From an optimization exercise on the open Yosys and OpenROAD flow, aimed at small area, a short achievable clock period and few clock cycles; shortcuts taken in it are not production practice.
At most, simulation tests tie the RTL to the original design; equivalence was not proved.
Some runs may be left out. An edit can pass the tests and still lose a function that they never use.
For run 7, only the layout was checked, not whether the RTL still works.

**design.v**
```verilog
 module butterfly_ra2
 (
	rst_n,
	clk,
	bf_go,
	bf_done,
	wx,
	wy,
	x1,
	y1,
	x2,
	y2,
	bfx1,
	bfy1,
	bfx2,
	bfy2
 );
	input rst_n;
	input clk;
	input bf_go;
	output reg bf_done;
	input signed[7:0]wx;
	input signed[7:0]wy;
	input signed[7:0]x1;
	input signed[7:0]y1;
	input signed[7:0]x2;
	input signed[7:0]y2;
	output reg signed[8:0]bfx1;
	output reg signed[8:0]bfy1;
	output reg signed[8:0]bfx2;
	output reg signed[8:0]bfy2;
	reg [1:0]cnt;
	reg clc_en;
	reg signed [15:0]a;
	reg signed [15:0]b;
	reg signed [15:0]c;
	reg signed [15:0]d;
	reg signed[7:0]r_x1;
	reg signed[7:0]r_y1;
	reg signed[15:0]rel;
	reg signed[15:0]img;
	always@(posedge clk or negedge rst_n)
	if(!rst_n)
		clc_en <= 1'd0;
	else if(bf_go)
		clc_en <= 1'd1;
	else if(cnt == 2'b11)
		clc_en <= 1'd0;
	always@(posedge clk or negedge rst_n)
	if(!rst_n)begin
		r_x1 = 8'd0;
		r_y1 = 8'd0;
	end
	else if(bf_go)begin
		r_x1 <= x1;
		r_y1 <= y1;
		end
	always@(posedge clk or negedge rst_n)
	if(!rst_n)
		cnt <= 2'd0;
	else if(bf_go)
		cnt <= 2'd1;
	else if(clc_en)
		cnt <= cnt + 1'b1;
	always@(posedge clk or negedge rst_n)
	if(!rst_n)begin
		bfx1 <= 9'd0;
		bfy1 <= 9'd0;
	   bfx2 <= 9'd0;
      bfy2 <= 9'd0;
		rel <=15'd0;
		img <=15'd0;
	end else if(bf_go | clc_en )
		case(cnt)
			1: 
				begin 
					a <= x2*wx;
					b <= y2*wy;
					c <= y2*wx;
					d <= x2*wy;
				end
			2:
				begin
					rel <= (a - b);
					img <= (c + d);	
				end
			3:
				begin
					bfx1 <= {r_x1[7],r_x1} + rel[15:7];
					bfy1 <= {r_y1[7],r_y1} + img[15:7];
					bfx2 <= {r_x1[7],r_x1} - rel[15:7];
					bfy2 <= {r_y1[7],r_y1} - img[15:7];
				end
			default:;
		endcase
	always @(posedge clk or negedge rst_n)
	if(!rst_n)
		bf_done <= 1'b0;
	else if(cnt == 2'd3)
		bf_done <= 1'b1;
	else
		bf_done <= 1'b0;
 endmodule
 module butterfly_ra2_seri
 (
	rst_n,
	clk,
	bf_go,
	bf_done,  
	datax,
	datay,
	wx, 
	wy,
	wren, 
	bfx,
	bfy
 );
 	input rst_n;
	input clk;
	input bf_go;
	output reg bf_done;
	input[7:0]datax;
	input[7:0]datay;
	input[7:0]wx; 
	input[7:0]wy;
	output reg[7:0]bfx;
	output reg[7:0]bfy;
	output reg wren;
	reg signed[7:0]r_wx;
	reg signed[7:0]r_wy;
	reg signed[7:0]x1;
	reg signed[7:0]y1;
	reg signed[7:0]x2;
	reg signed[7:0]y2;
	wire signed[8:0]bfx1;
	wire signed[8:0]bfy1;
	wire signed[8:0]bfx2;
	wire signed[8:0]bfy2;
	wire bbf_done;
	reg r_bbf_go;
	reg[3:0]cnt;
	reg cnt_en;
	always@(posedge clk or negedge rst_n)
	if(!rst_n)
		cnt_en <= 1'd0;
	else if(bf_go)
		cnt_en <= 1'b1;
	else if(cnt >= 4'd7)
		cnt_en <= 1'd0;
	always@(posedge clk or negedge rst_n)
	if(!rst_n)
		cnt <= 'd0;
	else if(cnt_en)
		cnt <= cnt + 1'b1;
	else
		cnt <= 'd0;
	always@(posedge clk or negedge rst_n)
	if(!rst_n)begin
		r_bbf_go <= 1'b0;
		bf_done <= 1'b0;
		bfx <= 8'd0;
	   bfy <= 8'd0;
		wren <= 1'b0;
	end
	else  
		case(cnt)
			0:begin
				x1 <= datax;
				y1 <= datay;
				r_wx <= wx;
				r_wy <= wy;
				wren <= 1'b00;
				bf_done <= 1'b0;
			end
			1:begin
				x2 <= datax;
				y2 <= datay;
				r_bbf_go <= 1'd1;				
			end
			2:begin
				r_bbf_go <= 1'd0;
			end
			6:begin
				bfx <= bfx1[8:1];
				bfy <= bfy1[8:1];
				wren <= 1'b1;
			end
			7:begin
				bfx <= bfx2[8:1];
				bfy <= bfy2[8:1];			
				wren <= 1'b1;
				bf_done <= 1'b1;
			end
			8:begin
				wren <= 1'b00;
				bf_done <= 1'b0;
			end
			default:;
		endcase
	butterfly_ra2 bflab1(
		.rst_n(rst_n),
		.clk(clk),
		.bf_go(r_bbf_go),
		.bf_done(bbf_done),
		.wx(r_wx),
		.wy(r_wy),
		.x1(x1),
		.y1(y1),
		.x2(x2),
		.y2(y2),
		.bfx1(bfx1),
		.bfy1(bfy1),
		.bfx2(bfx2),
		.bfy2(bfy2)
	 );
 endmodule
module ram128 (
	address,
	clock,
	data,
	wren,
	q);
	input	[6:0]  address;
	input	  clock;
	input	[15:0]  data;
	input	  wren;
	output	[15:0]  q;
	reg [15:0] mem [0:127];
	reg [6:0] addr_r;
	always @(posedge clock) begin
		if (wren)
			mem[address] <= data;
		addr_r <= address;
	end
	assign q = mem[addr_r];
endmodule
module wnp (
	address,
	clock,
	q);
	input	[5:0]  address;
	input	  clock;
	output	reg [15:0]  q;
	reg [5:0] addr_r;
	always @(posedge clock)
		addr_r <= address;
	always @(*)
		case (addr_r)
			6'd0: q = 16'h7f00;
			6'd1: q = 16'h7ffa;
			6'd2: q = 16'h7ef4;
			6'd3: q = 16'h7eed;
			6'd4: q = 16'h7de7;
			6'd5: q = 16'h7be1;
			6'd6: q = 16'h7adb;
			6'd7: q = 16'h78d5;
			6'd8: q = 16'h75cf;
			6'd9: q = 16'h73ca;
			6'd10: q = 16'h70c4;
			6'd11: q = 16'h6dbf;
			6'd12: q = 16'h6ab9;
			6'd13: q = 16'h66b4;
			6'd14: q = 16'h62af;
			6'd15: q = 16'h5eab;
			6'd16: q = 16'h5aa6;
			6'd17: q = 16'h55a2;
			6'd18: q = 16'h519e;
			6'd19: q = 16'h4c9a;
			6'd20: q = 16'h4796;
			6'd21: q = 16'h4193;
			6'd22: q = 16'h3c90;
			6'd23: q = 16'h368d;
			6'd24: q = 16'h318b;
			6'd25: q = 16'h2b88;
			6'd26: q = 16'h2586;
			6'd27: q = 16'h1f85;
			6'd28: q = 16'h1983;
			6'd29: q = 16'h1382;
			6'd30: q = 16'h0c82;
			6'd31: q = 16'h0681;
			6'd32: q = 16'h0081;
			6'd33: q = 16'hfa81;
			6'd34: q = 16'hf482;
			6'd35: q = 16'hed82;
			6'd36: q = 16'he783;
			6'd37: q = 16'he185;
			6'd38: q = 16'hdb86;
			6'd39: q = 16'hd588;
			6'd40: q = 16'hcf8b;
			6'd41: q = 16'hca8d;
			6'd42: q = 16'hc490;
			6'd43: q = 16'hbf93;
			6'd44: q = 16'hb996;
			6'd45: q = 16'hb49a;
			6'd46: q = 16'haf9e;
			6'd47: q = 16'haba2;
			6'd48: q = 16'ha6a6;
			6'd49: q = 16'ha2ab;
			6'd50: q = 16'h9eaf;
			6'd51: q = 16'h9ab4;
			6'd52: q = 16'h96b9;
			6'd53: q = 16'h93bf;
			6'd54: q = 16'h90c4;
			6'd55: q = 16'h8dca;
			6'd56: q = 16'h8bcf;
			6'd57: q = 16'h88d5;
			6'd58: q = 16'h86db;
			6'd59: q = 16'h85e1;
			6'd60: q = 16'h83e7;
			6'd61: q = 16'h82ed;
			6'd62: q = 16'h82f4;
			6'd63: q = 16'h81fa;
			default: q = 16'h0000;
		endcase
endmodule
module fft(
	rst_n,
	clk,
	data1,
	fft_go,
	fft_done,
	fft_res
);
	input rst_n;
	input clk;
	input signed[7:0]data1;
	input fft_go;
	output reg fft_done;
	output [15:0]fft_res;	
	reg[7:0]current_state;
	reg[7:0]next_state;
	reg rad_data_en; 
	reg[6:0]rd_cnt;
	reg[6:0]ot_cnt;
	reg unsigned[6:0]rd_data_add; 
	reg r_wren;
	reg [3:0]lay_cnt;	 
	reg [6:0]r_lay_cnt; 
	reg [6:0]bf_cnt;	 
	wire bf_done;		 
	reg unsigned [6:0]bstep;
	reg[5:0]rom_wn;
	reg[3:0]bf_clc_cnt;
	reg bf_go;
	wire[15:0]ram_out;
	wire[15:0]ram_data_in;
	wire[15:0]bf_data_out;
	wire[15:0]w_wnp;
	wire[15:0]fft_data_out;
	reg[6:0]ram_add_prv;
	reg fft_done_pre;
	localparam[7:0]
		IDEL  = 8'b0000_0001,
		RADDAT= 8'b0000_0010,
		FBKSEQ= 8'b0000_0100,
		FFTCLC= 8'b0001_0000,
		FFTOUT= 8'b0100_0000;
	ram128 ram_rel(
		.address(rd_data_add),
		.clock(clk),
		.data(ram_data_in),
		.wren(r_wren & ~((current_state == FFTCLC) & (bf_cnt == 7'd0))),
		.q(ram_out));
	wnp wnp_tab(
		.address(rom_wn),
		.clock(clk),
		.q(w_wnp));
	always@(posedge clk or negedge rst_n )
	if(!rst_n)
		lay_cnt <= 4'b0;
	else if(current_state == IDEL)
		lay_cnt <= 4'b0;
	else if((current_state == FFTCLC)&(bf_cnt == 7'd64)&(bf_clc_cnt == 4'd9))
		lay_cnt <= lay_cnt + 1'd1;
	always@(posedge clk or negedge rst_n )
	if(!rst_n)
		r_lay_cnt <= 1'b0;
	else 
		r_lay_cnt <= 1'b1 << lay_cnt;			
	always@(posedge clk or negedge rst_n)
	if(!rst_n)
		bf_cnt <= 7'b0;
	else if(current_state == IDEL)
		bf_cnt <= 7'b0;
	else if((current_state == FFTCLC)&(bf_clc_cnt == 4'd0)&(r_wren == 1'b1))
		if(bf_cnt < 7'd64)
			bf_cnt <= bf_cnt + 1'd1;
		else
			bf_cnt <= 7'd1;
	always@(posedge clk or negedge rst_n)
	if(!rst_n)
		bstep <= 7'b0;
	else 
		bstep <= 7'b1<<(lay_cnt );
	always@(posedge clk or negedge rst_n)
	if(!rst_n)
		bf_clc_cnt <= 4'b0;
	else 
		if((current_state == FFTCLC)&(bf_clc_cnt < 4'd9))
			bf_clc_cnt <= bf_clc_cnt + 1'd1;
		else	
			bf_clc_cnt <= 4'd0;
	always@(posedge clk or negedge rst_n)
	if(!rst_n)begin
		rd_data_add <= 7'd0;
		r_wren <= 1'd0;
		bf_go <= 1'd0;
		ram_add_prv <='d0;
		rom_wn <= 6'd0;
	end 
	else case(current_state)
		RADDAT :begin
			r_wren <= 1'd1;
			rd_data_add <= {rd_cnt[0],rd_cnt[1],rd_cnt[2],rd_cnt[3],rd_cnt[4],rd_cnt[5],rd_cnt[6]}; 
		end
		FFTCLC :
			case(bf_clc_cnt)
				0:begin
					bf_go <= 1'd1; 
					r_wren <= 1'd0;
					rd_data_add[0] <= (r_lay_cnt[6]|r_lay_cnt[5]|r_lay_cnt[4]|r_lay_cnt[3]|r_lay_cnt[2]|r_lay_cnt[1])&(bf_cnt[0]) ;
					rd_data_add[1] <= (r_lay_cnt[6]|r_lay_cnt[5]|r_lay_cnt[4]|r_lay_cnt[3]|r_lay_cnt[2])&(bf_cnt[1])|(r_lay_cnt[0])&bf_cnt[0];
					rd_data_add[2] <= (r_lay_cnt[6]|r_lay_cnt[5]|r_lay_cnt[4]|r_lay_cnt[3])&(bf_cnt[2])|(r_lay_cnt[1]|r_lay_cnt[0])&bf_cnt[1];
					rd_data_add[3] <= (r_lay_cnt[6]|r_lay_cnt[5]|r_lay_cnt[4])&(bf_cnt[3])|(r_lay_cnt[2]|r_lay_cnt[1]|r_lay_cnt[0])&bf_cnt[2];
					rd_data_add[4] <= (r_lay_cnt[6]|r_lay_cnt[5])&(bf_cnt[4])|(r_lay_cnt[3]|r_lay_cnt[2]|r_lay_cnt[1]|r_lay_cnt[0])&bf_cnt[3];
					rd_data_add[5] <= (r_lay_cnt[6])&(bf_cnt[5])|(r_lay_cnt[4]|r_lay_cnt[3]|r_lay_cnt[2]|r_lay_cnt[1]|r_lay_cnt[0])&bf_cnt[4];
					rd_data_add[6] <= (r_lay_cnt[5]|r_lay_cnt[4]|r_lay_cnt[3]|r_lay_cnt[2]|r_lay_cnt[1]|r_lay_cnt[0])&bf_cnt[5];
					rom_wn <={r_lay_cnt[6],r_lay_cnt[6],r_lay_cnt[6],r_lay_cnt[6],r_lay_cnt[6],r_lay_cnt[6]}&{bf_cnt[5],bf_cnt[4],bf_cnt[3],bf_cnt[2],bf_cnt[1],bf_cnt[0]}|
								{r_lay_cnt[5],r_lay_cnt[5],r_lay_cnt[5],r_lay_cnt[5],r_lay_cnt[5],r_lay_cnt[5]}&{bf_cnt[4],bf_cnt[3],bf_cnt[2],bf_cnt[1],bf_cnt[0],1'b0}|
								{r_lay_cnt[4],r_lay_cnt[4],r_lay_cnt[4],r_lay_cnt[4],r_lay_cnt[4],r_lay_cnt[4]}&{bf_cnt[3],bf_cnt[2],bf_cnt[1],bf_cnt[0],1'b0,1'b0}|
								{r_lay_cnt[3],r_lay_cnt[3],r_lay_cnt[3],r_lay_cnt[3],r_lay_cnt[3],r_lay_cnt[3]}&{bf_cnt[2],bf_cnt[1],bf_cnt[0],1'b0,1'b0,1'b0}|
								{r_lay_cnt[2],r_lay_cnt[2],r_lay_cnt[2],r_lay_cnt[2],r_lay_cnt[2],r_lay_cnt[2]}&{bf_cnt[1],bf_cnt[0],1'b0,1'b0,1'b0,1'b0}|
								{r_lay_cnt[1],r_lay_cnt[1],r_lay_cnt[1],r_lay_cnt[1],r_lay_cnt[1],r_lay_cnt[1]}&{bf_cnt[0],1'b0,1'b0,1'b0,1'b0,1'b0}|
								{r_lay_cnt[0],r_lay_cnt[0],r_lay_cnt[0],r_lay_cnt[0],r_lay_cnt[0],r_lay_cnt[0]}&{1'b0,1'b0,1'b0,1'b0,1'b0,1'b0};					
				end
				1:begin
					bf_go <= 1'd0;
					ram_add_prv <= rd_data_add;
					rd_data_add <= rd_data_add + bstep;  
				end
				8:begin
					r_wren <= 1'd1;
					rd_data_add <= ram_add_prv;  
				end
				9:begin
					rd_data_add <= rd_data_add + bstep;
				end
				default:;
			endcase	
		FFTOUT:begin
			rd_data_add <= ot_cnt;
		end
		default:begin
			r_wren <= 1'b0;
		end
	endcase
	always@(posedge clk or negedge rst_n )
	if(!rst_n)
		rd_cnt <= 1'b0;
	else if(current_state == IDEL)
		rd_cnt <= 7'd0;
	else if(current_state == RADDAT)
		rd_cnt <= rd_cnt + 1'd1;
	always@(posedge clk or negedge rst_n)
	if(!rst_n)
		ot_cnt <= 7'd0;
	else if(current_state == FFTOUT)
		ot_cnt <= ot_cnt + 1'b1;
	else
		ot_cnt <= 7'd0;
	always@(posedge clk or negedge rst_n )
	if(!rst_n) begin
		fft_done_pre <= 1'b0;
		fft_done <= 1'b0;
	end
	else begin
		fft_done_pre <= (current_state == FFTOUT);
		fft_done <= fft_done_pre;
	end
	always@(posedge clk or negedge rst_n )
	if(!rst_n)
		current_state <= IDEL;
	else
		current_state <= next_state;
	always@(posedge clk or negedge rst_n )
	if(!rst_n)
		next_state <= IDEL;
	else case(current_state)
		IDEL	:begin
					if(fft_go)
						next_state <= RADDAT;
				end
		RADDAT:begin
						if(rd_cnt == 7'b111_1111)
							next_state <= FFTCLC;
				end
		FFTCLC:begin
						if((lay_cnt == 4'd7) &(bf_cnt == 7'b100_0000 ))
							next_state <= FFTOUT;
				end
		FFTOUT:begin
					if(ot_cnt == 7'b111_1110)
						next_state <= IDEL;
				end
		endcase
	butterfly_ra2_seri bfcalc(
		.rst_n(rst_n),
		.clk(clk),
		.bf_go(bf_go),
		.bf_done(bf_done),  
		.datax(ram_out[15:8]),  
		.datay(ram_out[7:0]),	 
		.wx(w_wnp[15:8]), 
		.wy(w_wnp[7:0]),
		.wren(), 
		.bfx(bf_data_out[15:8]),
		.bfy(bf_data_out[7:0]));
	assign fft_res = fft_done ? ram_out : 16'd0;
	assign ram_data_in = (current_state == FFTCLC) ? bf_data_out : {data1, 8'd0};
endmodule
```
**run.sh**
```bash
#!/bin/bash
# synth_recipe.tcl (not shown) runs the flow's synth.tcl, then flattens the netlist and writes it again
# the make line also repeats each setting of config.mk as NAME=value (left out here)
make -C /OpenROAD-flow-scripts/flow DESIGN_CONFIG=/design/flow/config.mk WORK_HOME=/design/flow/orfs CLKGATE_MAP_FILE= SYNTH_SCRIPT=/design/flow/synth_recipe.tcl finish
```
**config.mk**
```make
export PLATFORM = sky130hd
export DESIGN_NAME = fft
export DESIGN_NICKNAME = fft
export VERILOG_FILES = /design/flow/design.v
export SDC_FILE = /design/flow/constraint.sdc
export NUM_CORES = 4
export LEC_CHECK = 0
export CAP_MARGIN = 20
export CORE_MARGIN = 2
export CORE_UTILIZATION = 40
export SLEW_MARGIN = 20
```
**constraint.sdc**
```tcl
create_clock -name core_clock -period 8.0 [get_ports {clk}]
set_input_delay 1.6000 -clock core_clock [delete_from_list [all_inputs] [get_ports {clk}]]
set_output_delay 1.6000 -clock core_clock [all_outputs]
set_load 0.01 [all_outputs]
```
Fig. 1: run 1, track usage over the die
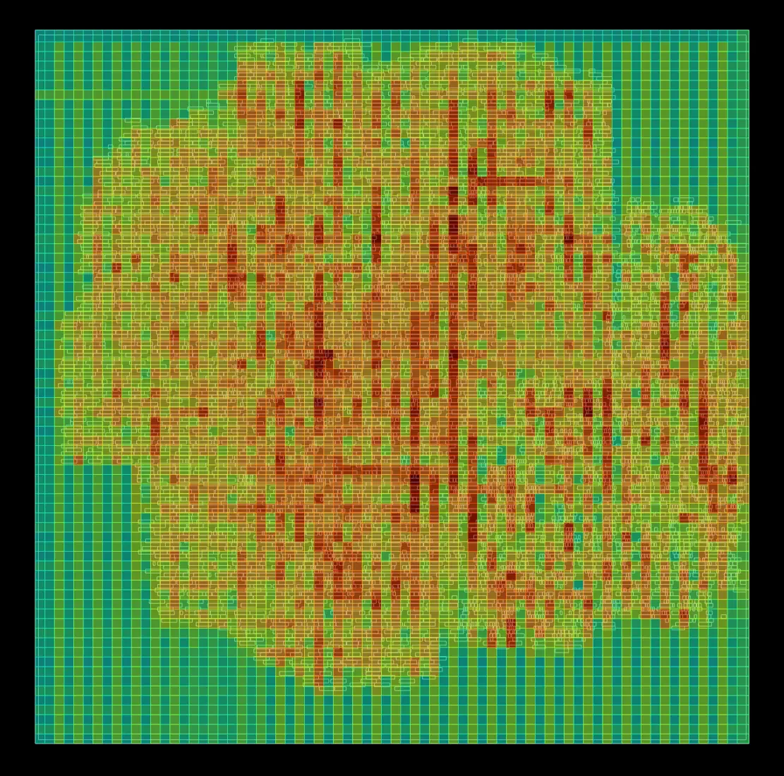
grt met2 use: 0.315
met1 usage: 0.277

Fig. 2: run 1, a small window of the routed layout
Window x 231 to 281, y 334 to 384 um. Cells in gray, sequential cells in the stronger gray; small squares are vias.
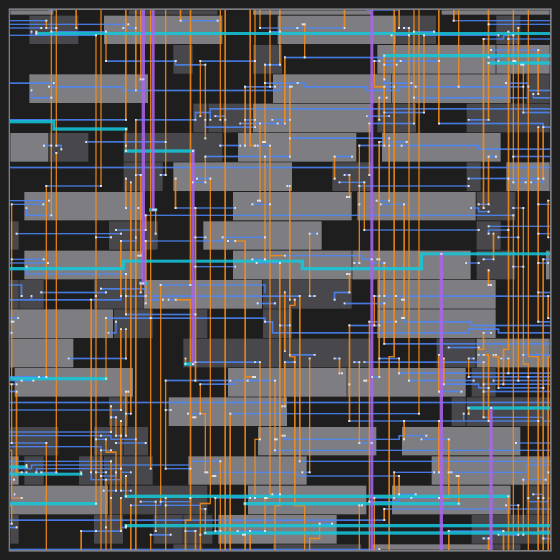
Key: cyan = metal 3; purple = metal 4; blue = metal 1; orange = metal 2
Netlist names of flops here include ram_rel.mem (35). Sequential cells in the window: 35. 79 logic cells have their middle in the window. Most frequent: edfxtp_1 (35), mux2i_1 (10), buf_4 (6).

Fig. 3: run 1, routed metal, one color a layer
Drawn at 1 px/um.
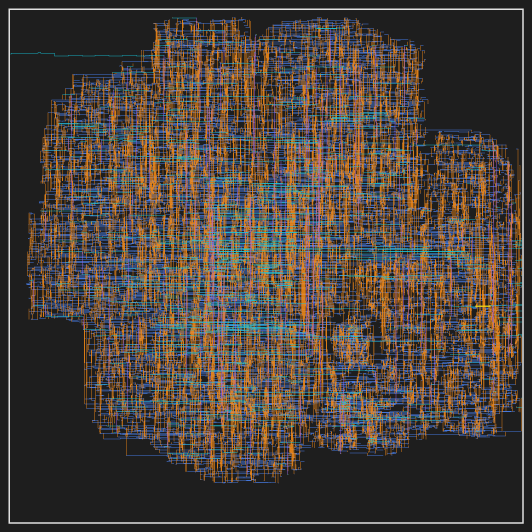
Key: orange = metal 2 [wire length 124 mm]; blue = metal 1 [wire length 112 mm]; yellow = metal 5 [wire length 13.8 um]; purple = metal 4 [wire length 7350 um]; cyan = metal 3 [wire length 16800 um]
DR vias: 54.7k
DR WL/cell: 26.2 um
Routed WL: 260 mm

Fig. 4: run 1, M1 wires
Drawn at 1 px/um. Supply wires on this layer in gray.
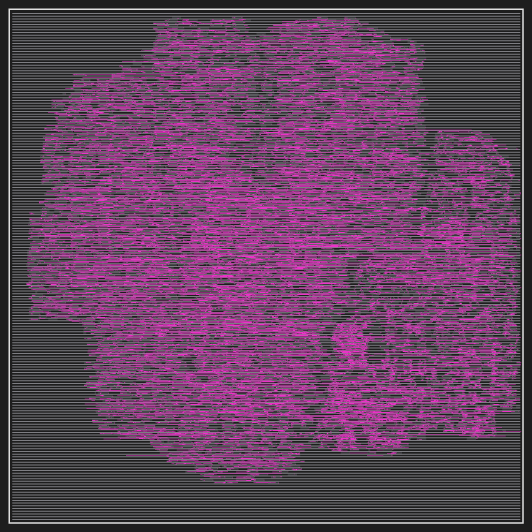
The longest straight run is 121 um. The layer holds 43% of the routed length. The layer carries 112 mm of wire.

## run 1: registers in the layout, indices dropped and copies added, names as in the netlist, 9 cells and up, named ones only
signal             cells
ram_rel.mem         2048
bfcalc.bflab1.img      9
bfcalc.bflab1.rel      9
bfcalc.bflab1.d       16
bfcalc.bflab1.b       16
bfcalc.bflab1.a       16
bfcalc.bflab1.c       16
## run 1: final timing paths
check | end | slack (ns) | cells past startpoint
setup / recovery | fft_res[10] | 0.79 | 9
hold / removal | fft_done | 0.36 | 0
setup reg to reg | bfcalc.bflab1.c[15] | 2.86 | 17
hold reg to reg | fft_done | 0.36 | 0
max in group asynchronous | current_state[0] | 5.51 | 3
min in group asynchronous | bfcalc.bflab1.cnt[0] | 0.73 | 1
## run 1: routing by layer
layer	share of wire	up-vias	track usage
met3	0.065	387	0.0303
met2	0.48	1865	0.315
met5	0.000050	-	0
li1	-	23700	-
met4	0.028	2	0.0562
met1	0.43	28800	0.277
## run 1: critical path, stage by stage, from the launching register on
cell and delay [ns]:
dfxtp_4 0.59, buf_4 0.61, buf_4 0.46, mux4_2 0.54, mux2i_1 0.13, o21ai_0 0.15
a211oi_1 1.04, nor3_2 0.39, and2_1 0.30, clkdlybuf4s50_1 0.47
## run 1: cells by family (layout without fill, tap and decap cells)
family,Yosys count,in the layout,synth area share
compound gates,728,728,0.0459
xor+xnor,115,115,0.00975
fa+ha+maj,436,436,0.0692
buf+inv,709,1098,0.0294
flops,2332,2332,0.669
mux,800,800,0.128
other cells,0,6,0
simple gates,1006,1006,0.0482
## run 1: layout by cell type (no fill, tap or decap), types with 20 or more instances in the layout
cell	count
nand2_1	271
mux2i_1	304
mux2_2	84
buf_4	206
bufinv_16	29
clkbuf_1	44
ha_1	211
clkdlybuf4s50_1	26
clkinv_1	52
clkinv_2	42
o21ai_0	148
xor2_1	20
edfxtp_1	2160
a211oi_1	76
and2_1	188
mux4_2	412
fa_1	225
nor2b_1	83
nand3_1	54
inv_1	411
o22ai_1	96
dfrtp_1	157
a22oi_1	40
nor3_1	28
xnor2_1	95
a21oi_1	155
a221oi_1	30
nor2_1	259
clkbuf_16	233
a31oi_1	27
o21bai_1	27
==> flow_metrics.env, run 1 <==
export IMPL_clk_pin_slew_worst_paths_ns=0.06
export IMPL_root_buffer="clkbuf_16"
export IMPL_critical_path_required_ns=6.40
export IMPL_antenna_found_initial=8
export IMPL_status="timing/DRC/antenna clean"
export IMPL_remaining_drc_errors=0
export IMPL_worstMarginPinSlew_ns=1.22
export IMPL_grt_pass1_vias=55200
export IMPL_std_cell_rows=186
export IMPL_final_util=0.452
export IMPL_postPlaceCellArea_um2=108000
export IMPL_seq_cell_count=2332
export IMPL_fin_skew_ns=0.0796
export IMPL_crit_path_max_fanout=40
export IMPL_hold_viol=0
export IMPL_avgSynthCellArea_um2=16.9
export IMPL_layout_min_cycle_time_ns=7.21
export IMPL_relSlewSlack=0.180
export IMPL_finalInstanceArea_um2=116000
export IMPL_fillerInstances=22000
export IMPL_initial_core_util=0.402
export IMPL_regArea_um2=69100
export IMPL_grt_pass1_wl_mm=380
export IMPL_drv_cap=0
export IMPL_synth_edf_count=2160
export IMPL_synth_largest_area_cell="edfxtp_1"
export IMPL_ioPinCount=28
export IMPL_buf_share=0.0182
export IMPL_track_usage=0.196
export IMPL_seq_share=0.595
export IMPL_clockNetworkAreaShare=0.0676
export IMPL_viasPerCell=5.53
export IMPL_die_area_um2=262000
Testbench counts for the RTL of run 1, summed over its fixed seeds: cycles 227,664.
Fig. 5: run 1, finished layout with every layer on
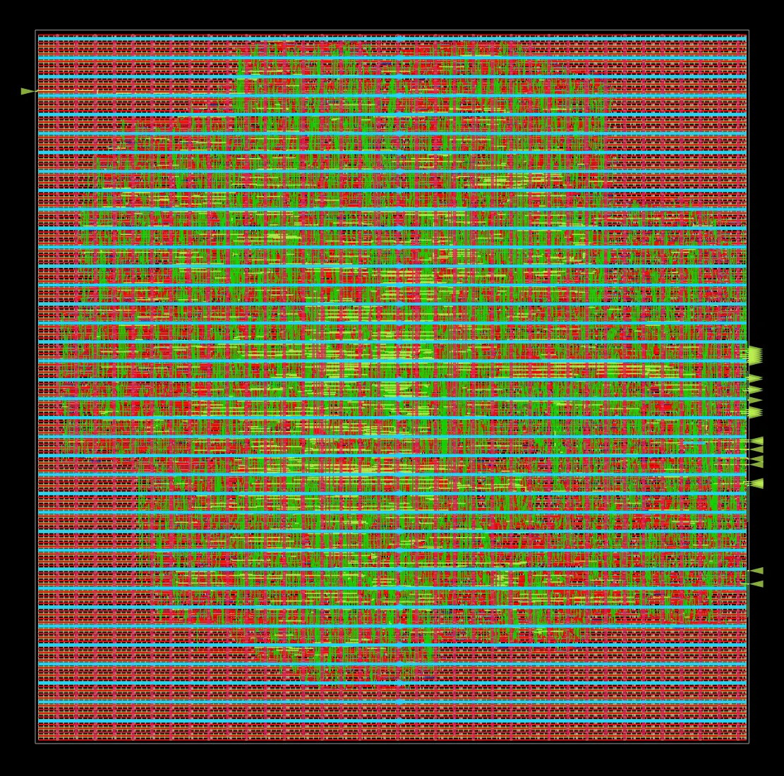

## Run 2: files that changed since run 1, shown whole
==> design.v <==
module butterfly_ra2 #(parameter S = 3) (
	input             clk,
	input      [6:0]  pos,
	input      [15:0] xin,
	output     [15:0] xout
);
	localparam D = 1 << S;
	localparam L = D + 2;
	reg  [16*L-1:0] sr;                  
	reg  [15:0]     x2r;
	reg  [15:0]     twr;
	reg  [8:0]      r9r, i9r;
	wire [6:0]      j = pos - 7'd2;
	wire [6:0]      q = pos - D - 7'd2;
	wire [5:0]      lo = pos[5:0] & (D - 1);
	wire [15:0]     tw;
	wnp twtab(.address(lo << (6 - S)), .q(tw));
	wire signed [7:0]  xr = x2r[15:8];
	wire signed [7:0]  xi = x2r[7:0];
	wire signed [7:0]  wr = twr[15:8];
	wire signed [7:0]  wi = twr[7:0];
	wire signed [15:0] rel;
	wire signed [15:0] img;
	generate
		if (S == 2) begin : g_const
			wire signed [15:0] sxr = xr;
			wire signed [15:0] sxi = xi;
			wire signed [15:0] s = sxr + sxi;
			wire signed [15:0] d = sxi - sxr;
			reg  signed [15:0] rl, im;
			always @(*)
				case (twr[1:0])
					2'd0: begin rl = sxr * 16'sd127; im = sxi * 16'sd127; end
					2'd1: begin rl = s * 16'sd90;    im = d * 16'sd90;    end
					2'd2: begin rl = sxi * 16'sd127; im = -(sxr * 16'sd127); end
					default: begin rl = d * 16'sd90; im = -(s * 16'sd90); end
				endcase
			assign rel = rl;
			assign img = im;
		end else begin : g_gen
			assign rel = xr * wr - xi * wi;
			assign img = xi * wr + xr * wi;
		end
	endgenerate
	wire [15:0] x1 = sr[16*(D+2)-1 -: 16];
	wire [8:0]  p = {x1[15], x1[15:8]} + r9r;
	wire [8:0]  u = {x1[15], x1[15:8]} - r9r;
	wire [8:0]  qq = {x1[7], x1[7:0]} + i9r;
	wire [8:0]  v = {x1[7], x1[7:0]} - i9r;
	wire [15:0] a = {p[8:1], qq[8:1]};
	wire [15:0] b = {u[8:1], v[8:1]};
	integer k;
	always @(posedge clk) begin
		sr[15:0] <= xin;
		sr[31:16] <= sr[15:0];
		sr[47:32] <= j[S] ? b : sr[31:16];
		for (k = 3; k < L; k = k + 1)
			sr[16*k +: 16] <= sr[16*(k-1) +: 16];
		x2r <= xin;
		twr <= (S == 2) ? {14'd0, lo[1:0]} : tw;
		r9r <= rel[15:7];
		i9r <= img[15:7];
	end
	assign xout = q[S] ? sr[16*L-1 -: 16] : a;
endmodule
module bf_s0 (
	input             clk,
	input      [6:0]  pos,       
	input      [7:0]  xin,
	output     [7:0]  xout
);
	reg  [7:0] r0, r1;           
	reg  [7:0] ar, br;           
	wire [6:0] j = pos - 7'd1;   
	wire [6:0] q = pos - 7'd2;   
	wire signed [7:0]  x1 = r0;
	wire signed [7:0]  x2 = xin;
	wire signed [15:0] rel = x2 * 16'sd127;
	wire        [8:0]  r9 = rel[15:7];
	wire        [8:0]  p = {x1[7], x1} + r9;
	wire        [8:0]  u = {x1[7], x1} - r9;
	always @(posedge clk) begin
		r0 <= xin;
		r1 <= j[0] ? br : r0;
		ar <= p[8:1];
		br <= u[8:1];
	end
	assign xout = q[0] ? r1 : ar;
endmodule
module bf_s1 (
	input             clk,
	input      [6:0]  pos,
	input      [7:0]  xin,
	output     [15:0] xout
);
	reg  [7:0]  r0;
	reg  [15:0] r1, r2;
	reg  [15:0] ar, br;
	wire [6:0]  j = pos - 7'd1;
	wire [6:0]  q = pos - 7'd3;
	wire signed [7:0]  x1 = r1[15:8];    
	wire signed [7:0]  x2 = xin;
	wire signed [15:0] m = x2 * 16'sd127;
	wire signed [15:0] mn = -m;
	wire        [8:0]  r9 = pos[0] ? 9'd0 : m[15:7];
	wire        [8:0]  i9 = pos[0] ? mn[15:7] : 9'd0;
	wire        [8:0]  p = {x1[7], x1} + r9;
	wire        [8:0]  u = {x1[7], x1} - r9;
	wire        [8:0]  v = 9'd0 - i9;
	always @(posedge clk) begin
		r0 <= xin;
		r1 <= j[1] ? br : {r0, 8'd0};
		r2 <= r1;
		ar <= {p[8:1], i9[8:1]};
		br <= {u[8:1], v[8:1]};
	end
	assign xout = q[1] ? r2 : ar;
endmodule
module ram128 #(parameter I = 0, parameter J = 6, parameter W = 8) (
	input              clk,
	input      [6:0]   pos,
	input      [W-1:0] din,
	output     [W-1:0] dout
);
	localparam L = (1 << J) - (1 << I);
	reg  [W*L-1:0] sr;           
	wire           byp = pos[J] & ~pos[I];
	wire [W-1:0]   last = sr[W*L-1 -: W];
	always @(posedge clk)
		sr <= {sr[W*(L-1)-1:0], byp ? last : din};
	assign dout = byp ? din : last;
endmodule
module wnp (
	input      [5:0]  address,
	output reg [15:0] q
);
	always @(*)
		case (address)
      6'd0: q = 16'h7f00;
      6'd1: q = 16'h7ffa;
      6'd2: q = 16'h7ef4;
      6'd3: q = 16'h7eed;
      6'd4: q = 16'h7de7;
      6'd5: q = 16'h7be1;
      6'd6: q = 16'h7adb;
      6'd7: q = 16'h78d5;
      6'd8: q = 16'h75cf;
      6'd9: q = 16'h73ca;
      6'd10: q = 16'h70c4;
      6'd11: q = 16'h6dbf;
      6'd12: q = 16'h6ab9;
      6'd13: q = 16'h66b4;
      6'd14: q = 16'h62af;
      6'd15: q = 16'h5eab;
      6'd16: q = 16'h5aa6;
      6'd17: q = 16'h55a2;
      6'd18: q = 16'h519e;
      6'd19: q = 16'h4c9a;
      6'd20: q = 16'h4796;
      6'd21: q = 16'h4193;
      6'd22: q = 16'h3c90;
      6'd23: q = 16'h368d;
      6'd24: q = 16'h318b;
      6'd25: q = 16'h2b88;
      6'd26: q = 16'h2586;
      6'd27: q = 16'h1f85;
      6'd28: q = 16'h1983;
      6'd29: q = 16'h1382;
      6'd30: q = 16'h0c82;
      6'd31: q = 16'h0681;
      6'd32: q = 16'h0081;
      6'd33: q = 16'hfa81;
      6'd34: q = 16'hf482;
      6'd35: q = 16'hed82;
      6'd36: q = 16'he783;
      6'd37: q = 16'he185;
      6'd38: q = 16'hdb86;
      6'd39: q = 16'hd588;
      6'd40: q = 16'hcf8b;
      6'd41: q = 16'hca8d;
      6'd42: q = 16'hc490;
      6'd43: q = 16'hbf93;
      6'd44: q = 16'hb996;
      6'd45: q = 16'hb49a;
      6'd46: q = 16'haf9e;
      6'd47: q = 16'haba2;
      6'd48: q = 16'ha6a6;
      6'd49: q = 16'ha2ab;
      6'd50: q = 16'h9eaf;
      6'd51: q = 16'h9ab4;
      6'd52: q = 16'h96b9;
      6'd53: q = 16'h93bf;
      6'd54: q = 16'h90c4;
      6'd55: q = 16'h8dca;
      6'd56: q = 16'h8bcf;
      6'd57: q = 16'h88d5;
      6'd58: q = 16'h86db;
      6'd59: q = 16'h85e1;
      6'd60: q = 16'h83e7;
      6'd61: q = 16'h82ed;
      6'd62: q = 16'h82f4;
      6'd63: q = 16'h81fa;
			default: q = 16'h0000;
		endcase
endmodule
module fft(
	rst_n,
	clk,
	data1,
	fft_go,
	fft_done,
	fft_res
);
	input rst_n;
	input clk;
	input signed [7:0] data1;
	input fft_go;
	output reg fft_done;
	output reg [15:0] fft_res;
	localparam [8:0] OUT0 = 9'd249;              
	localparam [8:0] LAST = OUT0 + 9'd127;       
	reg        run;
	reg  [8:0] cnt;
	always @(posedge clk or negedge rst_n)
		if (!rst_n) begin
			run <= 1'b0;
			cnt <= 9'd0;
		end else if (fft_go) begin
			run <= 1'b1;
			cnt <= 9'd1;
		end else if (run) begin
			cnt <= cnt + 9'd1;
			if (cnt == LAST)
				run <= 1'b0;
		end
	always @(posedge clk or negedge rst_n)
		if (!rst_n)
			fft_done <= 1'b0;
		else
			fft_done <= run & ~fft_go & (cnt >= OUT0 - 9'd1) & (cnt <= LAST - 9'd1);
	reg [7:0] din;
	always @(posedge clk)
		din <= data1;
	wire [7:0]  s_a, s_b, s_c, s_0;
	wire [15:0] s_1, s_2, s_3, s_4, s_5, s_6;
	ram128 #(.I(0), .J(6), .W(8)) swp_a(.clk(clk), .pos(cnt[6:0] - 7'd4),  .din(din), .dout(s_a));
	ram128 #(.I(1), .J(5), .W(8)) swp_b(.clk(clk), .pos(cnt[6:0] - 7'd67), .din(s_a), .dout(s_b));
	ram128 #(.I(2), .J(4), .W(8)) swp_c(.clk(clk), .pos(cnt[6:0] - 7'd97), .din(s_b), .dout(s_c));
	bf_s0 st0(.clk(clk), .pos(cnt[6:0] - 7'd109), .xin(s_c), .xout(s_0));
	bf_s1 st1(.clk(clk), .pos(cnt[6:0] - 7'd111), .xin(s_0), .xout(s_1));
	butterfly_ra2 #(.S(2)) st2(.clk(clk), .pos(cnt[6:0] - 7'd114), .xin(s_1), .xout(s_2));
	butterfly_ra2 #(.S(3)) st3(.clk(clk), .pos(cnt[6:0] - 7'd120), .xin(s_2), .xout(s_3));
	butterfly_ra2 #(.S(4)) st4(.clk(clk), .pos(cnt[6:0] - 7'd130), .xin(s_3), .xout(s_4));
	butterfly_ra2 #(.S(5)) st5(.clk(clk), .pos(cnt[6:0] - 7'd148), .xin(s_4), .xout(s_5));
	butterfly_ra2 #(.S(6)) st6(.clk(clk), .pos(cnt[6:0] - 7'd182), .xin(s_5), .xout(s_6));
	always @(posedge clk)
		fft_res <= s_6;
endmodule
Fig. 6: run 2, finished layout with every layer on
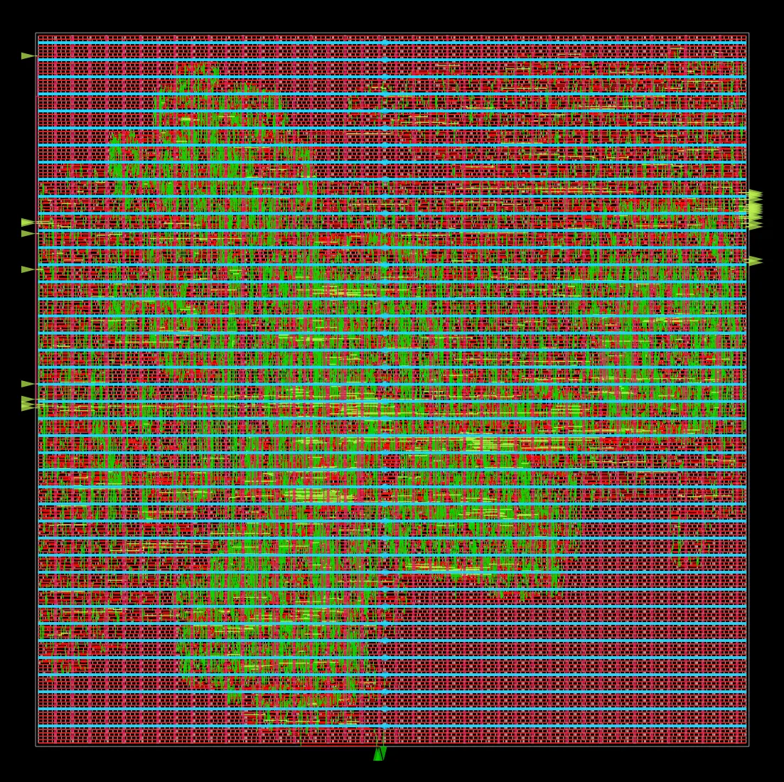
Die Footprint: 323000 um^2
Routed WL: 244 mm
chip height: 568 um
final std cells w/o fill: 15.1k

Fig. 7: run 2, track usage over the die
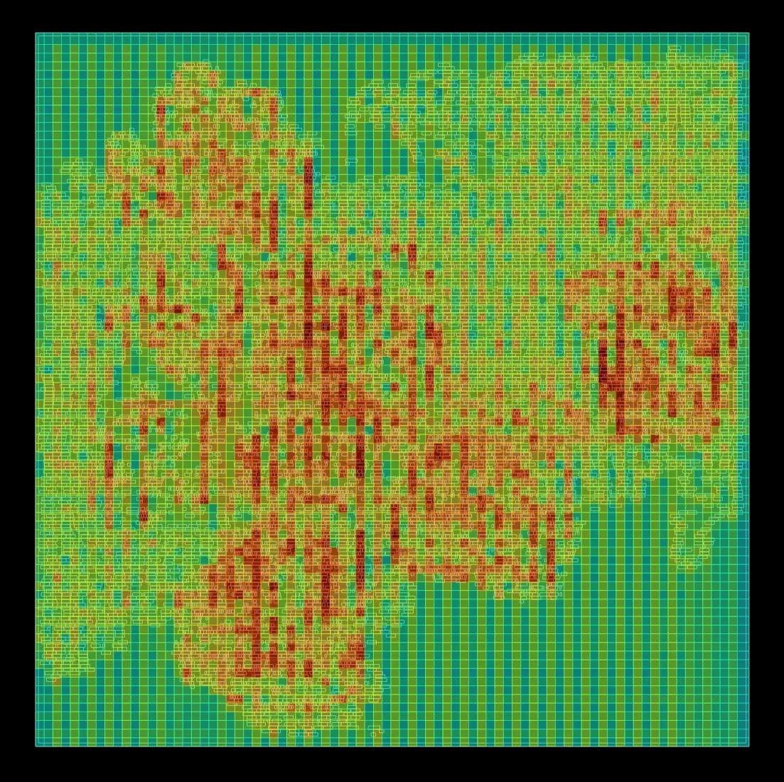
routing usage on met3: 0.0224
met1 usage: 0.201
Global Route Usage Sum: 0.155
grt met2 use: 0.261
DR WL/cell: 16.2 um

==> flow_metrics.env, run 2 <==
export IMPL_remaining_drc_errors=0
export IMPL_grt_pass1_wl_mm=402
export IMPL_hold_viol=0
export IMPL_largest_register="st6.sr"
export IMPL_worstMarginPinSlew_ns=1.21
export IMPL_cp_start_kind="register"
export IMPL_synth_largest_area_cell="dfxtp_1"
export IMPL_globalplace_congestion=0.878
export IMPL_reg2reg_depth=34
export IMPL_root_buffer="clkbuf_16"
export IMPL_grt_pass1_vias=74000
export IMPL_status="timing/DRC/antenna clean"
export IMPL_min_path_cells=0
export IMPL_r2r_slack_ns=0.43
export IMPL_endpoint_kind="register"
export IMPL_slowest_delay_ns=0.52
export IMPL_initial_core_util=0.401
export IMPL_syn_inst=10400
export IMPL_final_cell_mix="dfxtp_1, inv_1, fa_1"
export IMPL_dr_pass1_iters=7
export IMPL_critical_path_required_ns=8.77
export IMPL_ys_types=95
export IMPL_fillerInstances=28400
export IMPL_synth_top_area_frac=0.514
export IMPL_crit_path_top_delay_cell="fa_1"
export IMPL_finalCritPeriodShare=0.946
export IMPL_finalWorstSetupSlack_ns=0.431
export IMPL_viasPerCell=4.51
export IMPL_postPlaceCellArea_um2=133000
export IMPL_synth_edf_count=0
export IMPL_path_common_cell="ha_1"
export IMPL_rsz0062_at_grt="yes"
export IMPL_final_util=0.454
export IMPL_hold_path_end="st2.sr[65]"
export IMPL_ioPinCount=28
export IMPL_layout_min_cycle_time_ns=7.57
export IMPL_hold_path_class="register to register"
export IMPL_relSlewSlack=0.182
export IMPL_final_common_cell="dfxtp_1"
export IMPL_top_regs="st6.sr: 1056 flops, st5.sr: 544 flops, swp_a.sr: 504 flops"
export IMPL_drv_cap=0
export IMPL_antenna_found_initial=17
export IMPL_fin_skew_ns=0.0581
export IMPL_rr_startpoint="cnt[2]"
export IMPL_crit_path_max_fanout=21
export IMPL_max_freq_mhz=132
export IMPL_clk_pin_slew_worst_paths_ns=0.06
export IMPL_avgSynthCellArea_um2=12.2
export IMPL_reg2reg_to="st0.br[6]"
export IMPL_largest_register_ffs=1056
export IMPL_finalInstanceArea_um2=144000
export IMPL_std_cell_rows=207
Testbench counts for the RTL of run 2, summed over its fixed seeds: cycles 18,096.
Fig. 8: run 2, M1 wires
Drawn at 1 px/um. Supply wires on this layer in gray.
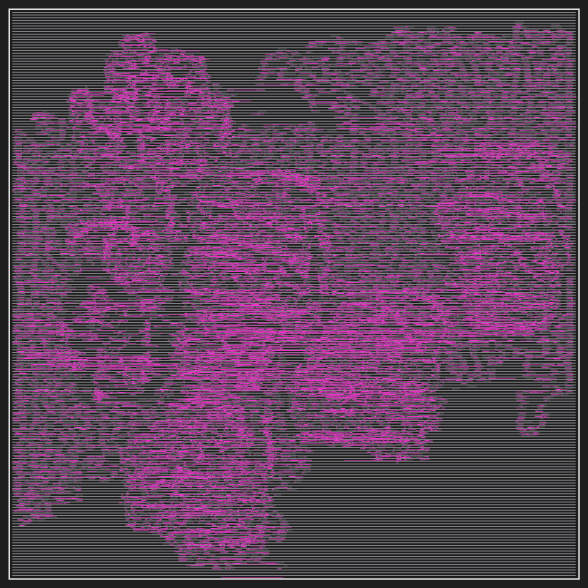
The wires run mostly horizontal. The longest straight run is 187 um.
DR vias: 68.2k

[run 2: cell count changes after synthesis, sizes merged, moves of 397 or more]
cell	previous run	this run
dfxtp	13	3266
inv	411	1499
edfxtp	2160	0
fa	225	1208
ha	211	825
mux4	412	15
[run 2: repair_timing]
item / in CTS / in global routing
setup endpoints to repair: 0 / 7
buffers inserted: 0 / 9
endpoints found under the hold margin: 0 / 0
gates resized for setup: 0 / 5
[run 2: metal layers]
| metal | up-vias | global-route usage | routed length [um] | share of wire |
|---|---|---|---|---|
| li1 | 32700 | - | - | - |
| met1 | 33900 | 0.201 | 108000 | 0.44 |
| met2 | 1236 | 0.261 | 117000 | 0.48 |
| met3 | 415 | 0.0224 | 10100 | 0.041 |
| met4 | 0 | 0.0578 | 8650 | 0.035 |
| met5 | - | 0 | 0 | 0 |
[run 2: worst max path at each step]
stage                            to  slack, ns  cells past startpoint
final                     st0.br[6]       0.43                     34
after global routing      st0.br[6]      -0.04                     34
after CTS                 st0.ar[7]       0.05                     32
after detailed placement  st0.ar[7]       0.07                     32
after global placement    st0.br[6]       0.03                     32
after floorplan           st0.br[7]       0.05                     34
[run 2: cells by family (layout without fill, tap and decap cells)]
family | Yosys count | after routing | share of synthesized area
and+or+nand+nor | 1831 | 1831 | 0.0721
DFF | 3277 | 3277 | 0.516
muxes | 101 | 101 | 0.00989
other | 0 | 34 | 0
buffers and inverters | 1755 | 2237 | 0.0518
adders and majority gates | 2035 | 2035 | 0.271
xor gates and xnor gates | 502 | 502 | 0.0348
AOI/OAI and AO/OA | 912 | 912 | 0.0445
[run 2: area by class of cell]
cell class,count,area (um^2),area share
sequential,3277,65700,0.455
multi-input combinational,5381,55200,0.383
clock buffer,440,9160,0.0636
inverter,1506,5650,0.0392
tap,4180,5230,0.0363
clock inverter,138,1940,0.0134
timing repair buffer,153,1230,0.00852
antenna,34,85.1,0.000590
[run 2: worst max-delay path: cells and delay by family, from the launching register on]
family	cells	cell delay, ns
buffers and inverters	6	0.75
AOI/OAI and AO/OA	8	1.44
xor gates and xnor gates	1	0.18
DFF	1	0.40
muxes	1	0.25
and+or+nand+nor	10	1.72
adders and majority gates	8	2.74
--- run 3 (changed files replaced; the others as in run 2) ---
==> design.v <==
module cmul (
	input             clk,
	input      [15:0] x,
	input      [15:0] w,
	output reg [8:0]  r9,
	output reg [8:0]  i9
);
	reg signed [7:0]  xr, xi, wr, wi;
	reg signed [15:0] prr, pii, pir, pri;
	wire signed [15:0] rel = prr - pii;
	wire signed [15:0] img = pir + pri;
	always @(posedge clk) begin
		xr <= x[15:8];
		xi <= x[7:0];
		wr <= w[15:8];
		wi <= w[7:0];
		prr <= xr * wr;
		pii <= xi * wi;
		pir <= xi * wr;
		pri <= xr * wi;
		r9 <= rel[15:7];
		i9 <= img[15:7];
	end
endmodule
module butterfly_ra2 #(parameter S = 3) (
	input             clk,
	input             inj,
	input             osel,
	input      [8:0]  r9,
	input      [8:0]  i9,
	input      [15:0] xin,
	output     [15:0] xout
);
	localparam D = 1 << S;
	localparam L = D + 3;
	reg  [16*L-1:0] sr;                  
	wire [15:0] x1 = sr[16*L-1 -: 16];
	wire [8:0]  p = {x1[15], x1[15:8]} + r9;
	wire [8:0]  u = {x1[15], x1[15:8]} - r9;
	wire [8:0]  q = {x1[7], x1[7:0]} + i9;
	wire [8:0]  v = {x1[7], x1[7:0]} - i9;
	integer k;
	always @(posedge clk) begin
		sr[15:0] <= xin;
		for (k = 1; k < L; k = k + 1)
			sr[16*k +: 16] <= (k == 3 && inj) ? {u[8:1], v[8:1]} : sr[16*(k-1) +: 16];
	end
	assign xout = osel ? x1 : {p[8:1], q[8:1]};
endmodule
module bf_s0 (
	input             clk,
	input             inj,
	input             osel,
	input      [7:0]  xin,
	output     [7:0]  xout
);
	function automatic [8:0] mul127(input [7:0] x);
		begin
			if (x == 8'h80)
				mul127 = 9'h181;                     
			else if (!x[7] && x != 8'd0)
				mul127 = {1'b0, x} - 9'd1;           
			else
				mul127 = {x[7], x};                  
		end
	endfunction
	function automatic [8:0] mul127n(input [7:0] x);
		begin
			if (x[7])
				mul127n = 9'd0 - {x[7], x} - 9'd1;   
			else
				mul127n = 9'd0 - {1'b0, x};          
		end
	endfunction
	reg  [7:0] r0, r1;           
	reg  [7:0] ar, br;           
	wire [8:0] r9 = mul127(xin);
	wire [8:0] p = {r0[7], r0} + r9;
	wire [8:0] u = {r0[7], r0} - r9;
	always @(posedge clk) begin
		r0 <= xin;
		r1 <= inj ? br : r0;
		ar <= p[8:1];
		br <= u[8:1];
	end
	assign xout = osel ? r1 : ar;
endmodule
module bf_s1 (
	input             clk,
	input             lo,
	input             inj,
	input             osel,
	input      [7:0]  xin,
	output     [15:0] xout
);
	function automatic [8:0] mul127(input [7:0] x);
		begin
			if (x == 8'h80)
				mul127 = 9'h181;                     
			else if (!x[7] && x != 8'd0)
				mul127 = {1'b0, x} - 9'd1;           
			else
				mul127 = {x[7], x};                  
		end
	endfunction
	function automatic [8:0] mul127n(input [7:0] x);
		begin
			if (x[7])
				mul127n = 9'd0 - {x[7], x} - 9'd1;   
			else
				mul127n = 9'd0 - {1'b0, x};          
		end
	endfunction
	reg  [7:0]  r0;
	reg  [15:0] r1, r2;
	reg  [15:0] ar, br;
	wire [7:0] x1 = r1[15:8];    
	wire [8:0] r9 = lo ? 9'd0 : mul127(xin);
	wire [8:0] i9 = lo ? mul127n(xin) : 9'd0;
	wire [8:0] p = {x1[7], x1} + r9;
	wire [8:0] u = {x1[7], x1} - r9;
	wire [8:0] v = 9'd0 - i9;
	always @(posedge clk) begin
		r0 <= xin;
		r1 <= inj ? br : {r0, 8'd0};
		r2 <= r1;
		ar <= {p[8:1], i9[8:1]};
		br <= {u[8:1], v[8:1]};
	end
	assign xout = osel ? r2 : ar;
endmodule
module bf_s2 (
	input             clk,
	input      [1:0]  lo,
	input             inj,
	input             osel,
	input      [15:0] xin,
	output     [15:0] xout
);
	localparam D = 4;
	localparam L = D + 2;
	reg  [16*L-1:0] sr;
	reg  [9:0]      ra, ia;          
	reg             k90;             
	reg  [8:0]      r9r, i9r;
	wire [8:0] xr = {xin[15], xin[15:8]};
	wire [8:0] xi = {xin[7], xin[7:0]};
	wire [8:0] s = xr + xi;      
	wire [8:0] d = xi - xr;
	reg  [9:0] ra_n, ia_n;
	always @(*)
		case (lo)
			2'd0: begin ra_n = {xr[8], xr}; ia_n = {xi[8], xi};          end
			2'd1: begin ra_n = {s[8], s};   ia_n = {d[8], d};            end
			2'd2: begin ra_n = {xi[8], xi}; ia_n = 10'd0 - {xr[8], xr};  end
			default: begin ra_n = {d[8], d}; ia_n = 10'd0 - {s[8], s};  end
		endcase
	wire signed [9:0]  ras = ra;
	wire signed [9:0]  ias = ia;
	wire signed [15:0] sra = ras;
	wire signed [15:0] sia = ias;
	wire signed [15:0] rel = k90 ? (sra <<< 6) + (sra <<< 4) + (sra <<< 3) + (sra <<< 1)
	                             : (sra <<< 7) - sra;
	wire signed [15:0] img = k90 ? (sia <<< 6) + (sia <<< 4) + (sia <<< 3) + (sia <<< 1)
	                             : (sia <<< 7) - sia;
	wire [15:0] x1 = sr[16*L-1 -: 16];
	wire [8:0]  p = {x1[15], x1[15:8]} + r9r;
	wire [8:0]  u = {x1[15], x1[15:8]} - r9r;
	wire [8:0]  q = {x1[7], x1[7:0]} + i9r;
	wire [8:0]  v = {x1[7], x1[7:0]} - i9r;
	integer k;
	always @(posedge clk) begin
		sr[15:0] <= xin;
		sr[31:16] <= sr[15:0];
		sr[47:32] <= inj ? {u[8:1], v[8:1]} : sr[31:16];
		for (k = 3; k < L; k = k + 1)
			sr[16*k +: 16] <= sr[16*(k-1) +: 16];
		ra <= ra_n;
		ia <= ia_n;
		k90 <= lo[0];
		r9r <= rel[15:7];
		i9r <= img[15:7];
	end
	assign xout = osel ? x1 : {p[8:1], q[8:1]};
endmodule
module ram128 (
	input             clk,
	input             modeA,
	input             modeB,
	input             modeC,
	input             bypA,
	input             bypB,
	input             bypC,
	input      [7:0]  din,           
	output     [7:0]  dout,          
	input             inj,
	input             osel,
	input      [8:0]  r9,
	input      [8:0]  i9,
	input      [15:0] xin,
	output     [15:0] xout
);
	localparam D = 64;
	localparam L = D + 3;
	reg  [8*L-1:0] re;               
	reg  [8*L-1:0] im;
	wire [7:0] a_last = re[8*62 +: 8];
	wire [7:0] b_last = im[8*39 +: 8];
	wire [7:0] c_last = im[8*51 +: 8];
	wire [7:0] s_a = bypA ? din : a_last;
	wire [7:0] s_b = bypB ? s_a : b_last;
	assign dout = bypC ? s_b : c_last;
	wire [7:0] x1r = re[8*L-1 -: 8];
	wire [7:0] x1i = im[8*L-1 -: 8];
	wire [8:0] p = {x1r[7], x1r} + r9;
	wire [8:0] u = {x1r[7], x1r} - r9;
	wire [8:0] q = {x1i[7], x1i} + i9;
	wire [8:0] v = {x1i[7], x1i} - i9;
	integer k;
	always @(posedge clk) begin
		re[7:0] <= modeA ? (bypA ? a_last : din) : xin[15:8];
		im[7:0] <= xin[7:0];
		for (k = 1; k < L; k = k + 1) begin
			if (k == 3 && inj) begin
				re[8*k +: 8] <= u[8:1];
				im[8*k +: 8] <= v[8:1];
			end else begin
				re[8*k +: 8] <= re[8*(k-1) +: 8];
				if (k == 10 && modeB)
					im[8*k +: 8] <= bypB ? b_last : s_a;
				else if (k == 40 && modeC)
					im[8*k +: 8] <= bypC ? c_last : s_b;
				else
					im[8*k +: 8] <= im[8*(k-1) +: 8];
			end
		end
	end
	assign xout = osel ? {x1r, x1i} : {p[8:1], q[8:1]};
endmodule
module wnp (
	input      [5:0]  address,
	output reg [15:0] q
);
	always @(*)
		case (address)
      6'd0: q = 16'h7f00;
      6'd1: q = 16'h7ffa;
      6'd2: q = 16'h7ef4;
      6'd3: q = 16'h7eed;
      6'd4: q = 16'h7de7;
      6'd5: q = 16'h7be1;
      6'd6: q = 16'h7adb;
      6'd7: q = 16'h78d5;
      6'd8: q = 16'h75cf;
      6'd9: q = 16'h73ca;
      6'd10: q = 16'h70c4;
      6'd11: q = 16'h6dbf;
      6'd12: q = 16'h6ab9;
      6'd13: q = 16'h66b4;
      6'd14: q = 16'h62af;
      6'd15: q = 16'h5eab;
      6'd16: q = 16'h5aa6;
      6'd17: q = 16'h55a2;
      6'd18: q = 16'h519e;
      6'd19: q = 16'h4c9a;
      6'd20: q = 16'h4796;
      6'd21: q = 16'h4193;
      6'd22: q = 16'h3c90;
      6'd23: q = 16'h368d;
      6'd24: q = 16'h318b;
      6'd25: q = 16'h2b88;
      6'd26: q = 16'h2586;
      6'd27: q = 16'h1f85;
      6'd28: q = 16'h1983;
      6'd29: q = 16'h1382;
      6'd30: q = 16'h0c82;
      6'd31: q = 16'h0681;
      6'd32: q = 16'h0081;
      6'd33: q = 16'hfa81;
      6'd34: q = 16'hf482;
      6'd35: q = 16'hed82;
      6'd36: q = 16'he783;
      6'd37: q = 16'he185;
      6'd38: q = 16'hdb86;
      6'd39: q = 16'hd588;
      6'd40: q = 16'hcf8b;
      6'd41: q = 16'hca8d;
      6'd42: q = 16'hc490;
      6'd43: q = 16'hbf93;
      6'd44: q = 16'hb996;
      6'd45: q = 16'hb49a;
      6'd46: q = 16'haf9e;
      6'd47: q = 16'haba2;
      6'd48: q = 16'ha6a6;
      6'd49: q = 16'ha2ab;
      6'd50: q = 16'h9eaf;
      6'd51: q = 16'h9ab4;
      6'd52: q = 16'h96b9;
      6'd53: q = 16'h93bf;
      6'd54: q = 16'h90c4;
      6'd55: q = 16'h8dca;
      6'd56: q = 16'h8bcf;
      6'd57: q = 16'h88d5;
      6'd58: q = 16'h86db;
      6'd59: q = 16'h85e1;
      6'd60: q = 16'h83e7;
      6'd61: q = 16'h82ed;
      6'd62: q = 16'h82f4;
      6'd63: q = 16'h81fa;
			default: q = 16'h0000;
		endcase
endmodule
module fft(
	rst_n,
	clk,
	data1,
	fft_go,
	fft_done,
	fft_res
);
	input rst_n;
	input clk;
	input signed [7:0] data1;
	input fft_go;
	output reg fft_done;
	output reg [15:0] fft_res;
	localparam [8:0] OUT0 = 9'd254;              
	localparam [8:0] LAST = OUT0 + 9'd127;       
	reg        run;
	reg  [8:0] cnt;
	always @(posedge clk or negedge rst_n)
		if (!rst_n) begin
			run <= 1'b0;
			cnt <= 9'd0;
		end else if (fft_go) begin
			run <= 1'b1;
			cnt <= 9'd1;
		end else if (run) begin
			cnt <= cnt + 9'd1;
			if (cnt == LAST)
				run <= 1'b0;
		end
	always @(posedge clk or negedge rst_n)
		if (!rst_n)
			fft_done <= 1'b0;
		else
			fft_done <= run & ~fft_go & (cnt >= OUT0 - 9'd1) & (cnt <= LAST - 9'd1);
	wire [8:0] cn = cnt + 9'd1;
	reg  bypA, bypB, bypC, modeA, modeB, modeC;
	reg  inj0, osel0, lo1, inj1, osel1, inj2, osel2;
	reg  [1:0] lo2;
	reg  inj3, osel3, inj4, osel4, inj5, osel5, inj6, osel6, sel6;
	reg  [5:0] tw3, tw4, tw5;
	wire [6:0] pA = cn[6:0] - 7'd4;
	wire [6:0] pB = cn[6:0] - 7'd67;
	wire [6:0] pC = cn[6:0] - 7'd97;
	wire [6:0] p0 = cn[6:0] - 7'd110;
	wire [6:0] p1 = cn[6:0] - 7'd112;
	wire [6:0] p2 = cn[6:0] - 7'd115;
	wire [6:0] p3 = cn[6:0] - 7'd121;
	wire [6:0] p4 = cn[6:0] - 7'd132;
	wire [6:0] p5 = cn[6:0] - 7'd151;
	wire [6:0] p6 = cn[6:0] - 7'd186;
	wire [6:0] j0 = p0 - 7'd1, q0 = p0 - 7'd2;
	wire [6:0] j1 = p1 - 7'd1, q1 = p1 - 7'd3;
	wire [6:0] j2 = p2 - 7'd2, q2 = p2 - 7'd6;
	wire [6:0] j3 = p3 - 7'd3, q3 = p3 - 7'd11;
	wire [6:0] j4 = p4 - 7'd3, q4 = p4 - 7'd19;
	wire [6:0] j5 = p5 - 7'd3, q5 = p5 - 7'd35;
	wire [6:0] j6 = p6 - 7'd3, q6 = p6 - 7'd67;
	always @(posedge clk) begin
		bypA <= pA[6] & ~pA[0];
		bypB <= pB[5] & ~pB[1];
		bypC <= pC[4] & ~pC[2];
		modeA <= cn <= 9'd131;
		modeB <= cn <= 9'd194;
		modeC <= cn <= 9'd224;
		inj0 <= j0[0];  osel0 <= q0[0];
		lo1 <= p1[0];   inj1 <= j1[1];  osel1 <= q1[1];
		lo2 <= p2[1:0]; inj2 <= j2[2];  osel2 <= q2[2];
		tw3 <= {p3[2:0], 3'd0}; inj3 <= j3[3]; osel3 <= q3[3];
		tw4 <= {p4[3:0], 2'd0}; inj4 <= j4[4]; osel4 <= q4[4];
		tw5 <= {p5[4:0], 1'd0}; inj5 <= j5[5]; osel5 <= q5[5];
		inj6 <= j6[6] & (cn >= 9'd250);
		osel6 <= q6[6];
		sel6 <= cn >= 9'd249;
	end
	reg  [7:0] din;
	reg  [7:0] sc;
	wire [7:0] sc_n;
	always @(posedge clk) begin
		din <= data1;
		sc <= sc_n;
	end
	wire [7:0]  s_0;
	wire [15:0] s_1, s_2, s_3, s_4, s_5, s_6;
	wire [15:0] w3, w4, w5;
	wire [8:0]  r9a, i9a, r9b, i9b, r9c, i9c;
	bf_s0 st0(.clk(clk), .inj(inj0), .osel(osel0), .xin(sc), .xout(s_0));
	bf_s1 st1(.clk(clk), .lo(lo1), .inj(inj1), .osel(osel1), .xin(s_0), .xout(s_1));
	bf_s2 st2(.clk(clk), .lo(lo2), .inj(inj2), .osel(osel2), .xin(s_1), .xout(s_2));
	reg [5:0] p6r;
	always @(posedge clk)
		p6r <= p6[5:0];
	wnp twa(.address(sel6 ? p6r : tw3), .q(w3));
	wnp twb(.address(tw4), .q(w4));
	wnp twc(.address(tw5), .q(w5));
	cmul mula(.clk(clk), .x(sel6 ? s_5 : s_2), .w(w3), .r9(r9a), .i9(i9a));
	cmul mulb(.clk(clk), .x(s_3), .w(w4), .r9(r9b), .i9(i9b));
	cmul mulc(.clk(clk), .x(s_4), .w(w5), .r9(r9c), .i9(i9c));
	butterfly_ra2 #(.S(3)) st3(.clk(clk), .inj(inj3), .osel(osel3), .r9(r9a), .i9(i9a), .xin(s_2), .xout(s_3));
	butterfly_ra2 #(.S(4)) st4(.clk(clk), .inj(inj4), .osel(osel4), .r9(r9b), .i9(i9b), .xin(s_3), .xout(s_4));
	butterfly_ra2 #(.S(5)) st5(.clk(clk), .inj(inj5), .osel(osel5), .r9(r9c), .i9(i9c), .xin(s_4), .xout(s_5));
	ram128 st6(.clk(clk), .modeA(modeA), .modeB(modeB), .modeC(modeC),
		.bypA(bypA), .bypB(bypB), .bypC(bypC), .din(din), .dout(sc_n),
		.inj(inj6), .osel(osel6), .r9(r9a), .i9(i9a), .xin(s_5), .xout(s_6));
	always @(posedge clk)
		fft_res <= s_6;
endmodule
==> flow_metrics.env, run 3 <==
export IMPL_status="timing/DRC/antenna clean"
export IMPL_root_buffer="clkbuf_16"
export IMPL_finalInstanceArea_um2=121000
export IMPL_min_path_cells=0
export IMPL_hold_path_class="register to register"
export IMPL_syn_inst=9382
export IMPL_worstMarginPinSlew_ns=1.30
export IMPL_relSlewSlack=0.133
export IMPL_dr_pass1_iters=8
export IMPL_synth_top_area_frac=0.510
export IMPL_drv_cap=0
export IMPL_critPathBufInv=1
export IMPL_initial_core_util=0.403
export IMPL_final_common_cell="dfxtp_1"
export IMPL_ys_types=95
export IMPL_antenna_found_initial=11
export IMPL_r2r_slack_ns=2.87
export IMPL_final_cell_mix="dfxtp_1, inv_1, ha_1"
export IMPL_remaining_drc_errors=0
export IMPL_max_freq_mhz=195
export IMPL_globalplace_congestion=0.855
export IMPL_crit_family="adder cells"
export IMPL_synth_largest_area_cell="dfxtp_1"
export IMPL_top_regs="st5.sr: 560 flops, st6.im: 536 flops, st6.re: 536 flops"
export IMPL_ioPinCount=28
export IMPL_cts_setup_buffers=0
export IMPL_finalCritPeriodShare=0.641
export IMPL_postPlaceCellArea_um2=111000
export IMPL_fin_skew_ns=0.107
export IMPL_reg2reg_depth=13
export IMPL_cp_depth=13
export IMPL_clk_pin_slew_worst_paths_ns=0.06
export IMPL_largest_register="st5.sr"
export IMPL_crit_path_max_fanout=16
Testbench counts for the RTL of run 3, summed over its fixed seeds: cycles 18,336.
## run 3: per-stage QoR
stage	hold WS (ns)	worst slack, ns	instances	util
2_1_floorplan	0.310	3.54	9382	-
3_3_place_gp	0.310	3.03	12700	0.418
3_5_place_dp	0.312	2.90	12700	0.418
4_1_cts	0.244	2.90	13200	0.454
5_1_grt	0.248	2.60	13200	0.454
6_report	0.253	2.87	13200	0.455
## run 3: worst register-to-register path: stages (launching register included)
cell	delay, ns
dfxtp_1	0.77
nand2_1	0.19
fa_1	0.52
fa_1	0.57
fa_1	0.43
fa_1	0.50
inv_1	0.04
ha_1	0.32
or3_1	0.31
o21ai_0	0.14
nor4b_1	0.10
a2111oi_0	0.77
a21oi_1	0.19
xnor2_1	0.17
## run 3: kinds of logic (layout without fill, tap and decap cells)
logic type,Yosys count,after routing,share of synthesized area
AO/OA/AOI/OAI,1198,1198,0.0721
XOR/XNOR,461,461,0.0378
adder cells (fa/ha/maj),1428,1428,0.217
buffers and inverters,1551,1870,0.0546
flip-flops,2736,2736,0.512
multiplexers,164,164,0.0169
other,0,10,0
AND/OR/NAND/NOR,1844,1844,0.0893
## run 3: layer usage
| layer | global-route usage | share of wire |
|---|---|---|
| met1 | 0.219 | 0.47 |
| met2 | 0.257 | 0.46 |
| met3 | 0.0276 | 0.046 |
| met4 | 0.0480 | 0.025 |
| met5 | 0 | 0.000061 |
## run 3: cell type report
type                            instances  area [um^2]
Clock buffer                          369         8030
Timing Repair Buffer                   62          533
Clock inverter                        116         1530
Sequential cell                      2736        54800
Fill cell                           23900       145000
Multi-Input combinational cell       5095        46400
Antenna cell                           10         25.0
Tap cell                             3533         4420
Inverter                             1323         4970
## run 3: path summary, 6_finish.rpt
check | from | endpoint
hold / removal | st6.im[112] | st6.im[120]
hold reg to reg | st6.im[112] | st6.im[120]
setup reg to reg | mula.xr[5] | mula.pri[15]
max in group asynchronous | rst_n | cnt[8]
min in group asynchronous | rst_n | cnt[7]
setup / recovery | mula.xr[5] | mula.pri[15]
Fig. 9: run 3, M1 wires
Drawn at 1 px/um. Supply wires on this layer in gray.
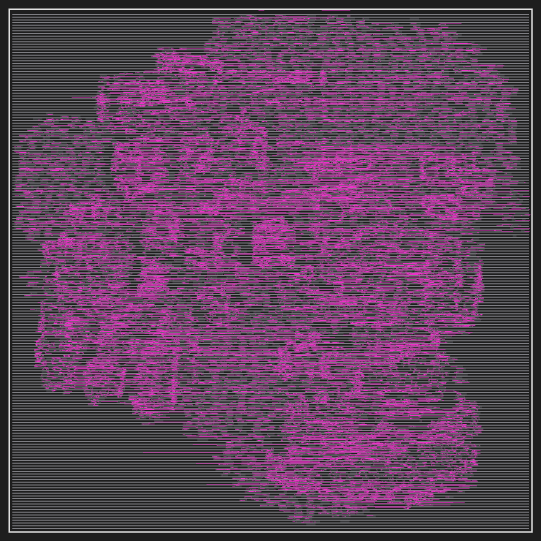
The longest straight run is 144 um. The layer holds 47% of the routed length.
met1 usage: 0.219
Routed WL: 214 mm
DR vias: 61.6k

Fig. 10: run 3, finished layout with every layer on
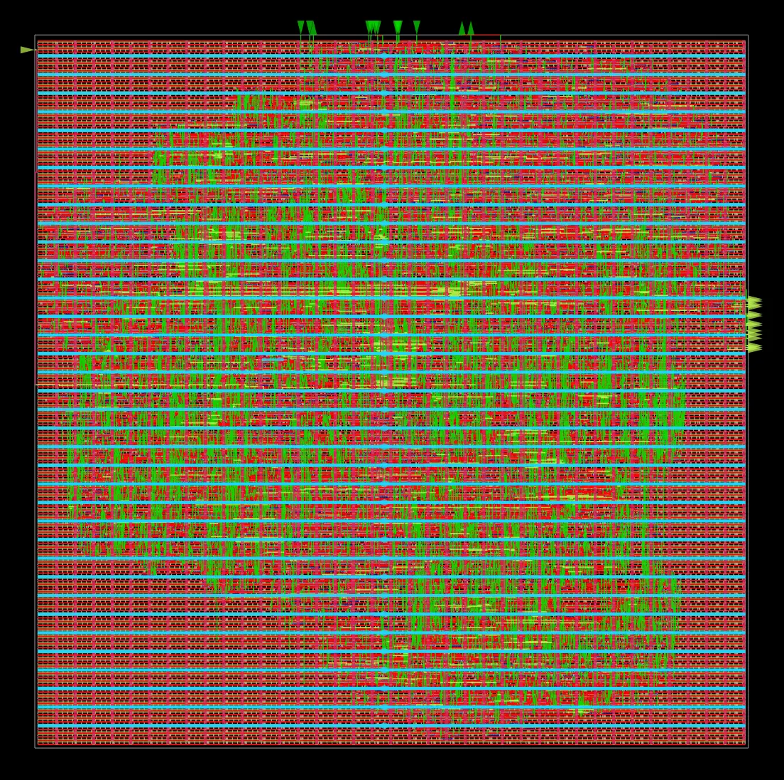
final std cells w/o fill: 13.2k
Site Rows: 189

Fig. 11: run 3, routed metal, one color a layer
Drawn at 1 px/um.
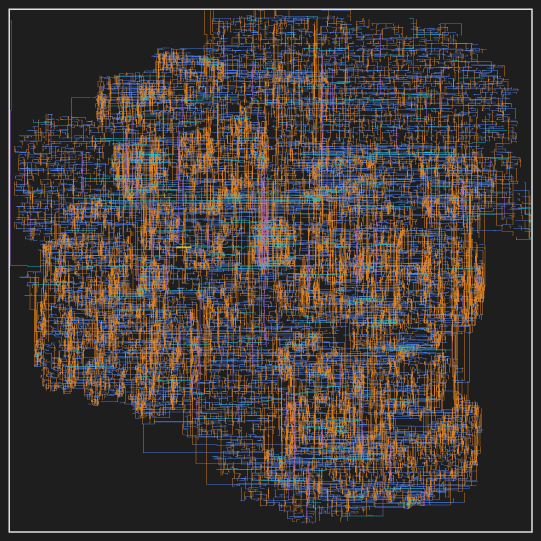
Key: purple = metal 4 [wire length 5410 um]; orange = metal 2 [wire length 97.5 mm]; blue = metal 1 [wire length 101 mm]; yellow = metal 5 [wire length 13.8 um]; cyan = metal 3 [wire length 9830 um]
DR WL/cell: 16.2 um
Global Route Usage Sum: 0.159

Fig. 12: run 3, a small window of the routed layout
Window x 236 to 286, y 340 to 390 um. Cells in gray, sequential cells in the stronger gray; small squares are vias.
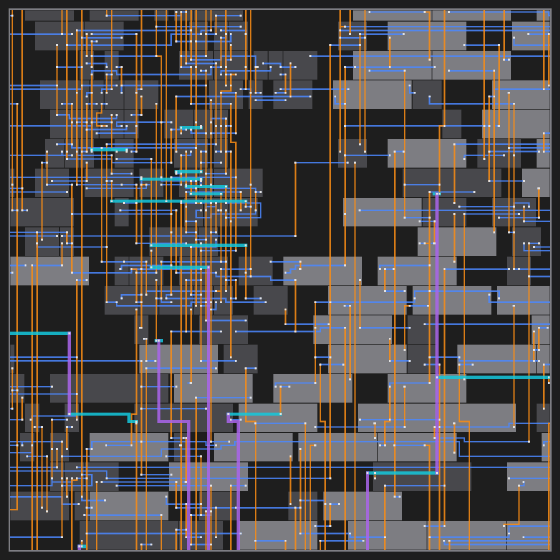

## Run 4: large edit since run 3, in outline
design.v: 419 -> 915 lines; modules unchanged: 1
  cmul: edited, 24 -> 487 lines
  butterfly_ra2: edited, 25 -> 42 lines
  bf_s0: edited, 38 -> 20 lines
  bf_s1: edited, 44 -> 46 lines
  bf_s2: edited, 54 -> 58 lines
  ram128: edited, 54 -> 71 lines
  fft: edited, 107 -> 118 lines
==> module ram128 as of run 4 <==
module ram128 (
	input             clk,
	input             modeA,
	input             modeB,
	input             modeC,
	input             bypA,
	input             bypB,
	input             bypC,
	input      [7:0]  din,           
	output     [7:0]  dout,          
	input             inj,
	input             osel,
	input      [15:0] rs,            
	input      [15:0] rc,
	input      [15:0] is,
	input      [15:0] ic,
	input      [15:0] xin,
	output     [15:0] xout
);
	localparam D = 64;
	localparam L = D + 2;
	reg  [8*L-1:0] re;               
	reg  [8*L-1:0] im;
	wire [7:0] a_last = re[8*62 +: 8];
	wire [7:0] b_last = im[8*39 +: 8];
	wire [7:0] c_last = im[8*51 +: 8];
	wire [7:0] s_a = bypA ? din : a_last;
	wire [7:0] s_b = bypB ? s_a : b_last;
	assign dout = bypC ? s_b : c_last;
	wire [7:0] x1r = re[8*L-1 -: 8];
	wire [7:0] x1i = im[8*L-1 -: 8];
	wire [15:0] xr7 = {x1r[7], x1r, 7'd0};
	wire [15:0] xi7 = {x1i[7], x1i, 7'd0};
	wire [15:0] nrs = ~rs, nrc = ~rc, nis = ~is, nic = ~ic;
	wire [15:0] ps1 = rs ^ rc ^ xr7;
	wire [15:0] pc1 = {((rs & rc) | (rs & xr7) | (rc & xr7)), 1'b0};
	wire [15:0] us1 = nrs ^ nrc ^ xr7;
	wire [15:0] uc1 = {((nrs & nrc) | (nrs & xr7) | (nrc & xr7)), 1'b1};
	wire [15:0] us2 = us1 ^ uc1 ^ 16'h0080;
	wire [15:0] uc2 = {((us1 & uc1) | ((us1 | uc1) & 16'h0080)), 1'b0};
	wire [15:0] qs1 = is ^ ic ^ xi7;
	wire [15:0] qc1 = {((is & ic) | (is & xi7) | (ic & xi7)), 1'b0};
	wire [15:0] vs1 = nis ^ nic ^ xi7;
	wire [15:0] vc1 = {((nis & nic) | (nis & xi7) | (nic & xi7)), 1'b1};
	wire [15:0] vs2 = vs1 ^ vc1 ^ 16'h0080;
	wire [15:0] vc2 = {((vs1 & vc1) | ((vs1 | vc1) & 16'h0080)), 1'b0};
	wire [15:0] p = ps1 + pc1;
	wire [15:0] u = us2 + uc2;
	wire [15:0] q = qs1 + qc1;
	wire [15:0] v = vs2 + vc2;
	integer k;
	always @(posedge clk) begin
		re[7:0] <= modeA ? (bypA ? a_last : din) : xin[15:8];
		im[7:0] <= xin[7:0];
		for (k = 1; k < L; k = k + 1) begin
			if (k == 2 && inj) begin
				re[8*k +: 8] <= u[15:8];
				im[8*k +: 8] <= v[15:8];
			end else begin
				re[8*k +: 8] <= re[8*(k-1) +: 8];
				if (k == 10 && modeB)
					im[8*k +: 8] <= bypB ? b_last : s_a;
				else if (k == 40 && modeC)
					im[8*k +: 8] <= bypC ? c_last : s_b;
				else
					im[8*k +: 8] <= im[8*(k-1) +: 8];
			end
		end
	end
	assign xout = osel ? {x1r, x1i} : {p[15:8], q[15:8]};
endmodule
==> module fft as of run 4 <==
module fft(
	rst_n,
	clk,
	data1,
	fft_go,
	fft_done,
	fft_res
);
	input rst_n;
	input clk;
	input signed [7:0] data1;
	input fft_go;
	output reg fft_done;
	output reg [15:0] fft_res;
	localparam [8:0] OUT0 = 9'd253;              
	localparam [8:0] LAST = OUT0 + 9'd127;       
	reg        run;
	reg  [8:0] cnt;
	always @(posedge clk or negedge rst_n)
		if (!rst_n) begin
			run <= 1'b0;
			cnt <= 9'd0;
		end else if (fft_go) begin
			run <= 1'b1;
			cnt <= 9'd1;
		end else if (run) begin
			cnt <= cnt + 9'd1;
			if (cnt == LAST)
				run <= 1'b0;
		end
	always @(posedge clk or negedge rst_n)
		if (!rst_n)
			fft_done <= 1'b0;
		else
			fft_done <= run & ~fft_go & (cnt >= OUT0 - 9'd1) & (cnt <= LAST - 9'd1);
	wire [8:0] cn = cnt + 9'd1;
	reg  bypA, bypB, bypC, modeA, modeB, modeC;
	reg  inj0, osel0, lo1, inj1, osel1, inj2, osel2;
	reg  [1:0] lo2;
	reg  inj3, osel3, inj4, osel4, inj5, osel5, inj6, osel6, sel6;
	reg  [5:0] tw3, tw4, tw5, tw6;
	wire [6:0] pA = cn[6:0] - 7'd4;
	wire [6:0] pB = cn[6:0] - 7'd67;
	wire [6:0] pC = cn[6:0] - 7'd97;
	wire [6:0] p0 = cn[6:0] - 7'd110;
	wire [6:0] p1 = cn[6:0] - 7'd112;
	wire [6:0] p2 = cn[6:0] - 7'd116;
	wire [6:0] p3 = cn[6:0] - 7'd122;
	wire [6:0] p4 = cn[6:0] - 7'd132;
	wire [6:0] p5 = cn[6:0] - 7'd150;
	wire [6:0] p6 = cn[6:0] - 7'd186;
	wire [6:0] j0 = p0 - 7'd1, q0 = p0 - 7'd2;
	wire [6:0] j1 = p1 - 7'd2, q1 = p1 - 7'd4;
	wire [6:0] j2 = p2 - 7'd2, q2 = p2 - 7'd6;
	wire [6:0] j3 = p3 - 7'd2, q3 = p3 - 7'd10;
	wire [6:0] j4 = p4 - 7'd2, q4 = p4 - 7'd18;
	wire [6:0] j5 = p5 - 7'd2, q5 = p5 - 7'd34;
	wire [6:0] j6 = p6 - 7'd2, q6 = p6 - 7'd66;
	always @(posedge clk) begin
		bypA <= pA[6] & ~pA[0];
		bypB <= pB[5] & ~pB[1];
		bypC <= pC[4] & ~pC[2];
		modeA <= cn <= 9'd131;
		modeB <= cn <= 9'd194;
		modeC <= cn <= 9'd224;
		inj0 <= j0[0];  osel0 <= q0[0];
		lo1 <= p1[0];   inj1 <= j1[1];  osel1 <= q1[1];
		lo2 <= p2[1:0]; inj2 <= j2[2];  osel2 <= q2[2];
		tw3 <= {p3[2:0], 3'd0}; inj3 <= j3[3]; osel3 <= q3[3];
		tw4 <= {p4[3:0], 2'd0}; inj4 <= j4[4]; osel4 <= q4[4];
		tw5 <= {p5[4:0], 1'd0}; inj5 <= j5[5]; osel5 <= q5[5];
		tw6 <= p6[5:0];
		inj6 <= j6[6] & (cn >= 9'd250);
		osel6 <= q6[6];
		sel6 <= cn >= 9'd250;
	end
	function automatic [8:0] mul127(input [7:0] x);
		begin
			if (x == 8'h80)
				mul127 = 9'h181;                     
			else if (!x[7] && x != 8'd0)
				mul127 = {1'b0, x} - 9'd1;           
			else
				mul127 = {x[7], x};                  
		end
	endfunction
	reg  [7:0] din;
	reg  [7:0] sc;
	reg  [8:0] sc9;                  
	wire [7:0] sc_n;
	always @(posedge clk) begin
		din <= data1;
		sc <= sc_n;
		sc9 <= mul127(sc_n);
	end
	wire [7:0]  s_0;
	wire [15:0] s_1, s_2, s_3, s_4, s_5, s_6;
	wire [15:0] rsa, rca, isa, ica, rsb, rcb, isb, icb, rsc, rcc, isc, icc;
	reg  [15:0] s_5a, s_5d;
	bf_s0 st0(.clk(clk), .inj(inj0), .osel(osel0), .xin(sc), .r9(sc9), .xout(s_0));
	bf_s1 st1(.clk(clk), .lo(lo1), .inj(inj1), .osel(osel1), .xin(s_0), .xout(s_1));
	bf_s2 st2(.clk(clk), .lo(lo2), .inj(inj2), .osel(osel2), .xin(s_1), .xout(s_2));
	cmul mula(.clk(clk), .x(sel6 ? s_5d : s_2), .idx(sel6 ? tw6 : tw3), .rs(rsa), .rc(rca), .is(isa), .ic(ica));
	cmul mulb(.clk(clk), .x(s_3), .idx(tw4), .rs(rsb), .rc(rcb), .is(isb), .ic(icb));
	cmul mulc(.clk(clk), .x(s_4), .idx(tw5), .rs(rsc), .rc(rcc), .is(isc), .ic(icc));
	butterfly_ra2 #(.S(3)) st3(.clk(clk), .inj(inj3), .osel(osel3), .rs(rsa), .rc(rca), .is(isa), .ic(ica), .xin(s_2), .xout(s_3));
	butterfly_ra2 #(.S(4)) st4(.clk(clk), .inj(inj4), .osel(osel4), .rs(rsb), .rc(rcb), .is(isb), .ic(icb), .xin(s_3), .xout(s_4));
	butterfly_ra2 #(.S(5)) st5(.clk(clk), .inj(inj5), .osel(osel5), .rs(rsc), .rc(rcc), .is(isc), .ic(icc), .xin(s_4), .xout(s_5));
	always @(posedge clk) begin
		s_5a <= s_5;
		s_5d <= s_5a;
	end
	ram128 st6(.clk(clk), .modeA(modeA), .modeB(modeB), .modeC(modeC),
		.bypA(bypA), .bypB(bypB), .bypC(bypC), .din(din), .dout(sc_n),
		.inj(inj6), .osel(osel6), .rs(rsa), .rc(rca), .is(isa), .ic(ica), .xin(s_5d), .xout(s_6));
	always @(posedge clk)
		fft_res <= s_6;
endmodule
==> module bf_s1 as of run 4 <==
module bf_s1 (
	input             clk,
	input             lo,
	input             inj,
	input             osel,
	input      [7:0]  xin,
	output     [15:0] xout
);
	function automatic [8:0] mul127(input [7:0] x);
		begin
			if (x == 8'h80)
				mul127 = 9'h181;                     
			else if (!x[7] && x != 8'd0)
				mul127 = {1'b0, x} - 9'd1;           
			else
				mul127 = {x[7], x};                  
		end
	endfunction
	function automatic [8:0] mul127n(input [7:0] x);
		begin
			if (x[7])
				mul127n = 9'd0 - {x[7], x} - 9'd1;   
			else
				mul127n = 9'd0 - {1'b0, x};          
		end
	endfunction
	reg  [7:0]  r0, r1;
	reg  [15:0] r2, r3;
	reg  [8:0]  r9r, i9r;
	reg  [15:0] ar, br;
	wire [7:0] x1 = r2[15:8];    
	wire [8:0] p = {x1[7], x1} + r9r;
	wire [8:0] u = {x1[7], x1} - r9r;
	wire [8:0] v = 9'd0 - i9r;
	always @(posedge clk) begin
		r0 <= xin;
		r1 <= r0;
		r2 <= inj ? br : {r1, 8'd0};
		r3 <= r2;
		r9r <= lo ? 9'd0 : mul127(xin);
		i9r <= lo ? mul127n(xin) : 9'd0;
		ar <= {p[8:1], i9r[8:1]};
		br <= {u[8:1], v[8:1]};
	end
	assign xout = osel ? r3 : ar;
endmodule
==> module bf_s0 as of run 4 <==
module bf_s0 (
	input             clk,
	input             inj,
	input             osel,
	input      [7:0]  xin,
	input      [8:0]  r9,
	output     [7:0]  xout
);
	reg  [7:0] r0, r1;           
	reg  [7:0] ar, br;           
	wire [8:0] p = {r0[7], r0} + r9;
	wire [8:0] u = {r0[7], r0} - r9;
	always @(posedge clk) begin
		r0 <= xin;
		r1 <= inj ? br : r0;
		ar <= p[8:1];
		br <= u[8:1];
	end
	assign xout = osel ? r1 : ar;
endmodule
==> module bf_s2 as of run 4 <==
module bf_s2 (
	input             clk,
	input      [1:0]  lo,
	input             inj,
	input             osel,
	input      [15:0] xin,
	output     [15:0] xout
);
	localparam D = 4;
	localparam L = D + 2;
	reg  [16*L-1:0] sr;
	reg  [9:0]      ra, ia;          
	reg             k90;             
	reg  [8:0]      r9r, i9r;
	wire [8:0] xr = {xin[15], xin[15:8]};
	wire [8:0] xi = {xin[7], xin[7:0]};
	wire [9:0] xr10 = {xr[8], xr};
	wire [9:0] xi10 = {xi[8], xi};
	wire [9:0] s = xr10 + xi10;
	wire [9:0] d = xi10 - xr10;
	wire [9:0] nx = ~xr10 + 10'd1;               
	wire [9:0] ns = ~xr10 + ~xi10 + 10'd2;       
	reg  [9:0] ra_n, ia_n;
	always @(*)
		case (lo)
			2'd0: begin ra_n = xr10; ia_n = xi10; end
			2'd1: begin ra_n = s;    ia_n = d;    end
			2'd2: begin ra_n = xi10; ia_n = nx;   end
			default: begin ra_n = d; ia_n = ns;   end
		endcase
	wire signed [9:0]  ras = ra;
	wire signed [9:0]  ias = ia;
	wire signed [15:0] sra = ras;
	wire signed [15:0] sia = ias;
	wire signed [15:0] rel = k90 ? (sra <<< 6) + (sra <<< 4) + (sra <<< 3) + (sra <<< 1)
	                             : (sra <<< 7) - sra;
	wire signed [15:0] img = k90 ? (sia <<< 6) + (sia <<< 4) + (sia <<< 3) + (sia <<< 1)
	                             : (sia <<< 7) - sia;
	wire [15:0] x1 = sr[16*L-1 -: 16];
	wire [8:0]  p = {x1[15], x1[15:8]} + r9r;
	wire [8:0]  u = {x1[15], x1[15:8]} - r9r;
	wire [8:0]  q = {x1[7], x1[7:0]} + i9r;
	wire [8:0]  v = {x1[7], x1[7:0]} - i9r;
	integer k;
	always @(posedge clk) begin
		sr[15:0] <= xin;
		sr[31:16] <= sr[15:0];
		sr[47:32] <= inj ? {u[8:1], v[8:1]} : sr[31:16];
		for (k = 3; k < L; k = k + 1)
			sr[16*k +: 16] <= sr[16*(k-1) +: 16];
		ra <= ra_n;
		ia <= ia_n;
		k90 <= lo[0];
		r9r <= rel[15:7];
		i9r <= img[15:7];
	end
	assign xout = osel ? x1 : {p[8:1], q[8:1]};
endmodule
--- a/config.mk
+++ b/config.mk
@@ -9,3 +9,5 @@
 export CORE_MARGIN = 2
 export CORE_UTILIZATION = 40
+export CTS_CLUSTER_DIAMETER = 60
+export CTS_CLUSTER_SIZE = 30
 export SLEW_MARGIN = 20
Fig. 13: run 4, a small window of the routed layout
Window x 225 to 275, y 324 to 374 um. Cells in gray, sequential cells in the stronger gray; small squares are vias.
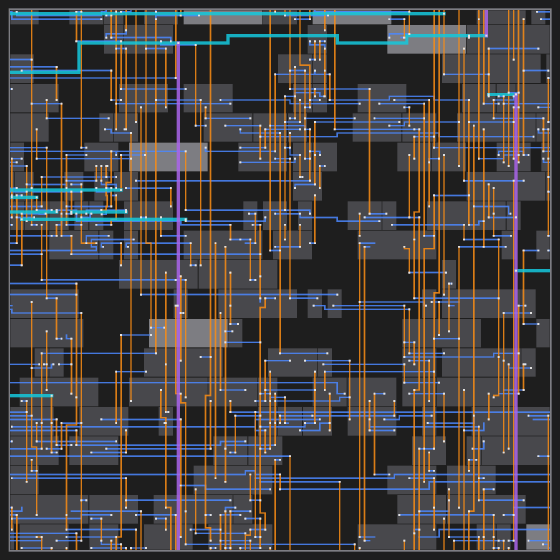
Key: purple = metal 4; orange = metal 2; blue = metal 1; cyan = metal 3
125 logic cells have their middle in the window. Netlist names of flops here include st3.sr (2), st6.re (1). Sequential cells in the window: 3. Most frequent: ha_1 (26), fa_1 (24), inv_1 (21).

Fig. 14: run 4, M1 wires
Drawn at 1 px/um. Supply wires on this layer in gray.
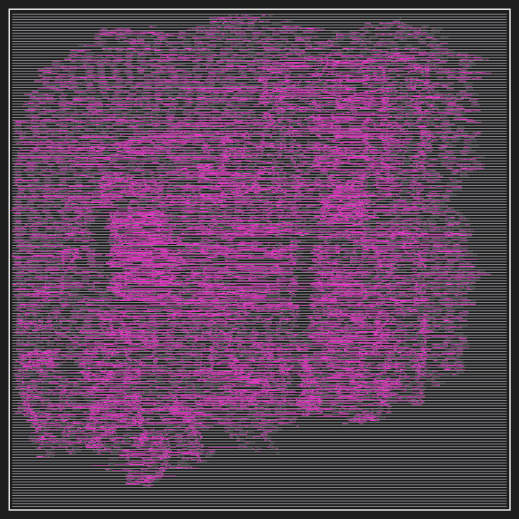
The layer holds 47% of the routed length. 8726 nets have wire on it. The layer carries 97.2 mm of wire.
Routed WL: 207 mm
DR vias: 54.8k
met1 usage: 0.230

Fig. 15: run 4, finished layout with every layer on
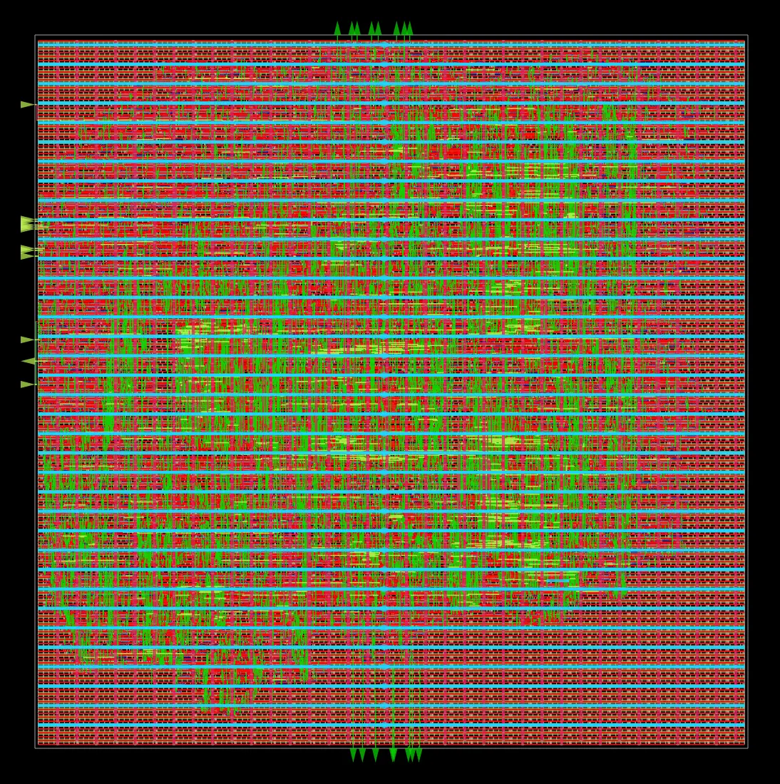
Site Rows: 181
final std cells w/o fill: 11.5k
die width: 499 um
Die Footprint: 249000 um^2

==> flow_metrics.env, run 4 <==
export IMPL_relSlewSlack=0.227
export IMPL_largest_register="st5.sr"
export IMPL_cp_start_kind="register"
export IMPL_remaining_drc_errors=0
export IMPL_synth_xor_area_frac=0.0598
export IMPL_hp_start="st5.sr[324]"
export IMPL_wire_per_inst_um=18.1
export IMPL_hold_path_class="register to register"
export IMPL_synth_compound_area_frac=0.0891
export IMPL_syn_inst=8300
export IMPL_root_buffer="clkbuf_16"
export IMPL_cts_setup_buffers=0
export IMPL_crit_path_max_fanout=4
export IMPL_ioPinCount=28
export IMPL_rr_startpoint="st2.ia[0]"
export IMPL_largest_register_ffs=544
export IMPL_final_cell_mix="dfxtp_1, inv_1, ha_1"
export IMPL_max_freq_mhz=259
export IMPL_synth_top_area_frac=0.559
export IMPL_antenna_found_initial=12
export IMPL_worstMarginPinSlew_ns=1.15
export IMPL_hold_viol=0
export IMPL_avgSynthCellArea_um2=11.8
export IMPL_placed_cells=11200
export IMPL_status="timing/DRC/antenna clean"
export IMPL_top_regs="st5.sr: 544 flops, st6.im: 528 flops, st6.re: 528 flops"
export IMPL_grt_pass1_wl_mm=328
export IMPL_hold_path_end="st5.sr[340]"
export IMPL_min_path_cells=0
export IMPL_rsz0062_at_grt="no"
Testbench counts for the RTL of run 4, summed over its fixed seeds: cycles 18,288.
==> run 4: cell count changes in the layout (fill, tap and decap cells not counted), moves of 79 or more <==
| cell | change |
|---|---|
| nand2_1 | -106 |
| clkbuf_16 | -125 |
| inv_1 | -456 |
| and2_1 | -500 |
| a22oi_1 | +297 |
| ha_1 | -79 |
| xnor2_1 | +103 |
| xor2_1 | +102 |
| fa_1 | -256 |
| nor2b_1 | -89 |
==> run 4: worst max-delay path: stages (launching register included) <==
cell and delay, ns:
dfxtp_1 0.42, inv_1 0.14, fa_1 0.56, inv_1 0.06, fa_1 0.43, ha_1 0.29
a41oi_1 0.28, o21bai_1 0.15, a21oi_1 0.29, o21ai_0 0.23, o41ai_1 0.48, o21ba_2 0.20
xor2_1 0.14, mux2i_1 0.09
==> run 4: logic make-up (layout without fill, tap and decap cells) <==
group | Yosys count | count (layout)
fa+ha+maj | 1092 | 1092
simple gates | 1017 | 1017
compound gates | 1347 | 1347
mux | 173 | 173
flops | 2752 | 2752
buf+inv | 1252 | 1217
other cells | 0 | 2
xor+xnor | 667 | 667
==> run 4: area by class of cell <==
type,count,area [um^2],share of cell area
multi-input cells,4296,38200,0.356
inverters,872,3270,0.0305
clock inverters,117,2060,0.0191
repair buffers,63,541,0.00504
flip-flops and latches,2752,55200,0.514
well taps,3202,4010,0.0373
diodes,2,5.00,0.0000466
clock buffers,165,4080,0.0380
==> run 4: layer usage <==
| metal | vias up | share of wire | track usage |
|---|---|---|---|
| li1 | 26600 | - | - |
| met1 | 26700 | 0.47 | 0.230 |
| met2 | 1211 | 0.46 | 0.273 |
| met3 | 326 | 0.044 | 0.0236 |
| met4 | 2 | 0.028 | 0.0501 |
| met5 | - | 0.000063 | 0 |
==> run 4: through the flow <==
step	setup WS, ns	instance area (um^2)
2_1_floorplan	4.37	98100
3_3_place_gp	4.19	101000
3_5_place_dp	4.10	101000
4_1_cts	4.13	107000
5_1_grt	3.89	107000
6_report	4.14	107000
## Run 5: what changed since run 4
--- a/config.mk
+++ b/config.mk
@@ -9,5 +9,4 @@
 export CORE_MARGIN = 2
 export CORE_UTILIZATION = 40
-export CTS_CLUSTER_DIAMETER = 60
-export CTS_CLUSTER_SIZE = 30
+export SETUP_SLACK_MARGIN = 4.8
 export SLEW_MARGIN = 20
==> flow_metrics.env, run 5 <==
export IMPL_globalplace_congestion=0.848
export IMPL_layout_min_cycle_time_ns=3.25
export IMPL_remaining_drc_errors=0
export IMPL_syn_inst=8300
export IMPL_ys_types=88
export IMPL_largest_register_ffs=544
export IMPL_endpoint_kind="register"
export IMPL_status="timing/DRC/antenna clean"
export IMPL_fin_skew_ns=0.0962
export IMPL_finalWorstSetupSlack_ns=4.75
export IMPL_synth_top_area_frac=0.559
export IMPL_ioPinCount=28
export IMPL_cp_depth=13
export IMPL_viasPerCell=4.81
export IMPL_antenna_found_initial=6
export IMPL_top_regs="st5.sr: 544 flops, st6.im: 528 flops, st6.re: 528 flops"
export IMPL_wl_met1_mm=102
export IMPL_place_ws_ns=4.08
export IMPL_root_buffer="clkbuf_16"
export IMPL_largest_register="st5.sr"
export IMPL_whs_ns=0.250
export IMPL_grt_pass1_vias=59000
export IMPL_initial_core_util=0.403
export IMPL_rsz0062_at_grt="yes"
export IMPL_critPathBufInv=2
export IMPL_wl_met3_mm=10.2
## run 5: cell count changes in the layout (fill, tap and decap cells not counted), moves of 36 or more
| cell | previous run | this run |
|---|---|---|
| dfxtp_1 | 2730 | 2574 |
| dfxtp_2 | 10 | 59 |
| clkbuf_8 | 1 | 41 |
| dfxtp_4 | 1 | 108 |
| a22oi_1 | 311 | 254 |
| o21ai_0 | 306 | 269 |
| clkbuf_16 | 162 | 285 |
| buf_4 | 36 | 285 |
| clkinv_2 | 5 | 41 |
| a22oi_2 | 0 | 57 |
## run 5: metrics by stage
stage | cell area [um^2] | util
floorplan | 98500 | -
global placement | 101000 | 0.416
detailed placement | 101000 | 0.416
CTS | 112000 | 0.462
global route | 115000 | 0.473
finish | 115000 | 0.473
## run 5: what timing repair did
item,4_1_cts,5_1_grt
pin swaps,28,109
gates resized for setup,353,269
endpoints found under the hold margin,0,0
setup endpoints to repair,231,145
cloned,1,1
buffers inserted,91,197
## run 5: final timing paths
| check | slack (ns) | end | start |
|---|---|---|---|
| min | 0.25 | st5.sr[392] | st5.sr[376] |
| max reg2reg | 4.75 | st2.i9r[8] | st2.ia[3] |
| min reg2reg | 0.25 | st5.sr[392] | st5.sr[376] |
| max in group asynchronous | 6.50 | run | rst_n |
| min in group asynchronous | 1.08 | fft_done | rst_n |
| max | 4.75 | st2.i9r[8] | st2.ia[3] |
## run 5: cell families after synthesis
group	count (synthesis)	share of synthesized area
DFF	2752	0.562
AOI/OAI and AO/OA	1347	0.0891
buffers and inverters	1252	0.0485
adders and majority gates	1092	0.174
and+or+nand+nor	1017	0.0471
xor gates and xnor gates	667	0.0598
muxes	173	0.0191
## run 5: area by class of cell
cell class | count | area (um^2)
clock inverters | 131 | 1830
well taps | 3202 | 4010
clock buffers | 356 | 7810
fillers | 21600 | 128000
inverters | 872 | 3310
multi-input cells | 4297 | 39400
flip-flops and latches | 2752 | 55600
repair buffers | 356 | 3110
diodes | 2 | 5.00
Fig. 16: run 5, track usage over the die
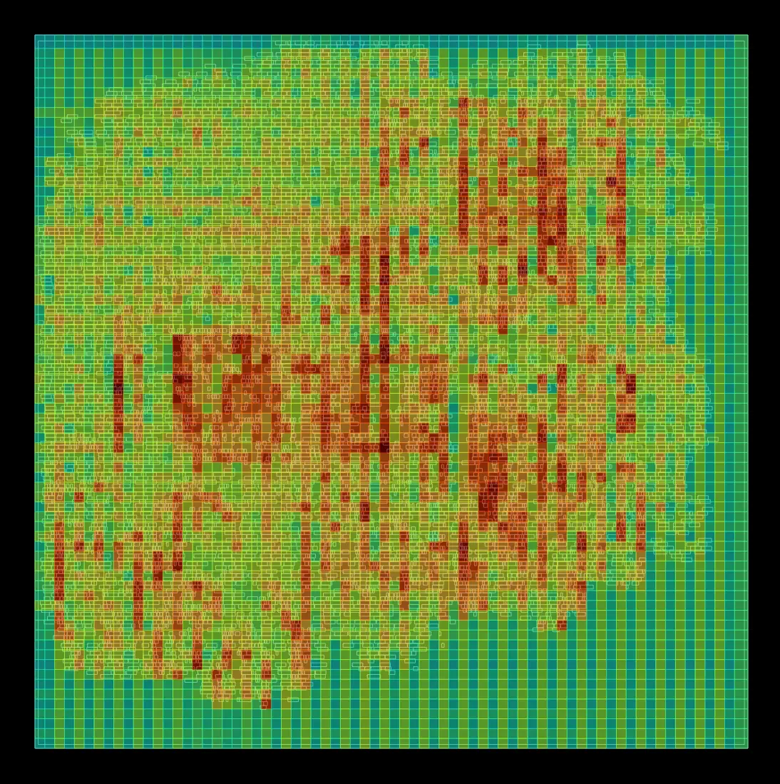
routing usage on met3: 0.0278
utilization after layout: 0.473
Global Route Usage Sum: 0.174
met1 usage: 0.235
DR WL/cell: 18.6 um

Fig. 17: run 5, routed metal, one color a layer
Drawn at 1 px/um.
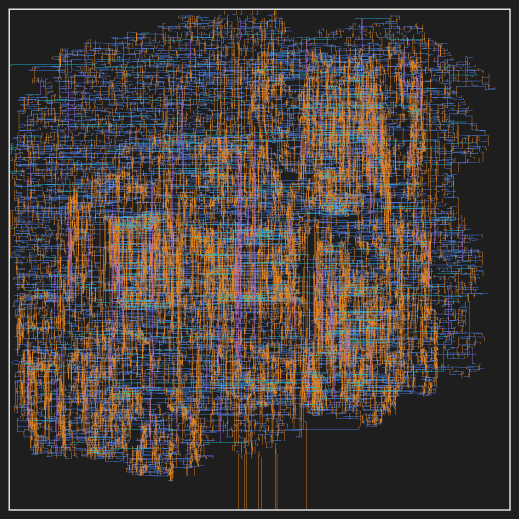
DR vias: 57.6k
Routed WL: 223 mm

Fig. 18: run 5, M1 wires
Drawn at 1 px/um. Supply wires on this layer in gray.
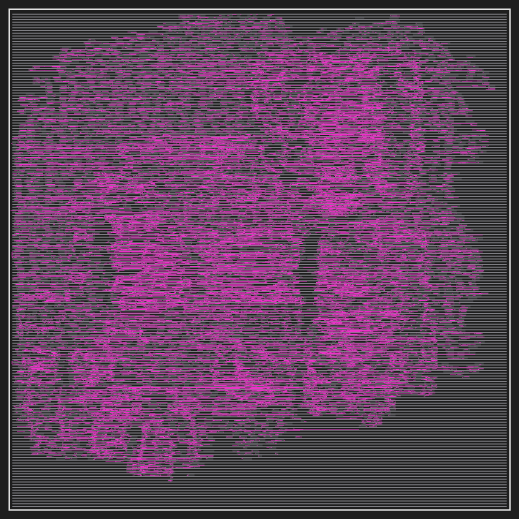
The longest straight run is 163 um. The layer carries 102 mm of wire. The layer holds 46% of the routed length. 9108 nets have wire on it.

## Run 6: what changed since run 5
--- a/config.mk
+++ b/config.mk
@@ -9,4 +9,3 @@
 export CORE_MARGIN = 2
 export CORE_UTILIZATION = 40
-export SETUP_SLACK_MARGIN = 4.8
 export SLEW_MARGIN = 20
==> flow_metrics.env, run 6 <==
export IMPL_top_regs="st5.sr: 544 flops, st6.im: 528 flops, st6.re: 528 flops"
export IMPL_whs_ns=0.259
export IMPL_hold_viol=0
export IMPL_drv_cap=0
export IMPL_hold_path_end="st6.re[328]"
export IMPL_worstMarginPinSlew_ns=1.08
export IMPL_crit_path_top_delay_cell="fa_1"
export IMPL_reg2reg_to="st2.i9r[8]"
export IMPL_relSlewSlack=0.280
export IMPL_synth_largest_area_cell="dfxtp_1"
export IMPL_die_x_um=499
export IMPL_cts_setup_buffers=0
export IMPL_status="timing/DRC/antenna clean"
export IMPL_largest_register_ffs=544
export IMPL_reg2reg_depth=13
export IMPL_final_cell_mix="dfxtp_1, inv_1, ha_1"
export IMPL_fin_skew_ns=0.109
export IMPL_slowest_delay_ns=0.56
export IMPL_ys_types=88
export IMPL_ioPinCount=28
export IMPL_std_cell_rows=181
export IMPL_cp_cell_sequence="inv_1 > fa_1 > inv_1 > fa_1 > ha_1 > a41oi_1 > o21bai_1 > a21oi_1 > o21ai_0 > o41ai_1 > o21ba_2 > xor2_1 > mux2i_1"
export IMPL_remaining_drc_errors=0
export IMPL_r2r_slack_ns=4.10
export IMPL_crit_path_max_fanout=4
export IMPL_finalCritPeriodShare=0.488
export IMPL_initial_core_util=0.403
export IMPL_cp_start_kind="register"
export IMPL_crit_family="compound AO/OA/AOI/OAI gates"
export IMPL_synth_edf_count=0
export IMPL_layout_min_cycle_time_ns=3.90
export IMPL_syn_inst=8300
export IMPL_avgSynthCellArea_um2=11.8
export IMPL_antenna_found_initial=10
export IMPL_critPathBufInv=2
export IMPL_grt_pass1_wl_mm=335
export IMPL_clk_pin_slew_worst_paths_ns=0.06
export IMPL_endpoint_kind="register"
export IMPL_hp_start="st6.re[320]"
export IMPL_hold_path_class="register to register"
## run 6: layout make-up
class,count,area (um^2)
inverter,872,3270
multi-input combinational,4296,38200
fill,22100,133000
sequential,2752,55200
antenna,4,10.0
clock inverter,112,1270
clock buffer,374,8010
tap,3202,4010
timing repair buffer,63,541
## run 6: kinds of logic (layout without fill, tap and decap cells)
family	after synthesis	in the layout	synth area share
flops	2752	2752	0.562
other cells	0	4	0
xor+xnor	667	667	0.0598
simple gates	1017	1017	0.0471
buf+inv	1252	1421	0.0485
fa+ha+maj	1092	1092	0.174
compound gates	1347	1347	0.0891
mux	173	173	0.0191
## run 6: worst register-to-register path: stages (launching register included)
cell and delay (ns):
dfxtp_1 0.42, inv_1 0.14, fa_1 0.56, inv_1 0.06, fa_1 0.43, ha_1 0.29, a41oi_1 0.28, o21bai_1 0.15
a21oi_1 0.29, o21ai_0 0.23, o41ai_1 0.48, o21ba_2 0.20, xor2_1 0.14, mux2i_1 0.09
## run 6: worst max path at each step
stage              start         end  slack, ns  cells after the start
2_1_floorplan     tw4[3]   st2.ia[9]       4.37                     16
3_3_place_gp   st4.sr[5]  mulb.is[6]       4.19                      9
5_1_grt        st2.ia[0]  st2.i9r[8]       3.85                     13
6_report       st2.ia[0]  st2.i9r[8]       4.10                     13
3_5_place_dp   st2.ia[0]  st2.i9r[8]       4.10                     13
4_1_cts        st2.ia[0]  st2.i9r[8]       4.08                     13
## run 6: routing by layer
| metal | up-vias | GRT usage | wire length, um |
|---|---|---|---|
| met2 | 1303 | 0.277 | 97400 |
| met4 | 0 | 0.0603 | 6640 |
| li1 | 27000 | - | - |
| met1 | 27200 | 0.232 | 98400 |
| met5 | - | 0 | 0 |
| met3 | 393 | 0.0250 | 9520 |
## run 6: stage by stage
step	cell area [um^2]	std cells
2_1_floorplan	98100	8300
5_1_grt	110000	11700
3_5_place_dp	101000	11200
6_report	111000	11700
4_1_cts	110000	11700
3_3_place_gp	101000	11200
Fig. 19: run 6, track usage over the die
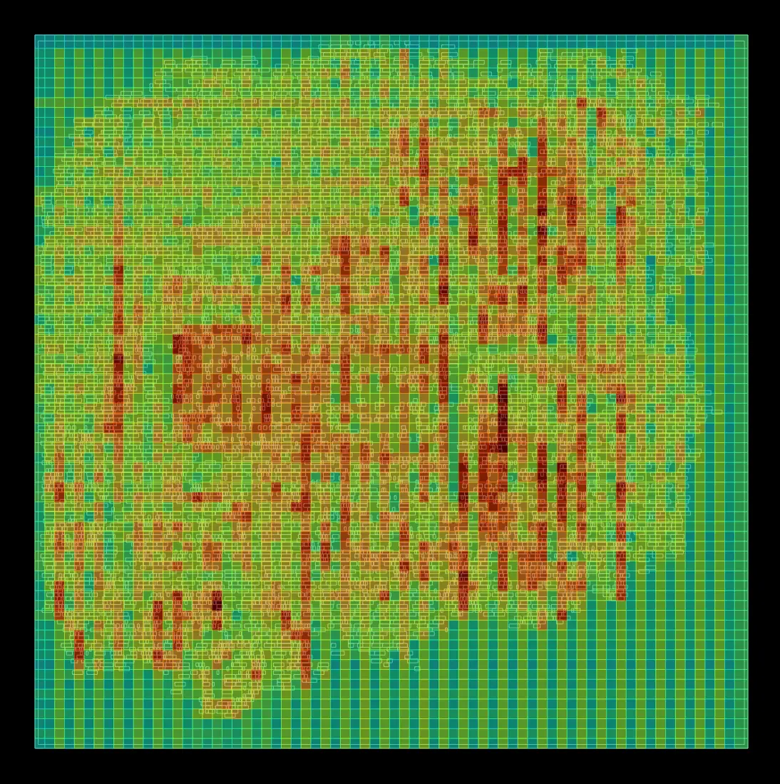
utilization after layout: 0.454
DR WL/cell: 18.2 um
met1 usage: 0.232
grt met2 use: 0.277
routing usage on met3: 0.0250

Fig. 20: run 6, M1 wires
Drawn at 1 px/um. Supply wires on this layer in gray.
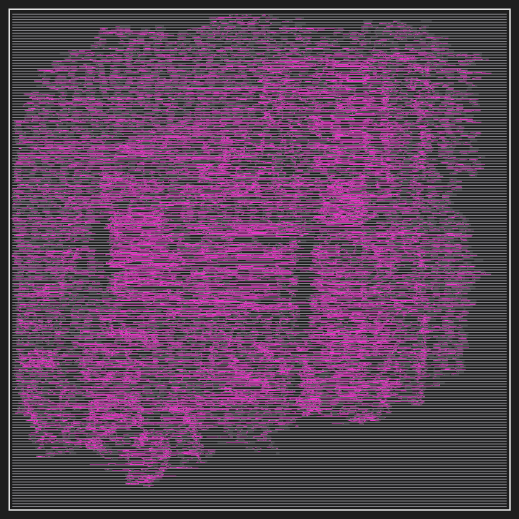
The layer carries 98.4 mm of wire. 8840 nets have wire on it.
Routed WL: 212 mm
DR vias: 55.8k

Fig. 21: run 6, routed metal, one color a layer
Drawn at 1 px/um.
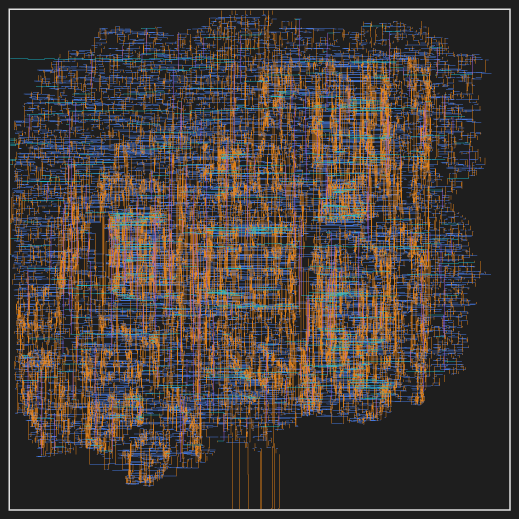
Key: cyan = metal 3 [wire length 9520 um]; orange = metal 2 [wire length 97.4 mm]; purple = metal 4 [wire length 6640 um]; blue = metal 1 [wire length 98.4 mm]
Global Route Usage Sum: 0.171

==> run 7: too many edits to list; what changed since run 6 <==
design.v: 915 -> 912 lines; modules unchanged: 3
  cmul: edited, 487 -> 489 lines
  butterfly_ra2: edited, 42 -> 48 lines
  cmul2: new, 51 lines
  ram128: edited, 71 -> 76 lines
  fft: edited, 118 -> 109 lines
  removed: bf_s2
==> module cmul2 as of run 7 <==
module cmul2 (
	input             clk,
	input      [15:0] x,
	input      [1:0]  lo,
	output reg [15:0] rs,
	output reg [15:0] rc,
	output reg [15:0] is,
	output reg [15:0] ic,
	output reg        ineg
);
	reg  [9:0] ra, ia;           
	reg        k90;              
	reg        ineg0;
	wire [9:0] xr10 = {{2{x[15]}}, x[15:8]};
	wire [9:0] xi10 = {{2{x[7]}}, x[7:0]};
	wire [9:0] s = xr10 + xi10;
	wire [9:0] d = xi10 - xr10;
	reg  [9:0] ra_n, ia_n;
	always @(*)
		case (lo)
			2'd0: begin ra_n = xr10; ia_n = xi10; end
			2'd1: begin ra_n = s;    ia_n = d;    end
			2'd2: begin ra_n = xi10; ia_n = xr10; end
			default: begin ra_n = d; ia_n = s;    end
		endcase
	wire [15:0] ar = {{6{ra[9]}}, ra};
	wire [15:0] ai = {{6{ia[9]}}, ia};
	wire [15:0] r1 = k90 ? ar << 6 : ar << 7;
	wire [15:0] r2 = k90 ? ar << 4 : ~ar;
	wire [15:0] r3 = k90 ? ar << 3 : 16'd0;
	wire [15:0] r4 = k90 ? ar << 1 : 16'd0;
	wire [15:0] i1 = k90 ? ai << 6 : ai << 7;
	wire [15:0] i2 = k90 ? ai << 4 : ~ai;
	wire [15:0] i3 = k90 ? ai << 3 : 16'd0;
	wire [15:0] i4 = k90 ? ai << 1 : 16'd0;
	wire [15:0] rs1 = r1 ^ r2 ^ r3;
	wire [15:0] rc1 = {((r1 & r2) | (r1 & r3) | (r2 & r3)), ~k90};
	wire [15:0] is1 = i1 ^ i2 ^ i3;
	wire [15:0] ic1 = {((i1 & i2) | (i1 & i3) | (i2 & i3)), ~k90};
	always @(posedge clk) begin
		ra <= ra_n;
		ia <= ia_n;
		k90 <= lo[0];
		ineg0 <= lo[1];
		rs <= rs1 ^ rc1 ^ r4;
		rc <= {((rs1 & rc1) | (rs1 & r4) | (rc1 & r4)), 1'b0};
		is <= is1 ^ ic1 ^ i4;
		ic <= {((is1 & ic1) | (is1 & i4) | (ic1 & i4)), 1'b0};
		ineg <= ineg0;
	end
endmodule
--- a/config.mk
+++ b/config.mk
@@ -9,3 +9,6 @@
 export CORE_MARGIN = 2
 export CORE_UTILIZATION = 40
+export CTS_CLUSTER_DIAMETER = 60
+export CTS_CLUSTER_SIZE = 30
+export SETUP_SLACK_MARGIN = 5.0
 export SLEW_MARGIN = 20
Fig. 22: run 7, M1 wires
Drawn at 1 px/um. Supply wires on this layer in gray.
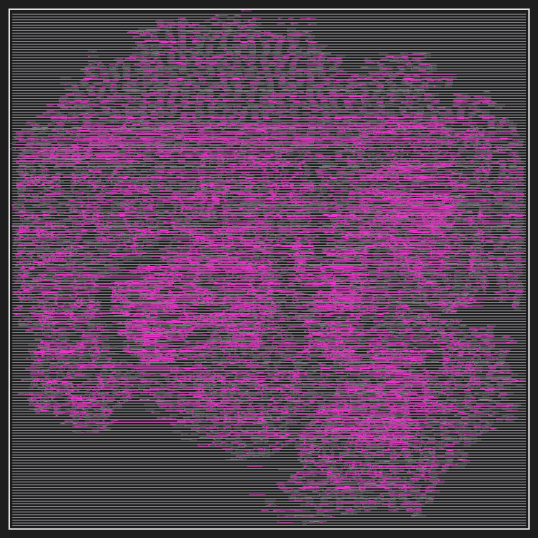
The wires run mostly horizontal. The longest straight run is 172 um. The layer holds 46% of the routed length. 9280 nets have wire on it.
Routed WL: 223 mm
met1 usage: 0.220
DR vias: 57.4k

Fig. 23: run 7, routed metal, one color a layer
Drawn at 1 px/um.
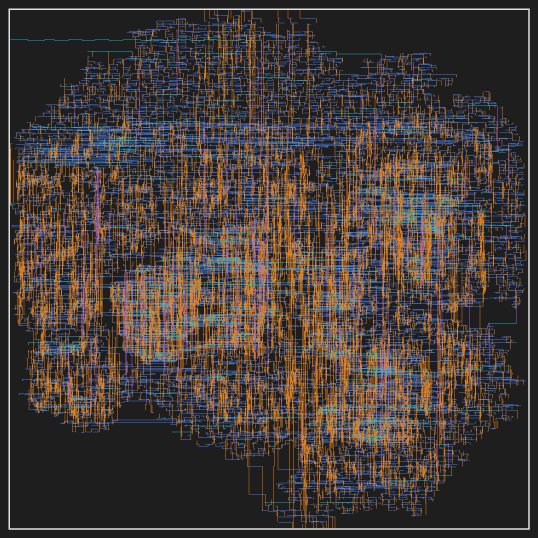
Key: blue = metal 1 [wire length 102 mm]; orange = metal 2 [wire length 105 mm]; cyan = metal 3 [wire length 8660 um]; purple = metal 4 [wire length 8100 um]
Global Route Usage Sum: 0.164
DR WL/cell: 18.1 um

Fig. 24: run 7, sequential cells grouped by signal name
Drawn at 1 px/um. Other sequential cells in the stronger gray, the rest of the logic in the fainter gray.
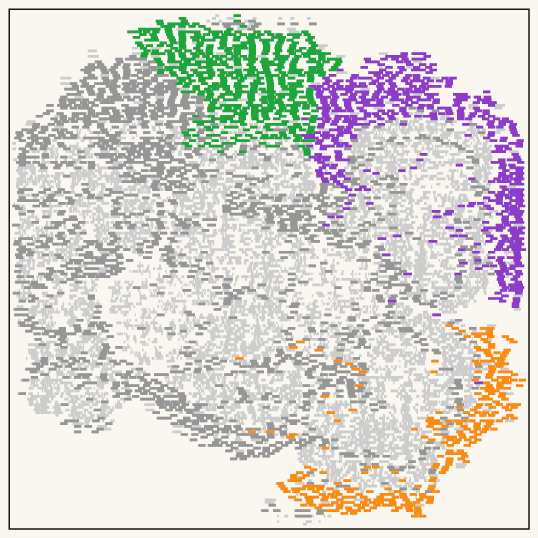
Key: orange = st4.sr [sequential cells 304, where south-east]; purple = st5.sr [sequential cells 560, where north-east]; green = st6.re [sequential cells 536, where north]
Another 1719 sequential cells are not colored.
register area: 63000 um^2
fraction of area in registers: 0.521
utilization after layout: 0.461

==> flow_metrics.env, run 7 <==
export IMPL_status="timing/DRC/antenna clean"
export IMPL_multi_input_area_um2=40700
export IMPL_reg2reg_to="st4.br[7]"
export IMPL_placed_cells=11700
export IMPL_fillerInstances=23700
export IMPL_globalplace_congestion=0.875
export IMPL_synth_top_area_frac=0.588
export IMPL_diodes=14
export IMPL_worstMarginPinSlew_ns=1.06
export IMPL_die_x_um=518
export IMPL_syn_inst=8526
export IMPL_die_area_um2=269000
export IMPL_ys_types=76
export IMPL_hold_path_class="register to register"
export IMPL_n_tap_cell=3515
export IMPL_final_cells=12300
export IMPL_hp_start="st5.sr[391]"
export IMPL_initial_core_util=0.403
export IMPL_endpoint_kind="register"
export IMPL_nNonClkInverters=865
export IMPL_clockNetworkAreaShare=0.0567
export IMPL_largest_register="st5.sr"
export IMPL_grt_pass1_vias=59100
export IMPL_seq_cell_count=3119
export IMPL_dr_pass1_iters=8
==> run 7: cell count changes in the layout (fill, tap and decap cells not counted), moves of 99 or more <==
cell / delta
buf_4: +179
dfxtp_1: +163
a22oi_1: -141
dfxtp_4: +105
clkbuf_16: -102
mux2_2: +102
dfxtp_2: +99
==> run 7: through the flow <==
step | instance area [um^2] | util | setup WS [ns]
after floorplan | 107000 | - | 4.84
after global placement | 110000 | 0.418 | 4.11
after detailed placement | 110000 | 0.418 | 4.08
after CTS | 119000 | 0.454 | 4.65
after global routing | 121000 | 0.461 | 4.58
final | 121000 | 0.461 | 4.72
==> run 7: cell families (layout without fill, tap and decap cells) <==
| group | count (synthesis) | after routing | share of synthesized area |
|---|---|---|---|
| AO/OA/AOI/OAI | 1133 | 1133 | 0.0688 |
| XOR/XNOR | 641 | 641 | 0.0531 |
| adder cells (fa/ha/maj) | 1140 | 1140 | 0.169 |
| buffers and inverters | 1221 | 1474 | 0.0434 |
| flip-flops | 3119 | 3119 | 0.591 |
| multiplexers | 311 | 311 | 0.0336 |
| other | 2 | 20 | 0.0000710 |
| AND/OR/NAND/NOR | 959 | 959 | 0.0409 |
==> run 7: critical path, stage by stage, from the launching register on <==
cell and delay [ns]:
dfxtp_2 0.34, fa_1 0.57, inv_1 0.05, ha_1 0.28, inv_2 0.04, ha_4 0.23, a21o_1 0.15, a21o_1 0.18
a21o_1 0.19, o21a_1 0.20, o31a_1 0.30, or3_4 0.36, a31oi_4 0.19, xnor2_1 0.13
==> run 7: metal layers <==
metal  global-route usage  routed length [um]
met1                0.220              102000
met2                0.269              105000
met3               0.0205                8660
met4               0.0601                8100
met5                    0                   0
==> run 7: repair_timing <==
| item | 4_1_cts | 5_1_grt |
|---|---|---|
| hold buffers | 0 | 0 |
| endpoints found under the setup margin | 317 | 233 |
| pin swaps | 134 | 191 |
| gates cloned | 3 | 0 |
| buffers inserted | 178 | 61 |
| resized for setup | 541 | 322 |

==> screenshots <==
A small window of the routed layout.
panel A
Window x 234 to 284, y 338 to 388 um. Cells in gray, sequential cells in the stronger gray; small squares are vias.
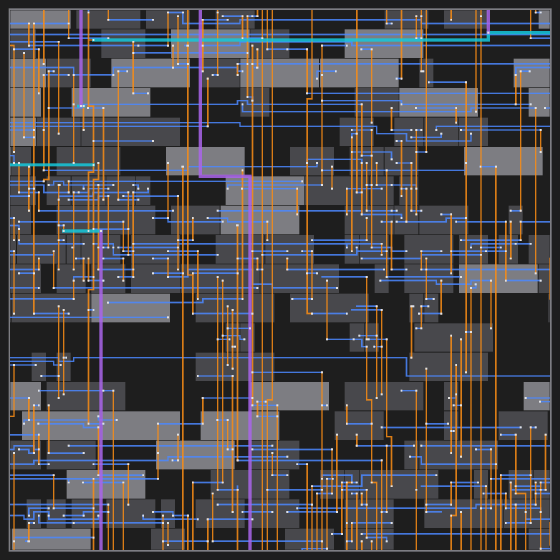
panel B
Window x 259 to 309, y 373 to 423 um. Cells in gray, sequential cells in the stronger gray; small squares are vias.
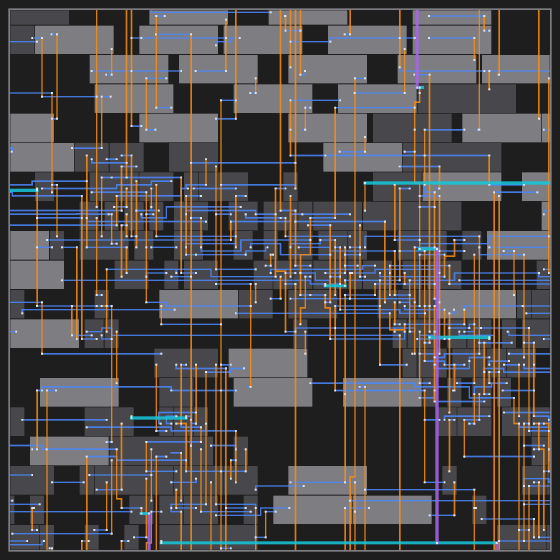
panel C
Window x 225 to 275, y 324 to 374 um. Cells in gray, sequential cells in the stronger gray; small squares are vias.
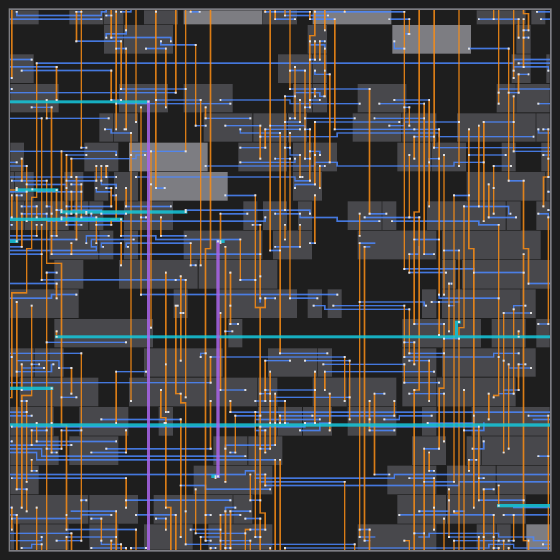
panel D
Window x 225 to 275, y 324 to 374 um. Cells in gray, sequential cells in the stronger gray; small squares are vias.
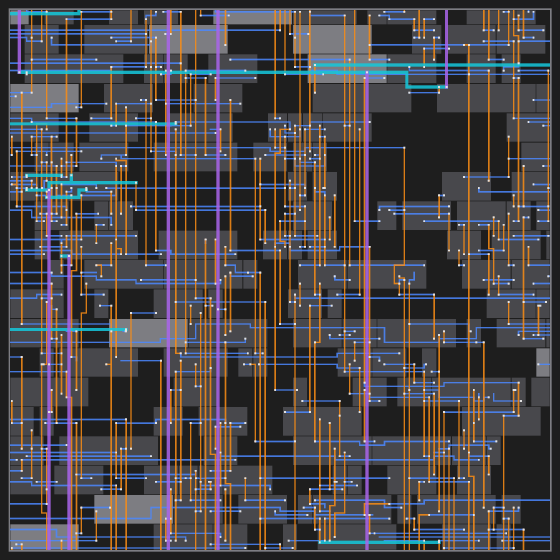
| picture | from |
|---|---|
| panel A | run 7 |
| panel B | run 2 |
| panel D | run 5 |
| panel C | run 6 |

Key to panel D:
Key: purple = metal 4; orange = metal 2; blue = metal 1; cyan = metal 3
Sequential cells in the window: 7. 137 logic cells have their middle in the window. Netlist names of flops here include st3.sr (6), osel5 (1). Most frequent: ha_1 (31), inv_1 (23), fa_1 (19).


==> layout pictures side by side <==
Finished layout with every layer on.
image #1
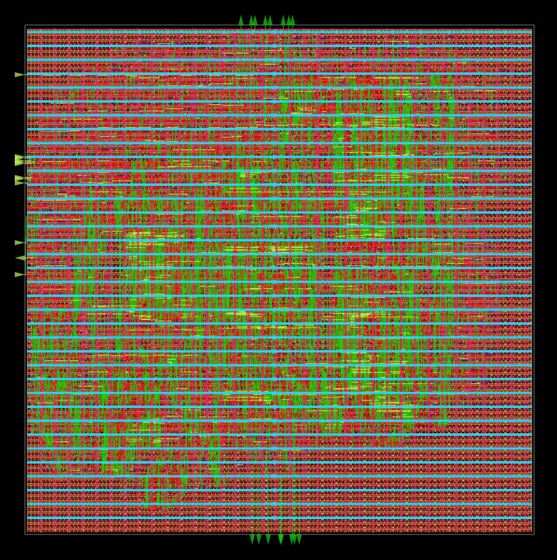
image #2
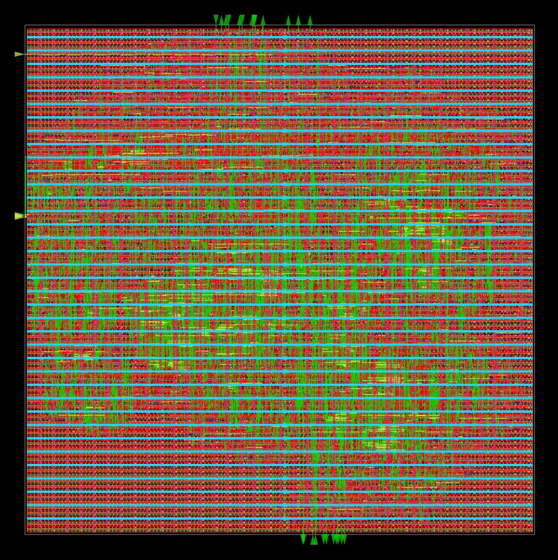
run 7: image #2
run 6: image #1

-- static timing again, ports no longer ideal --
In the flow no input, the clock included, has a driving cell. The finished layouts below were timed again as built, in two steps. Step 1 (the two cells are an assumption about what drives the block):
set clk [get_ports {clk}]
set_driving_cell -lib_cell sky130_fd_sc_hd__clkbuf_16 $clk
set_driving_cell -lib_cell sky130_fd_sc_hd__buf_2 [delete_from_list [all_inputs] $clk]
Step 2, shift: input delay + t, output delay - t, t = (earliest + latest rising clock arrival at the registers) / 2. This alone moves slack from input paths to output paths. Slacks: ideal / step 1 / step 2; pairs: ideal / step 1.
| run | t (ns) | slack for setup (ns) | worst setup path after step 2 | slew at the worst register clock pin (ns) | worst slew at a driven data input, ns |
|---|---|---|---|---|---|
| run 1 | 0.950 | 0.785 / 0.690 / 1.640 | register to output | 0.07 / 0.07 | 0.14 |
| run 2 | 0.966 | 0.431 / 0.431 / 0.431 | register to register | 0.07 / 0.07 | 0.19 |
| run 3 | 0.970 | 2.870 / 2.870 / 2.870 | register to register | 0.08 / 0.08 | 0.07 |
| run 4 | 0.913 | 4.138 / 4.138 / 4.138 | register to register | 0.10 / 0.10 | 0.10 |
| run 5 | 0.994 | 4.751 / 4.751 / 4.751 | register to register | 0.07 / 0.07 | 0.10 |
| run 6 | 0.989 | 4.099 / 4.099 / 4.099 | register to register | 0.07 / 0.07 | 0.10 |
| run 7 | 0.967 | 4.716 / 4.716 / 4.716 | register to register | 0.11 / 0.11 | 0.17 |
After both steps setup and hold are still met in every run listed.
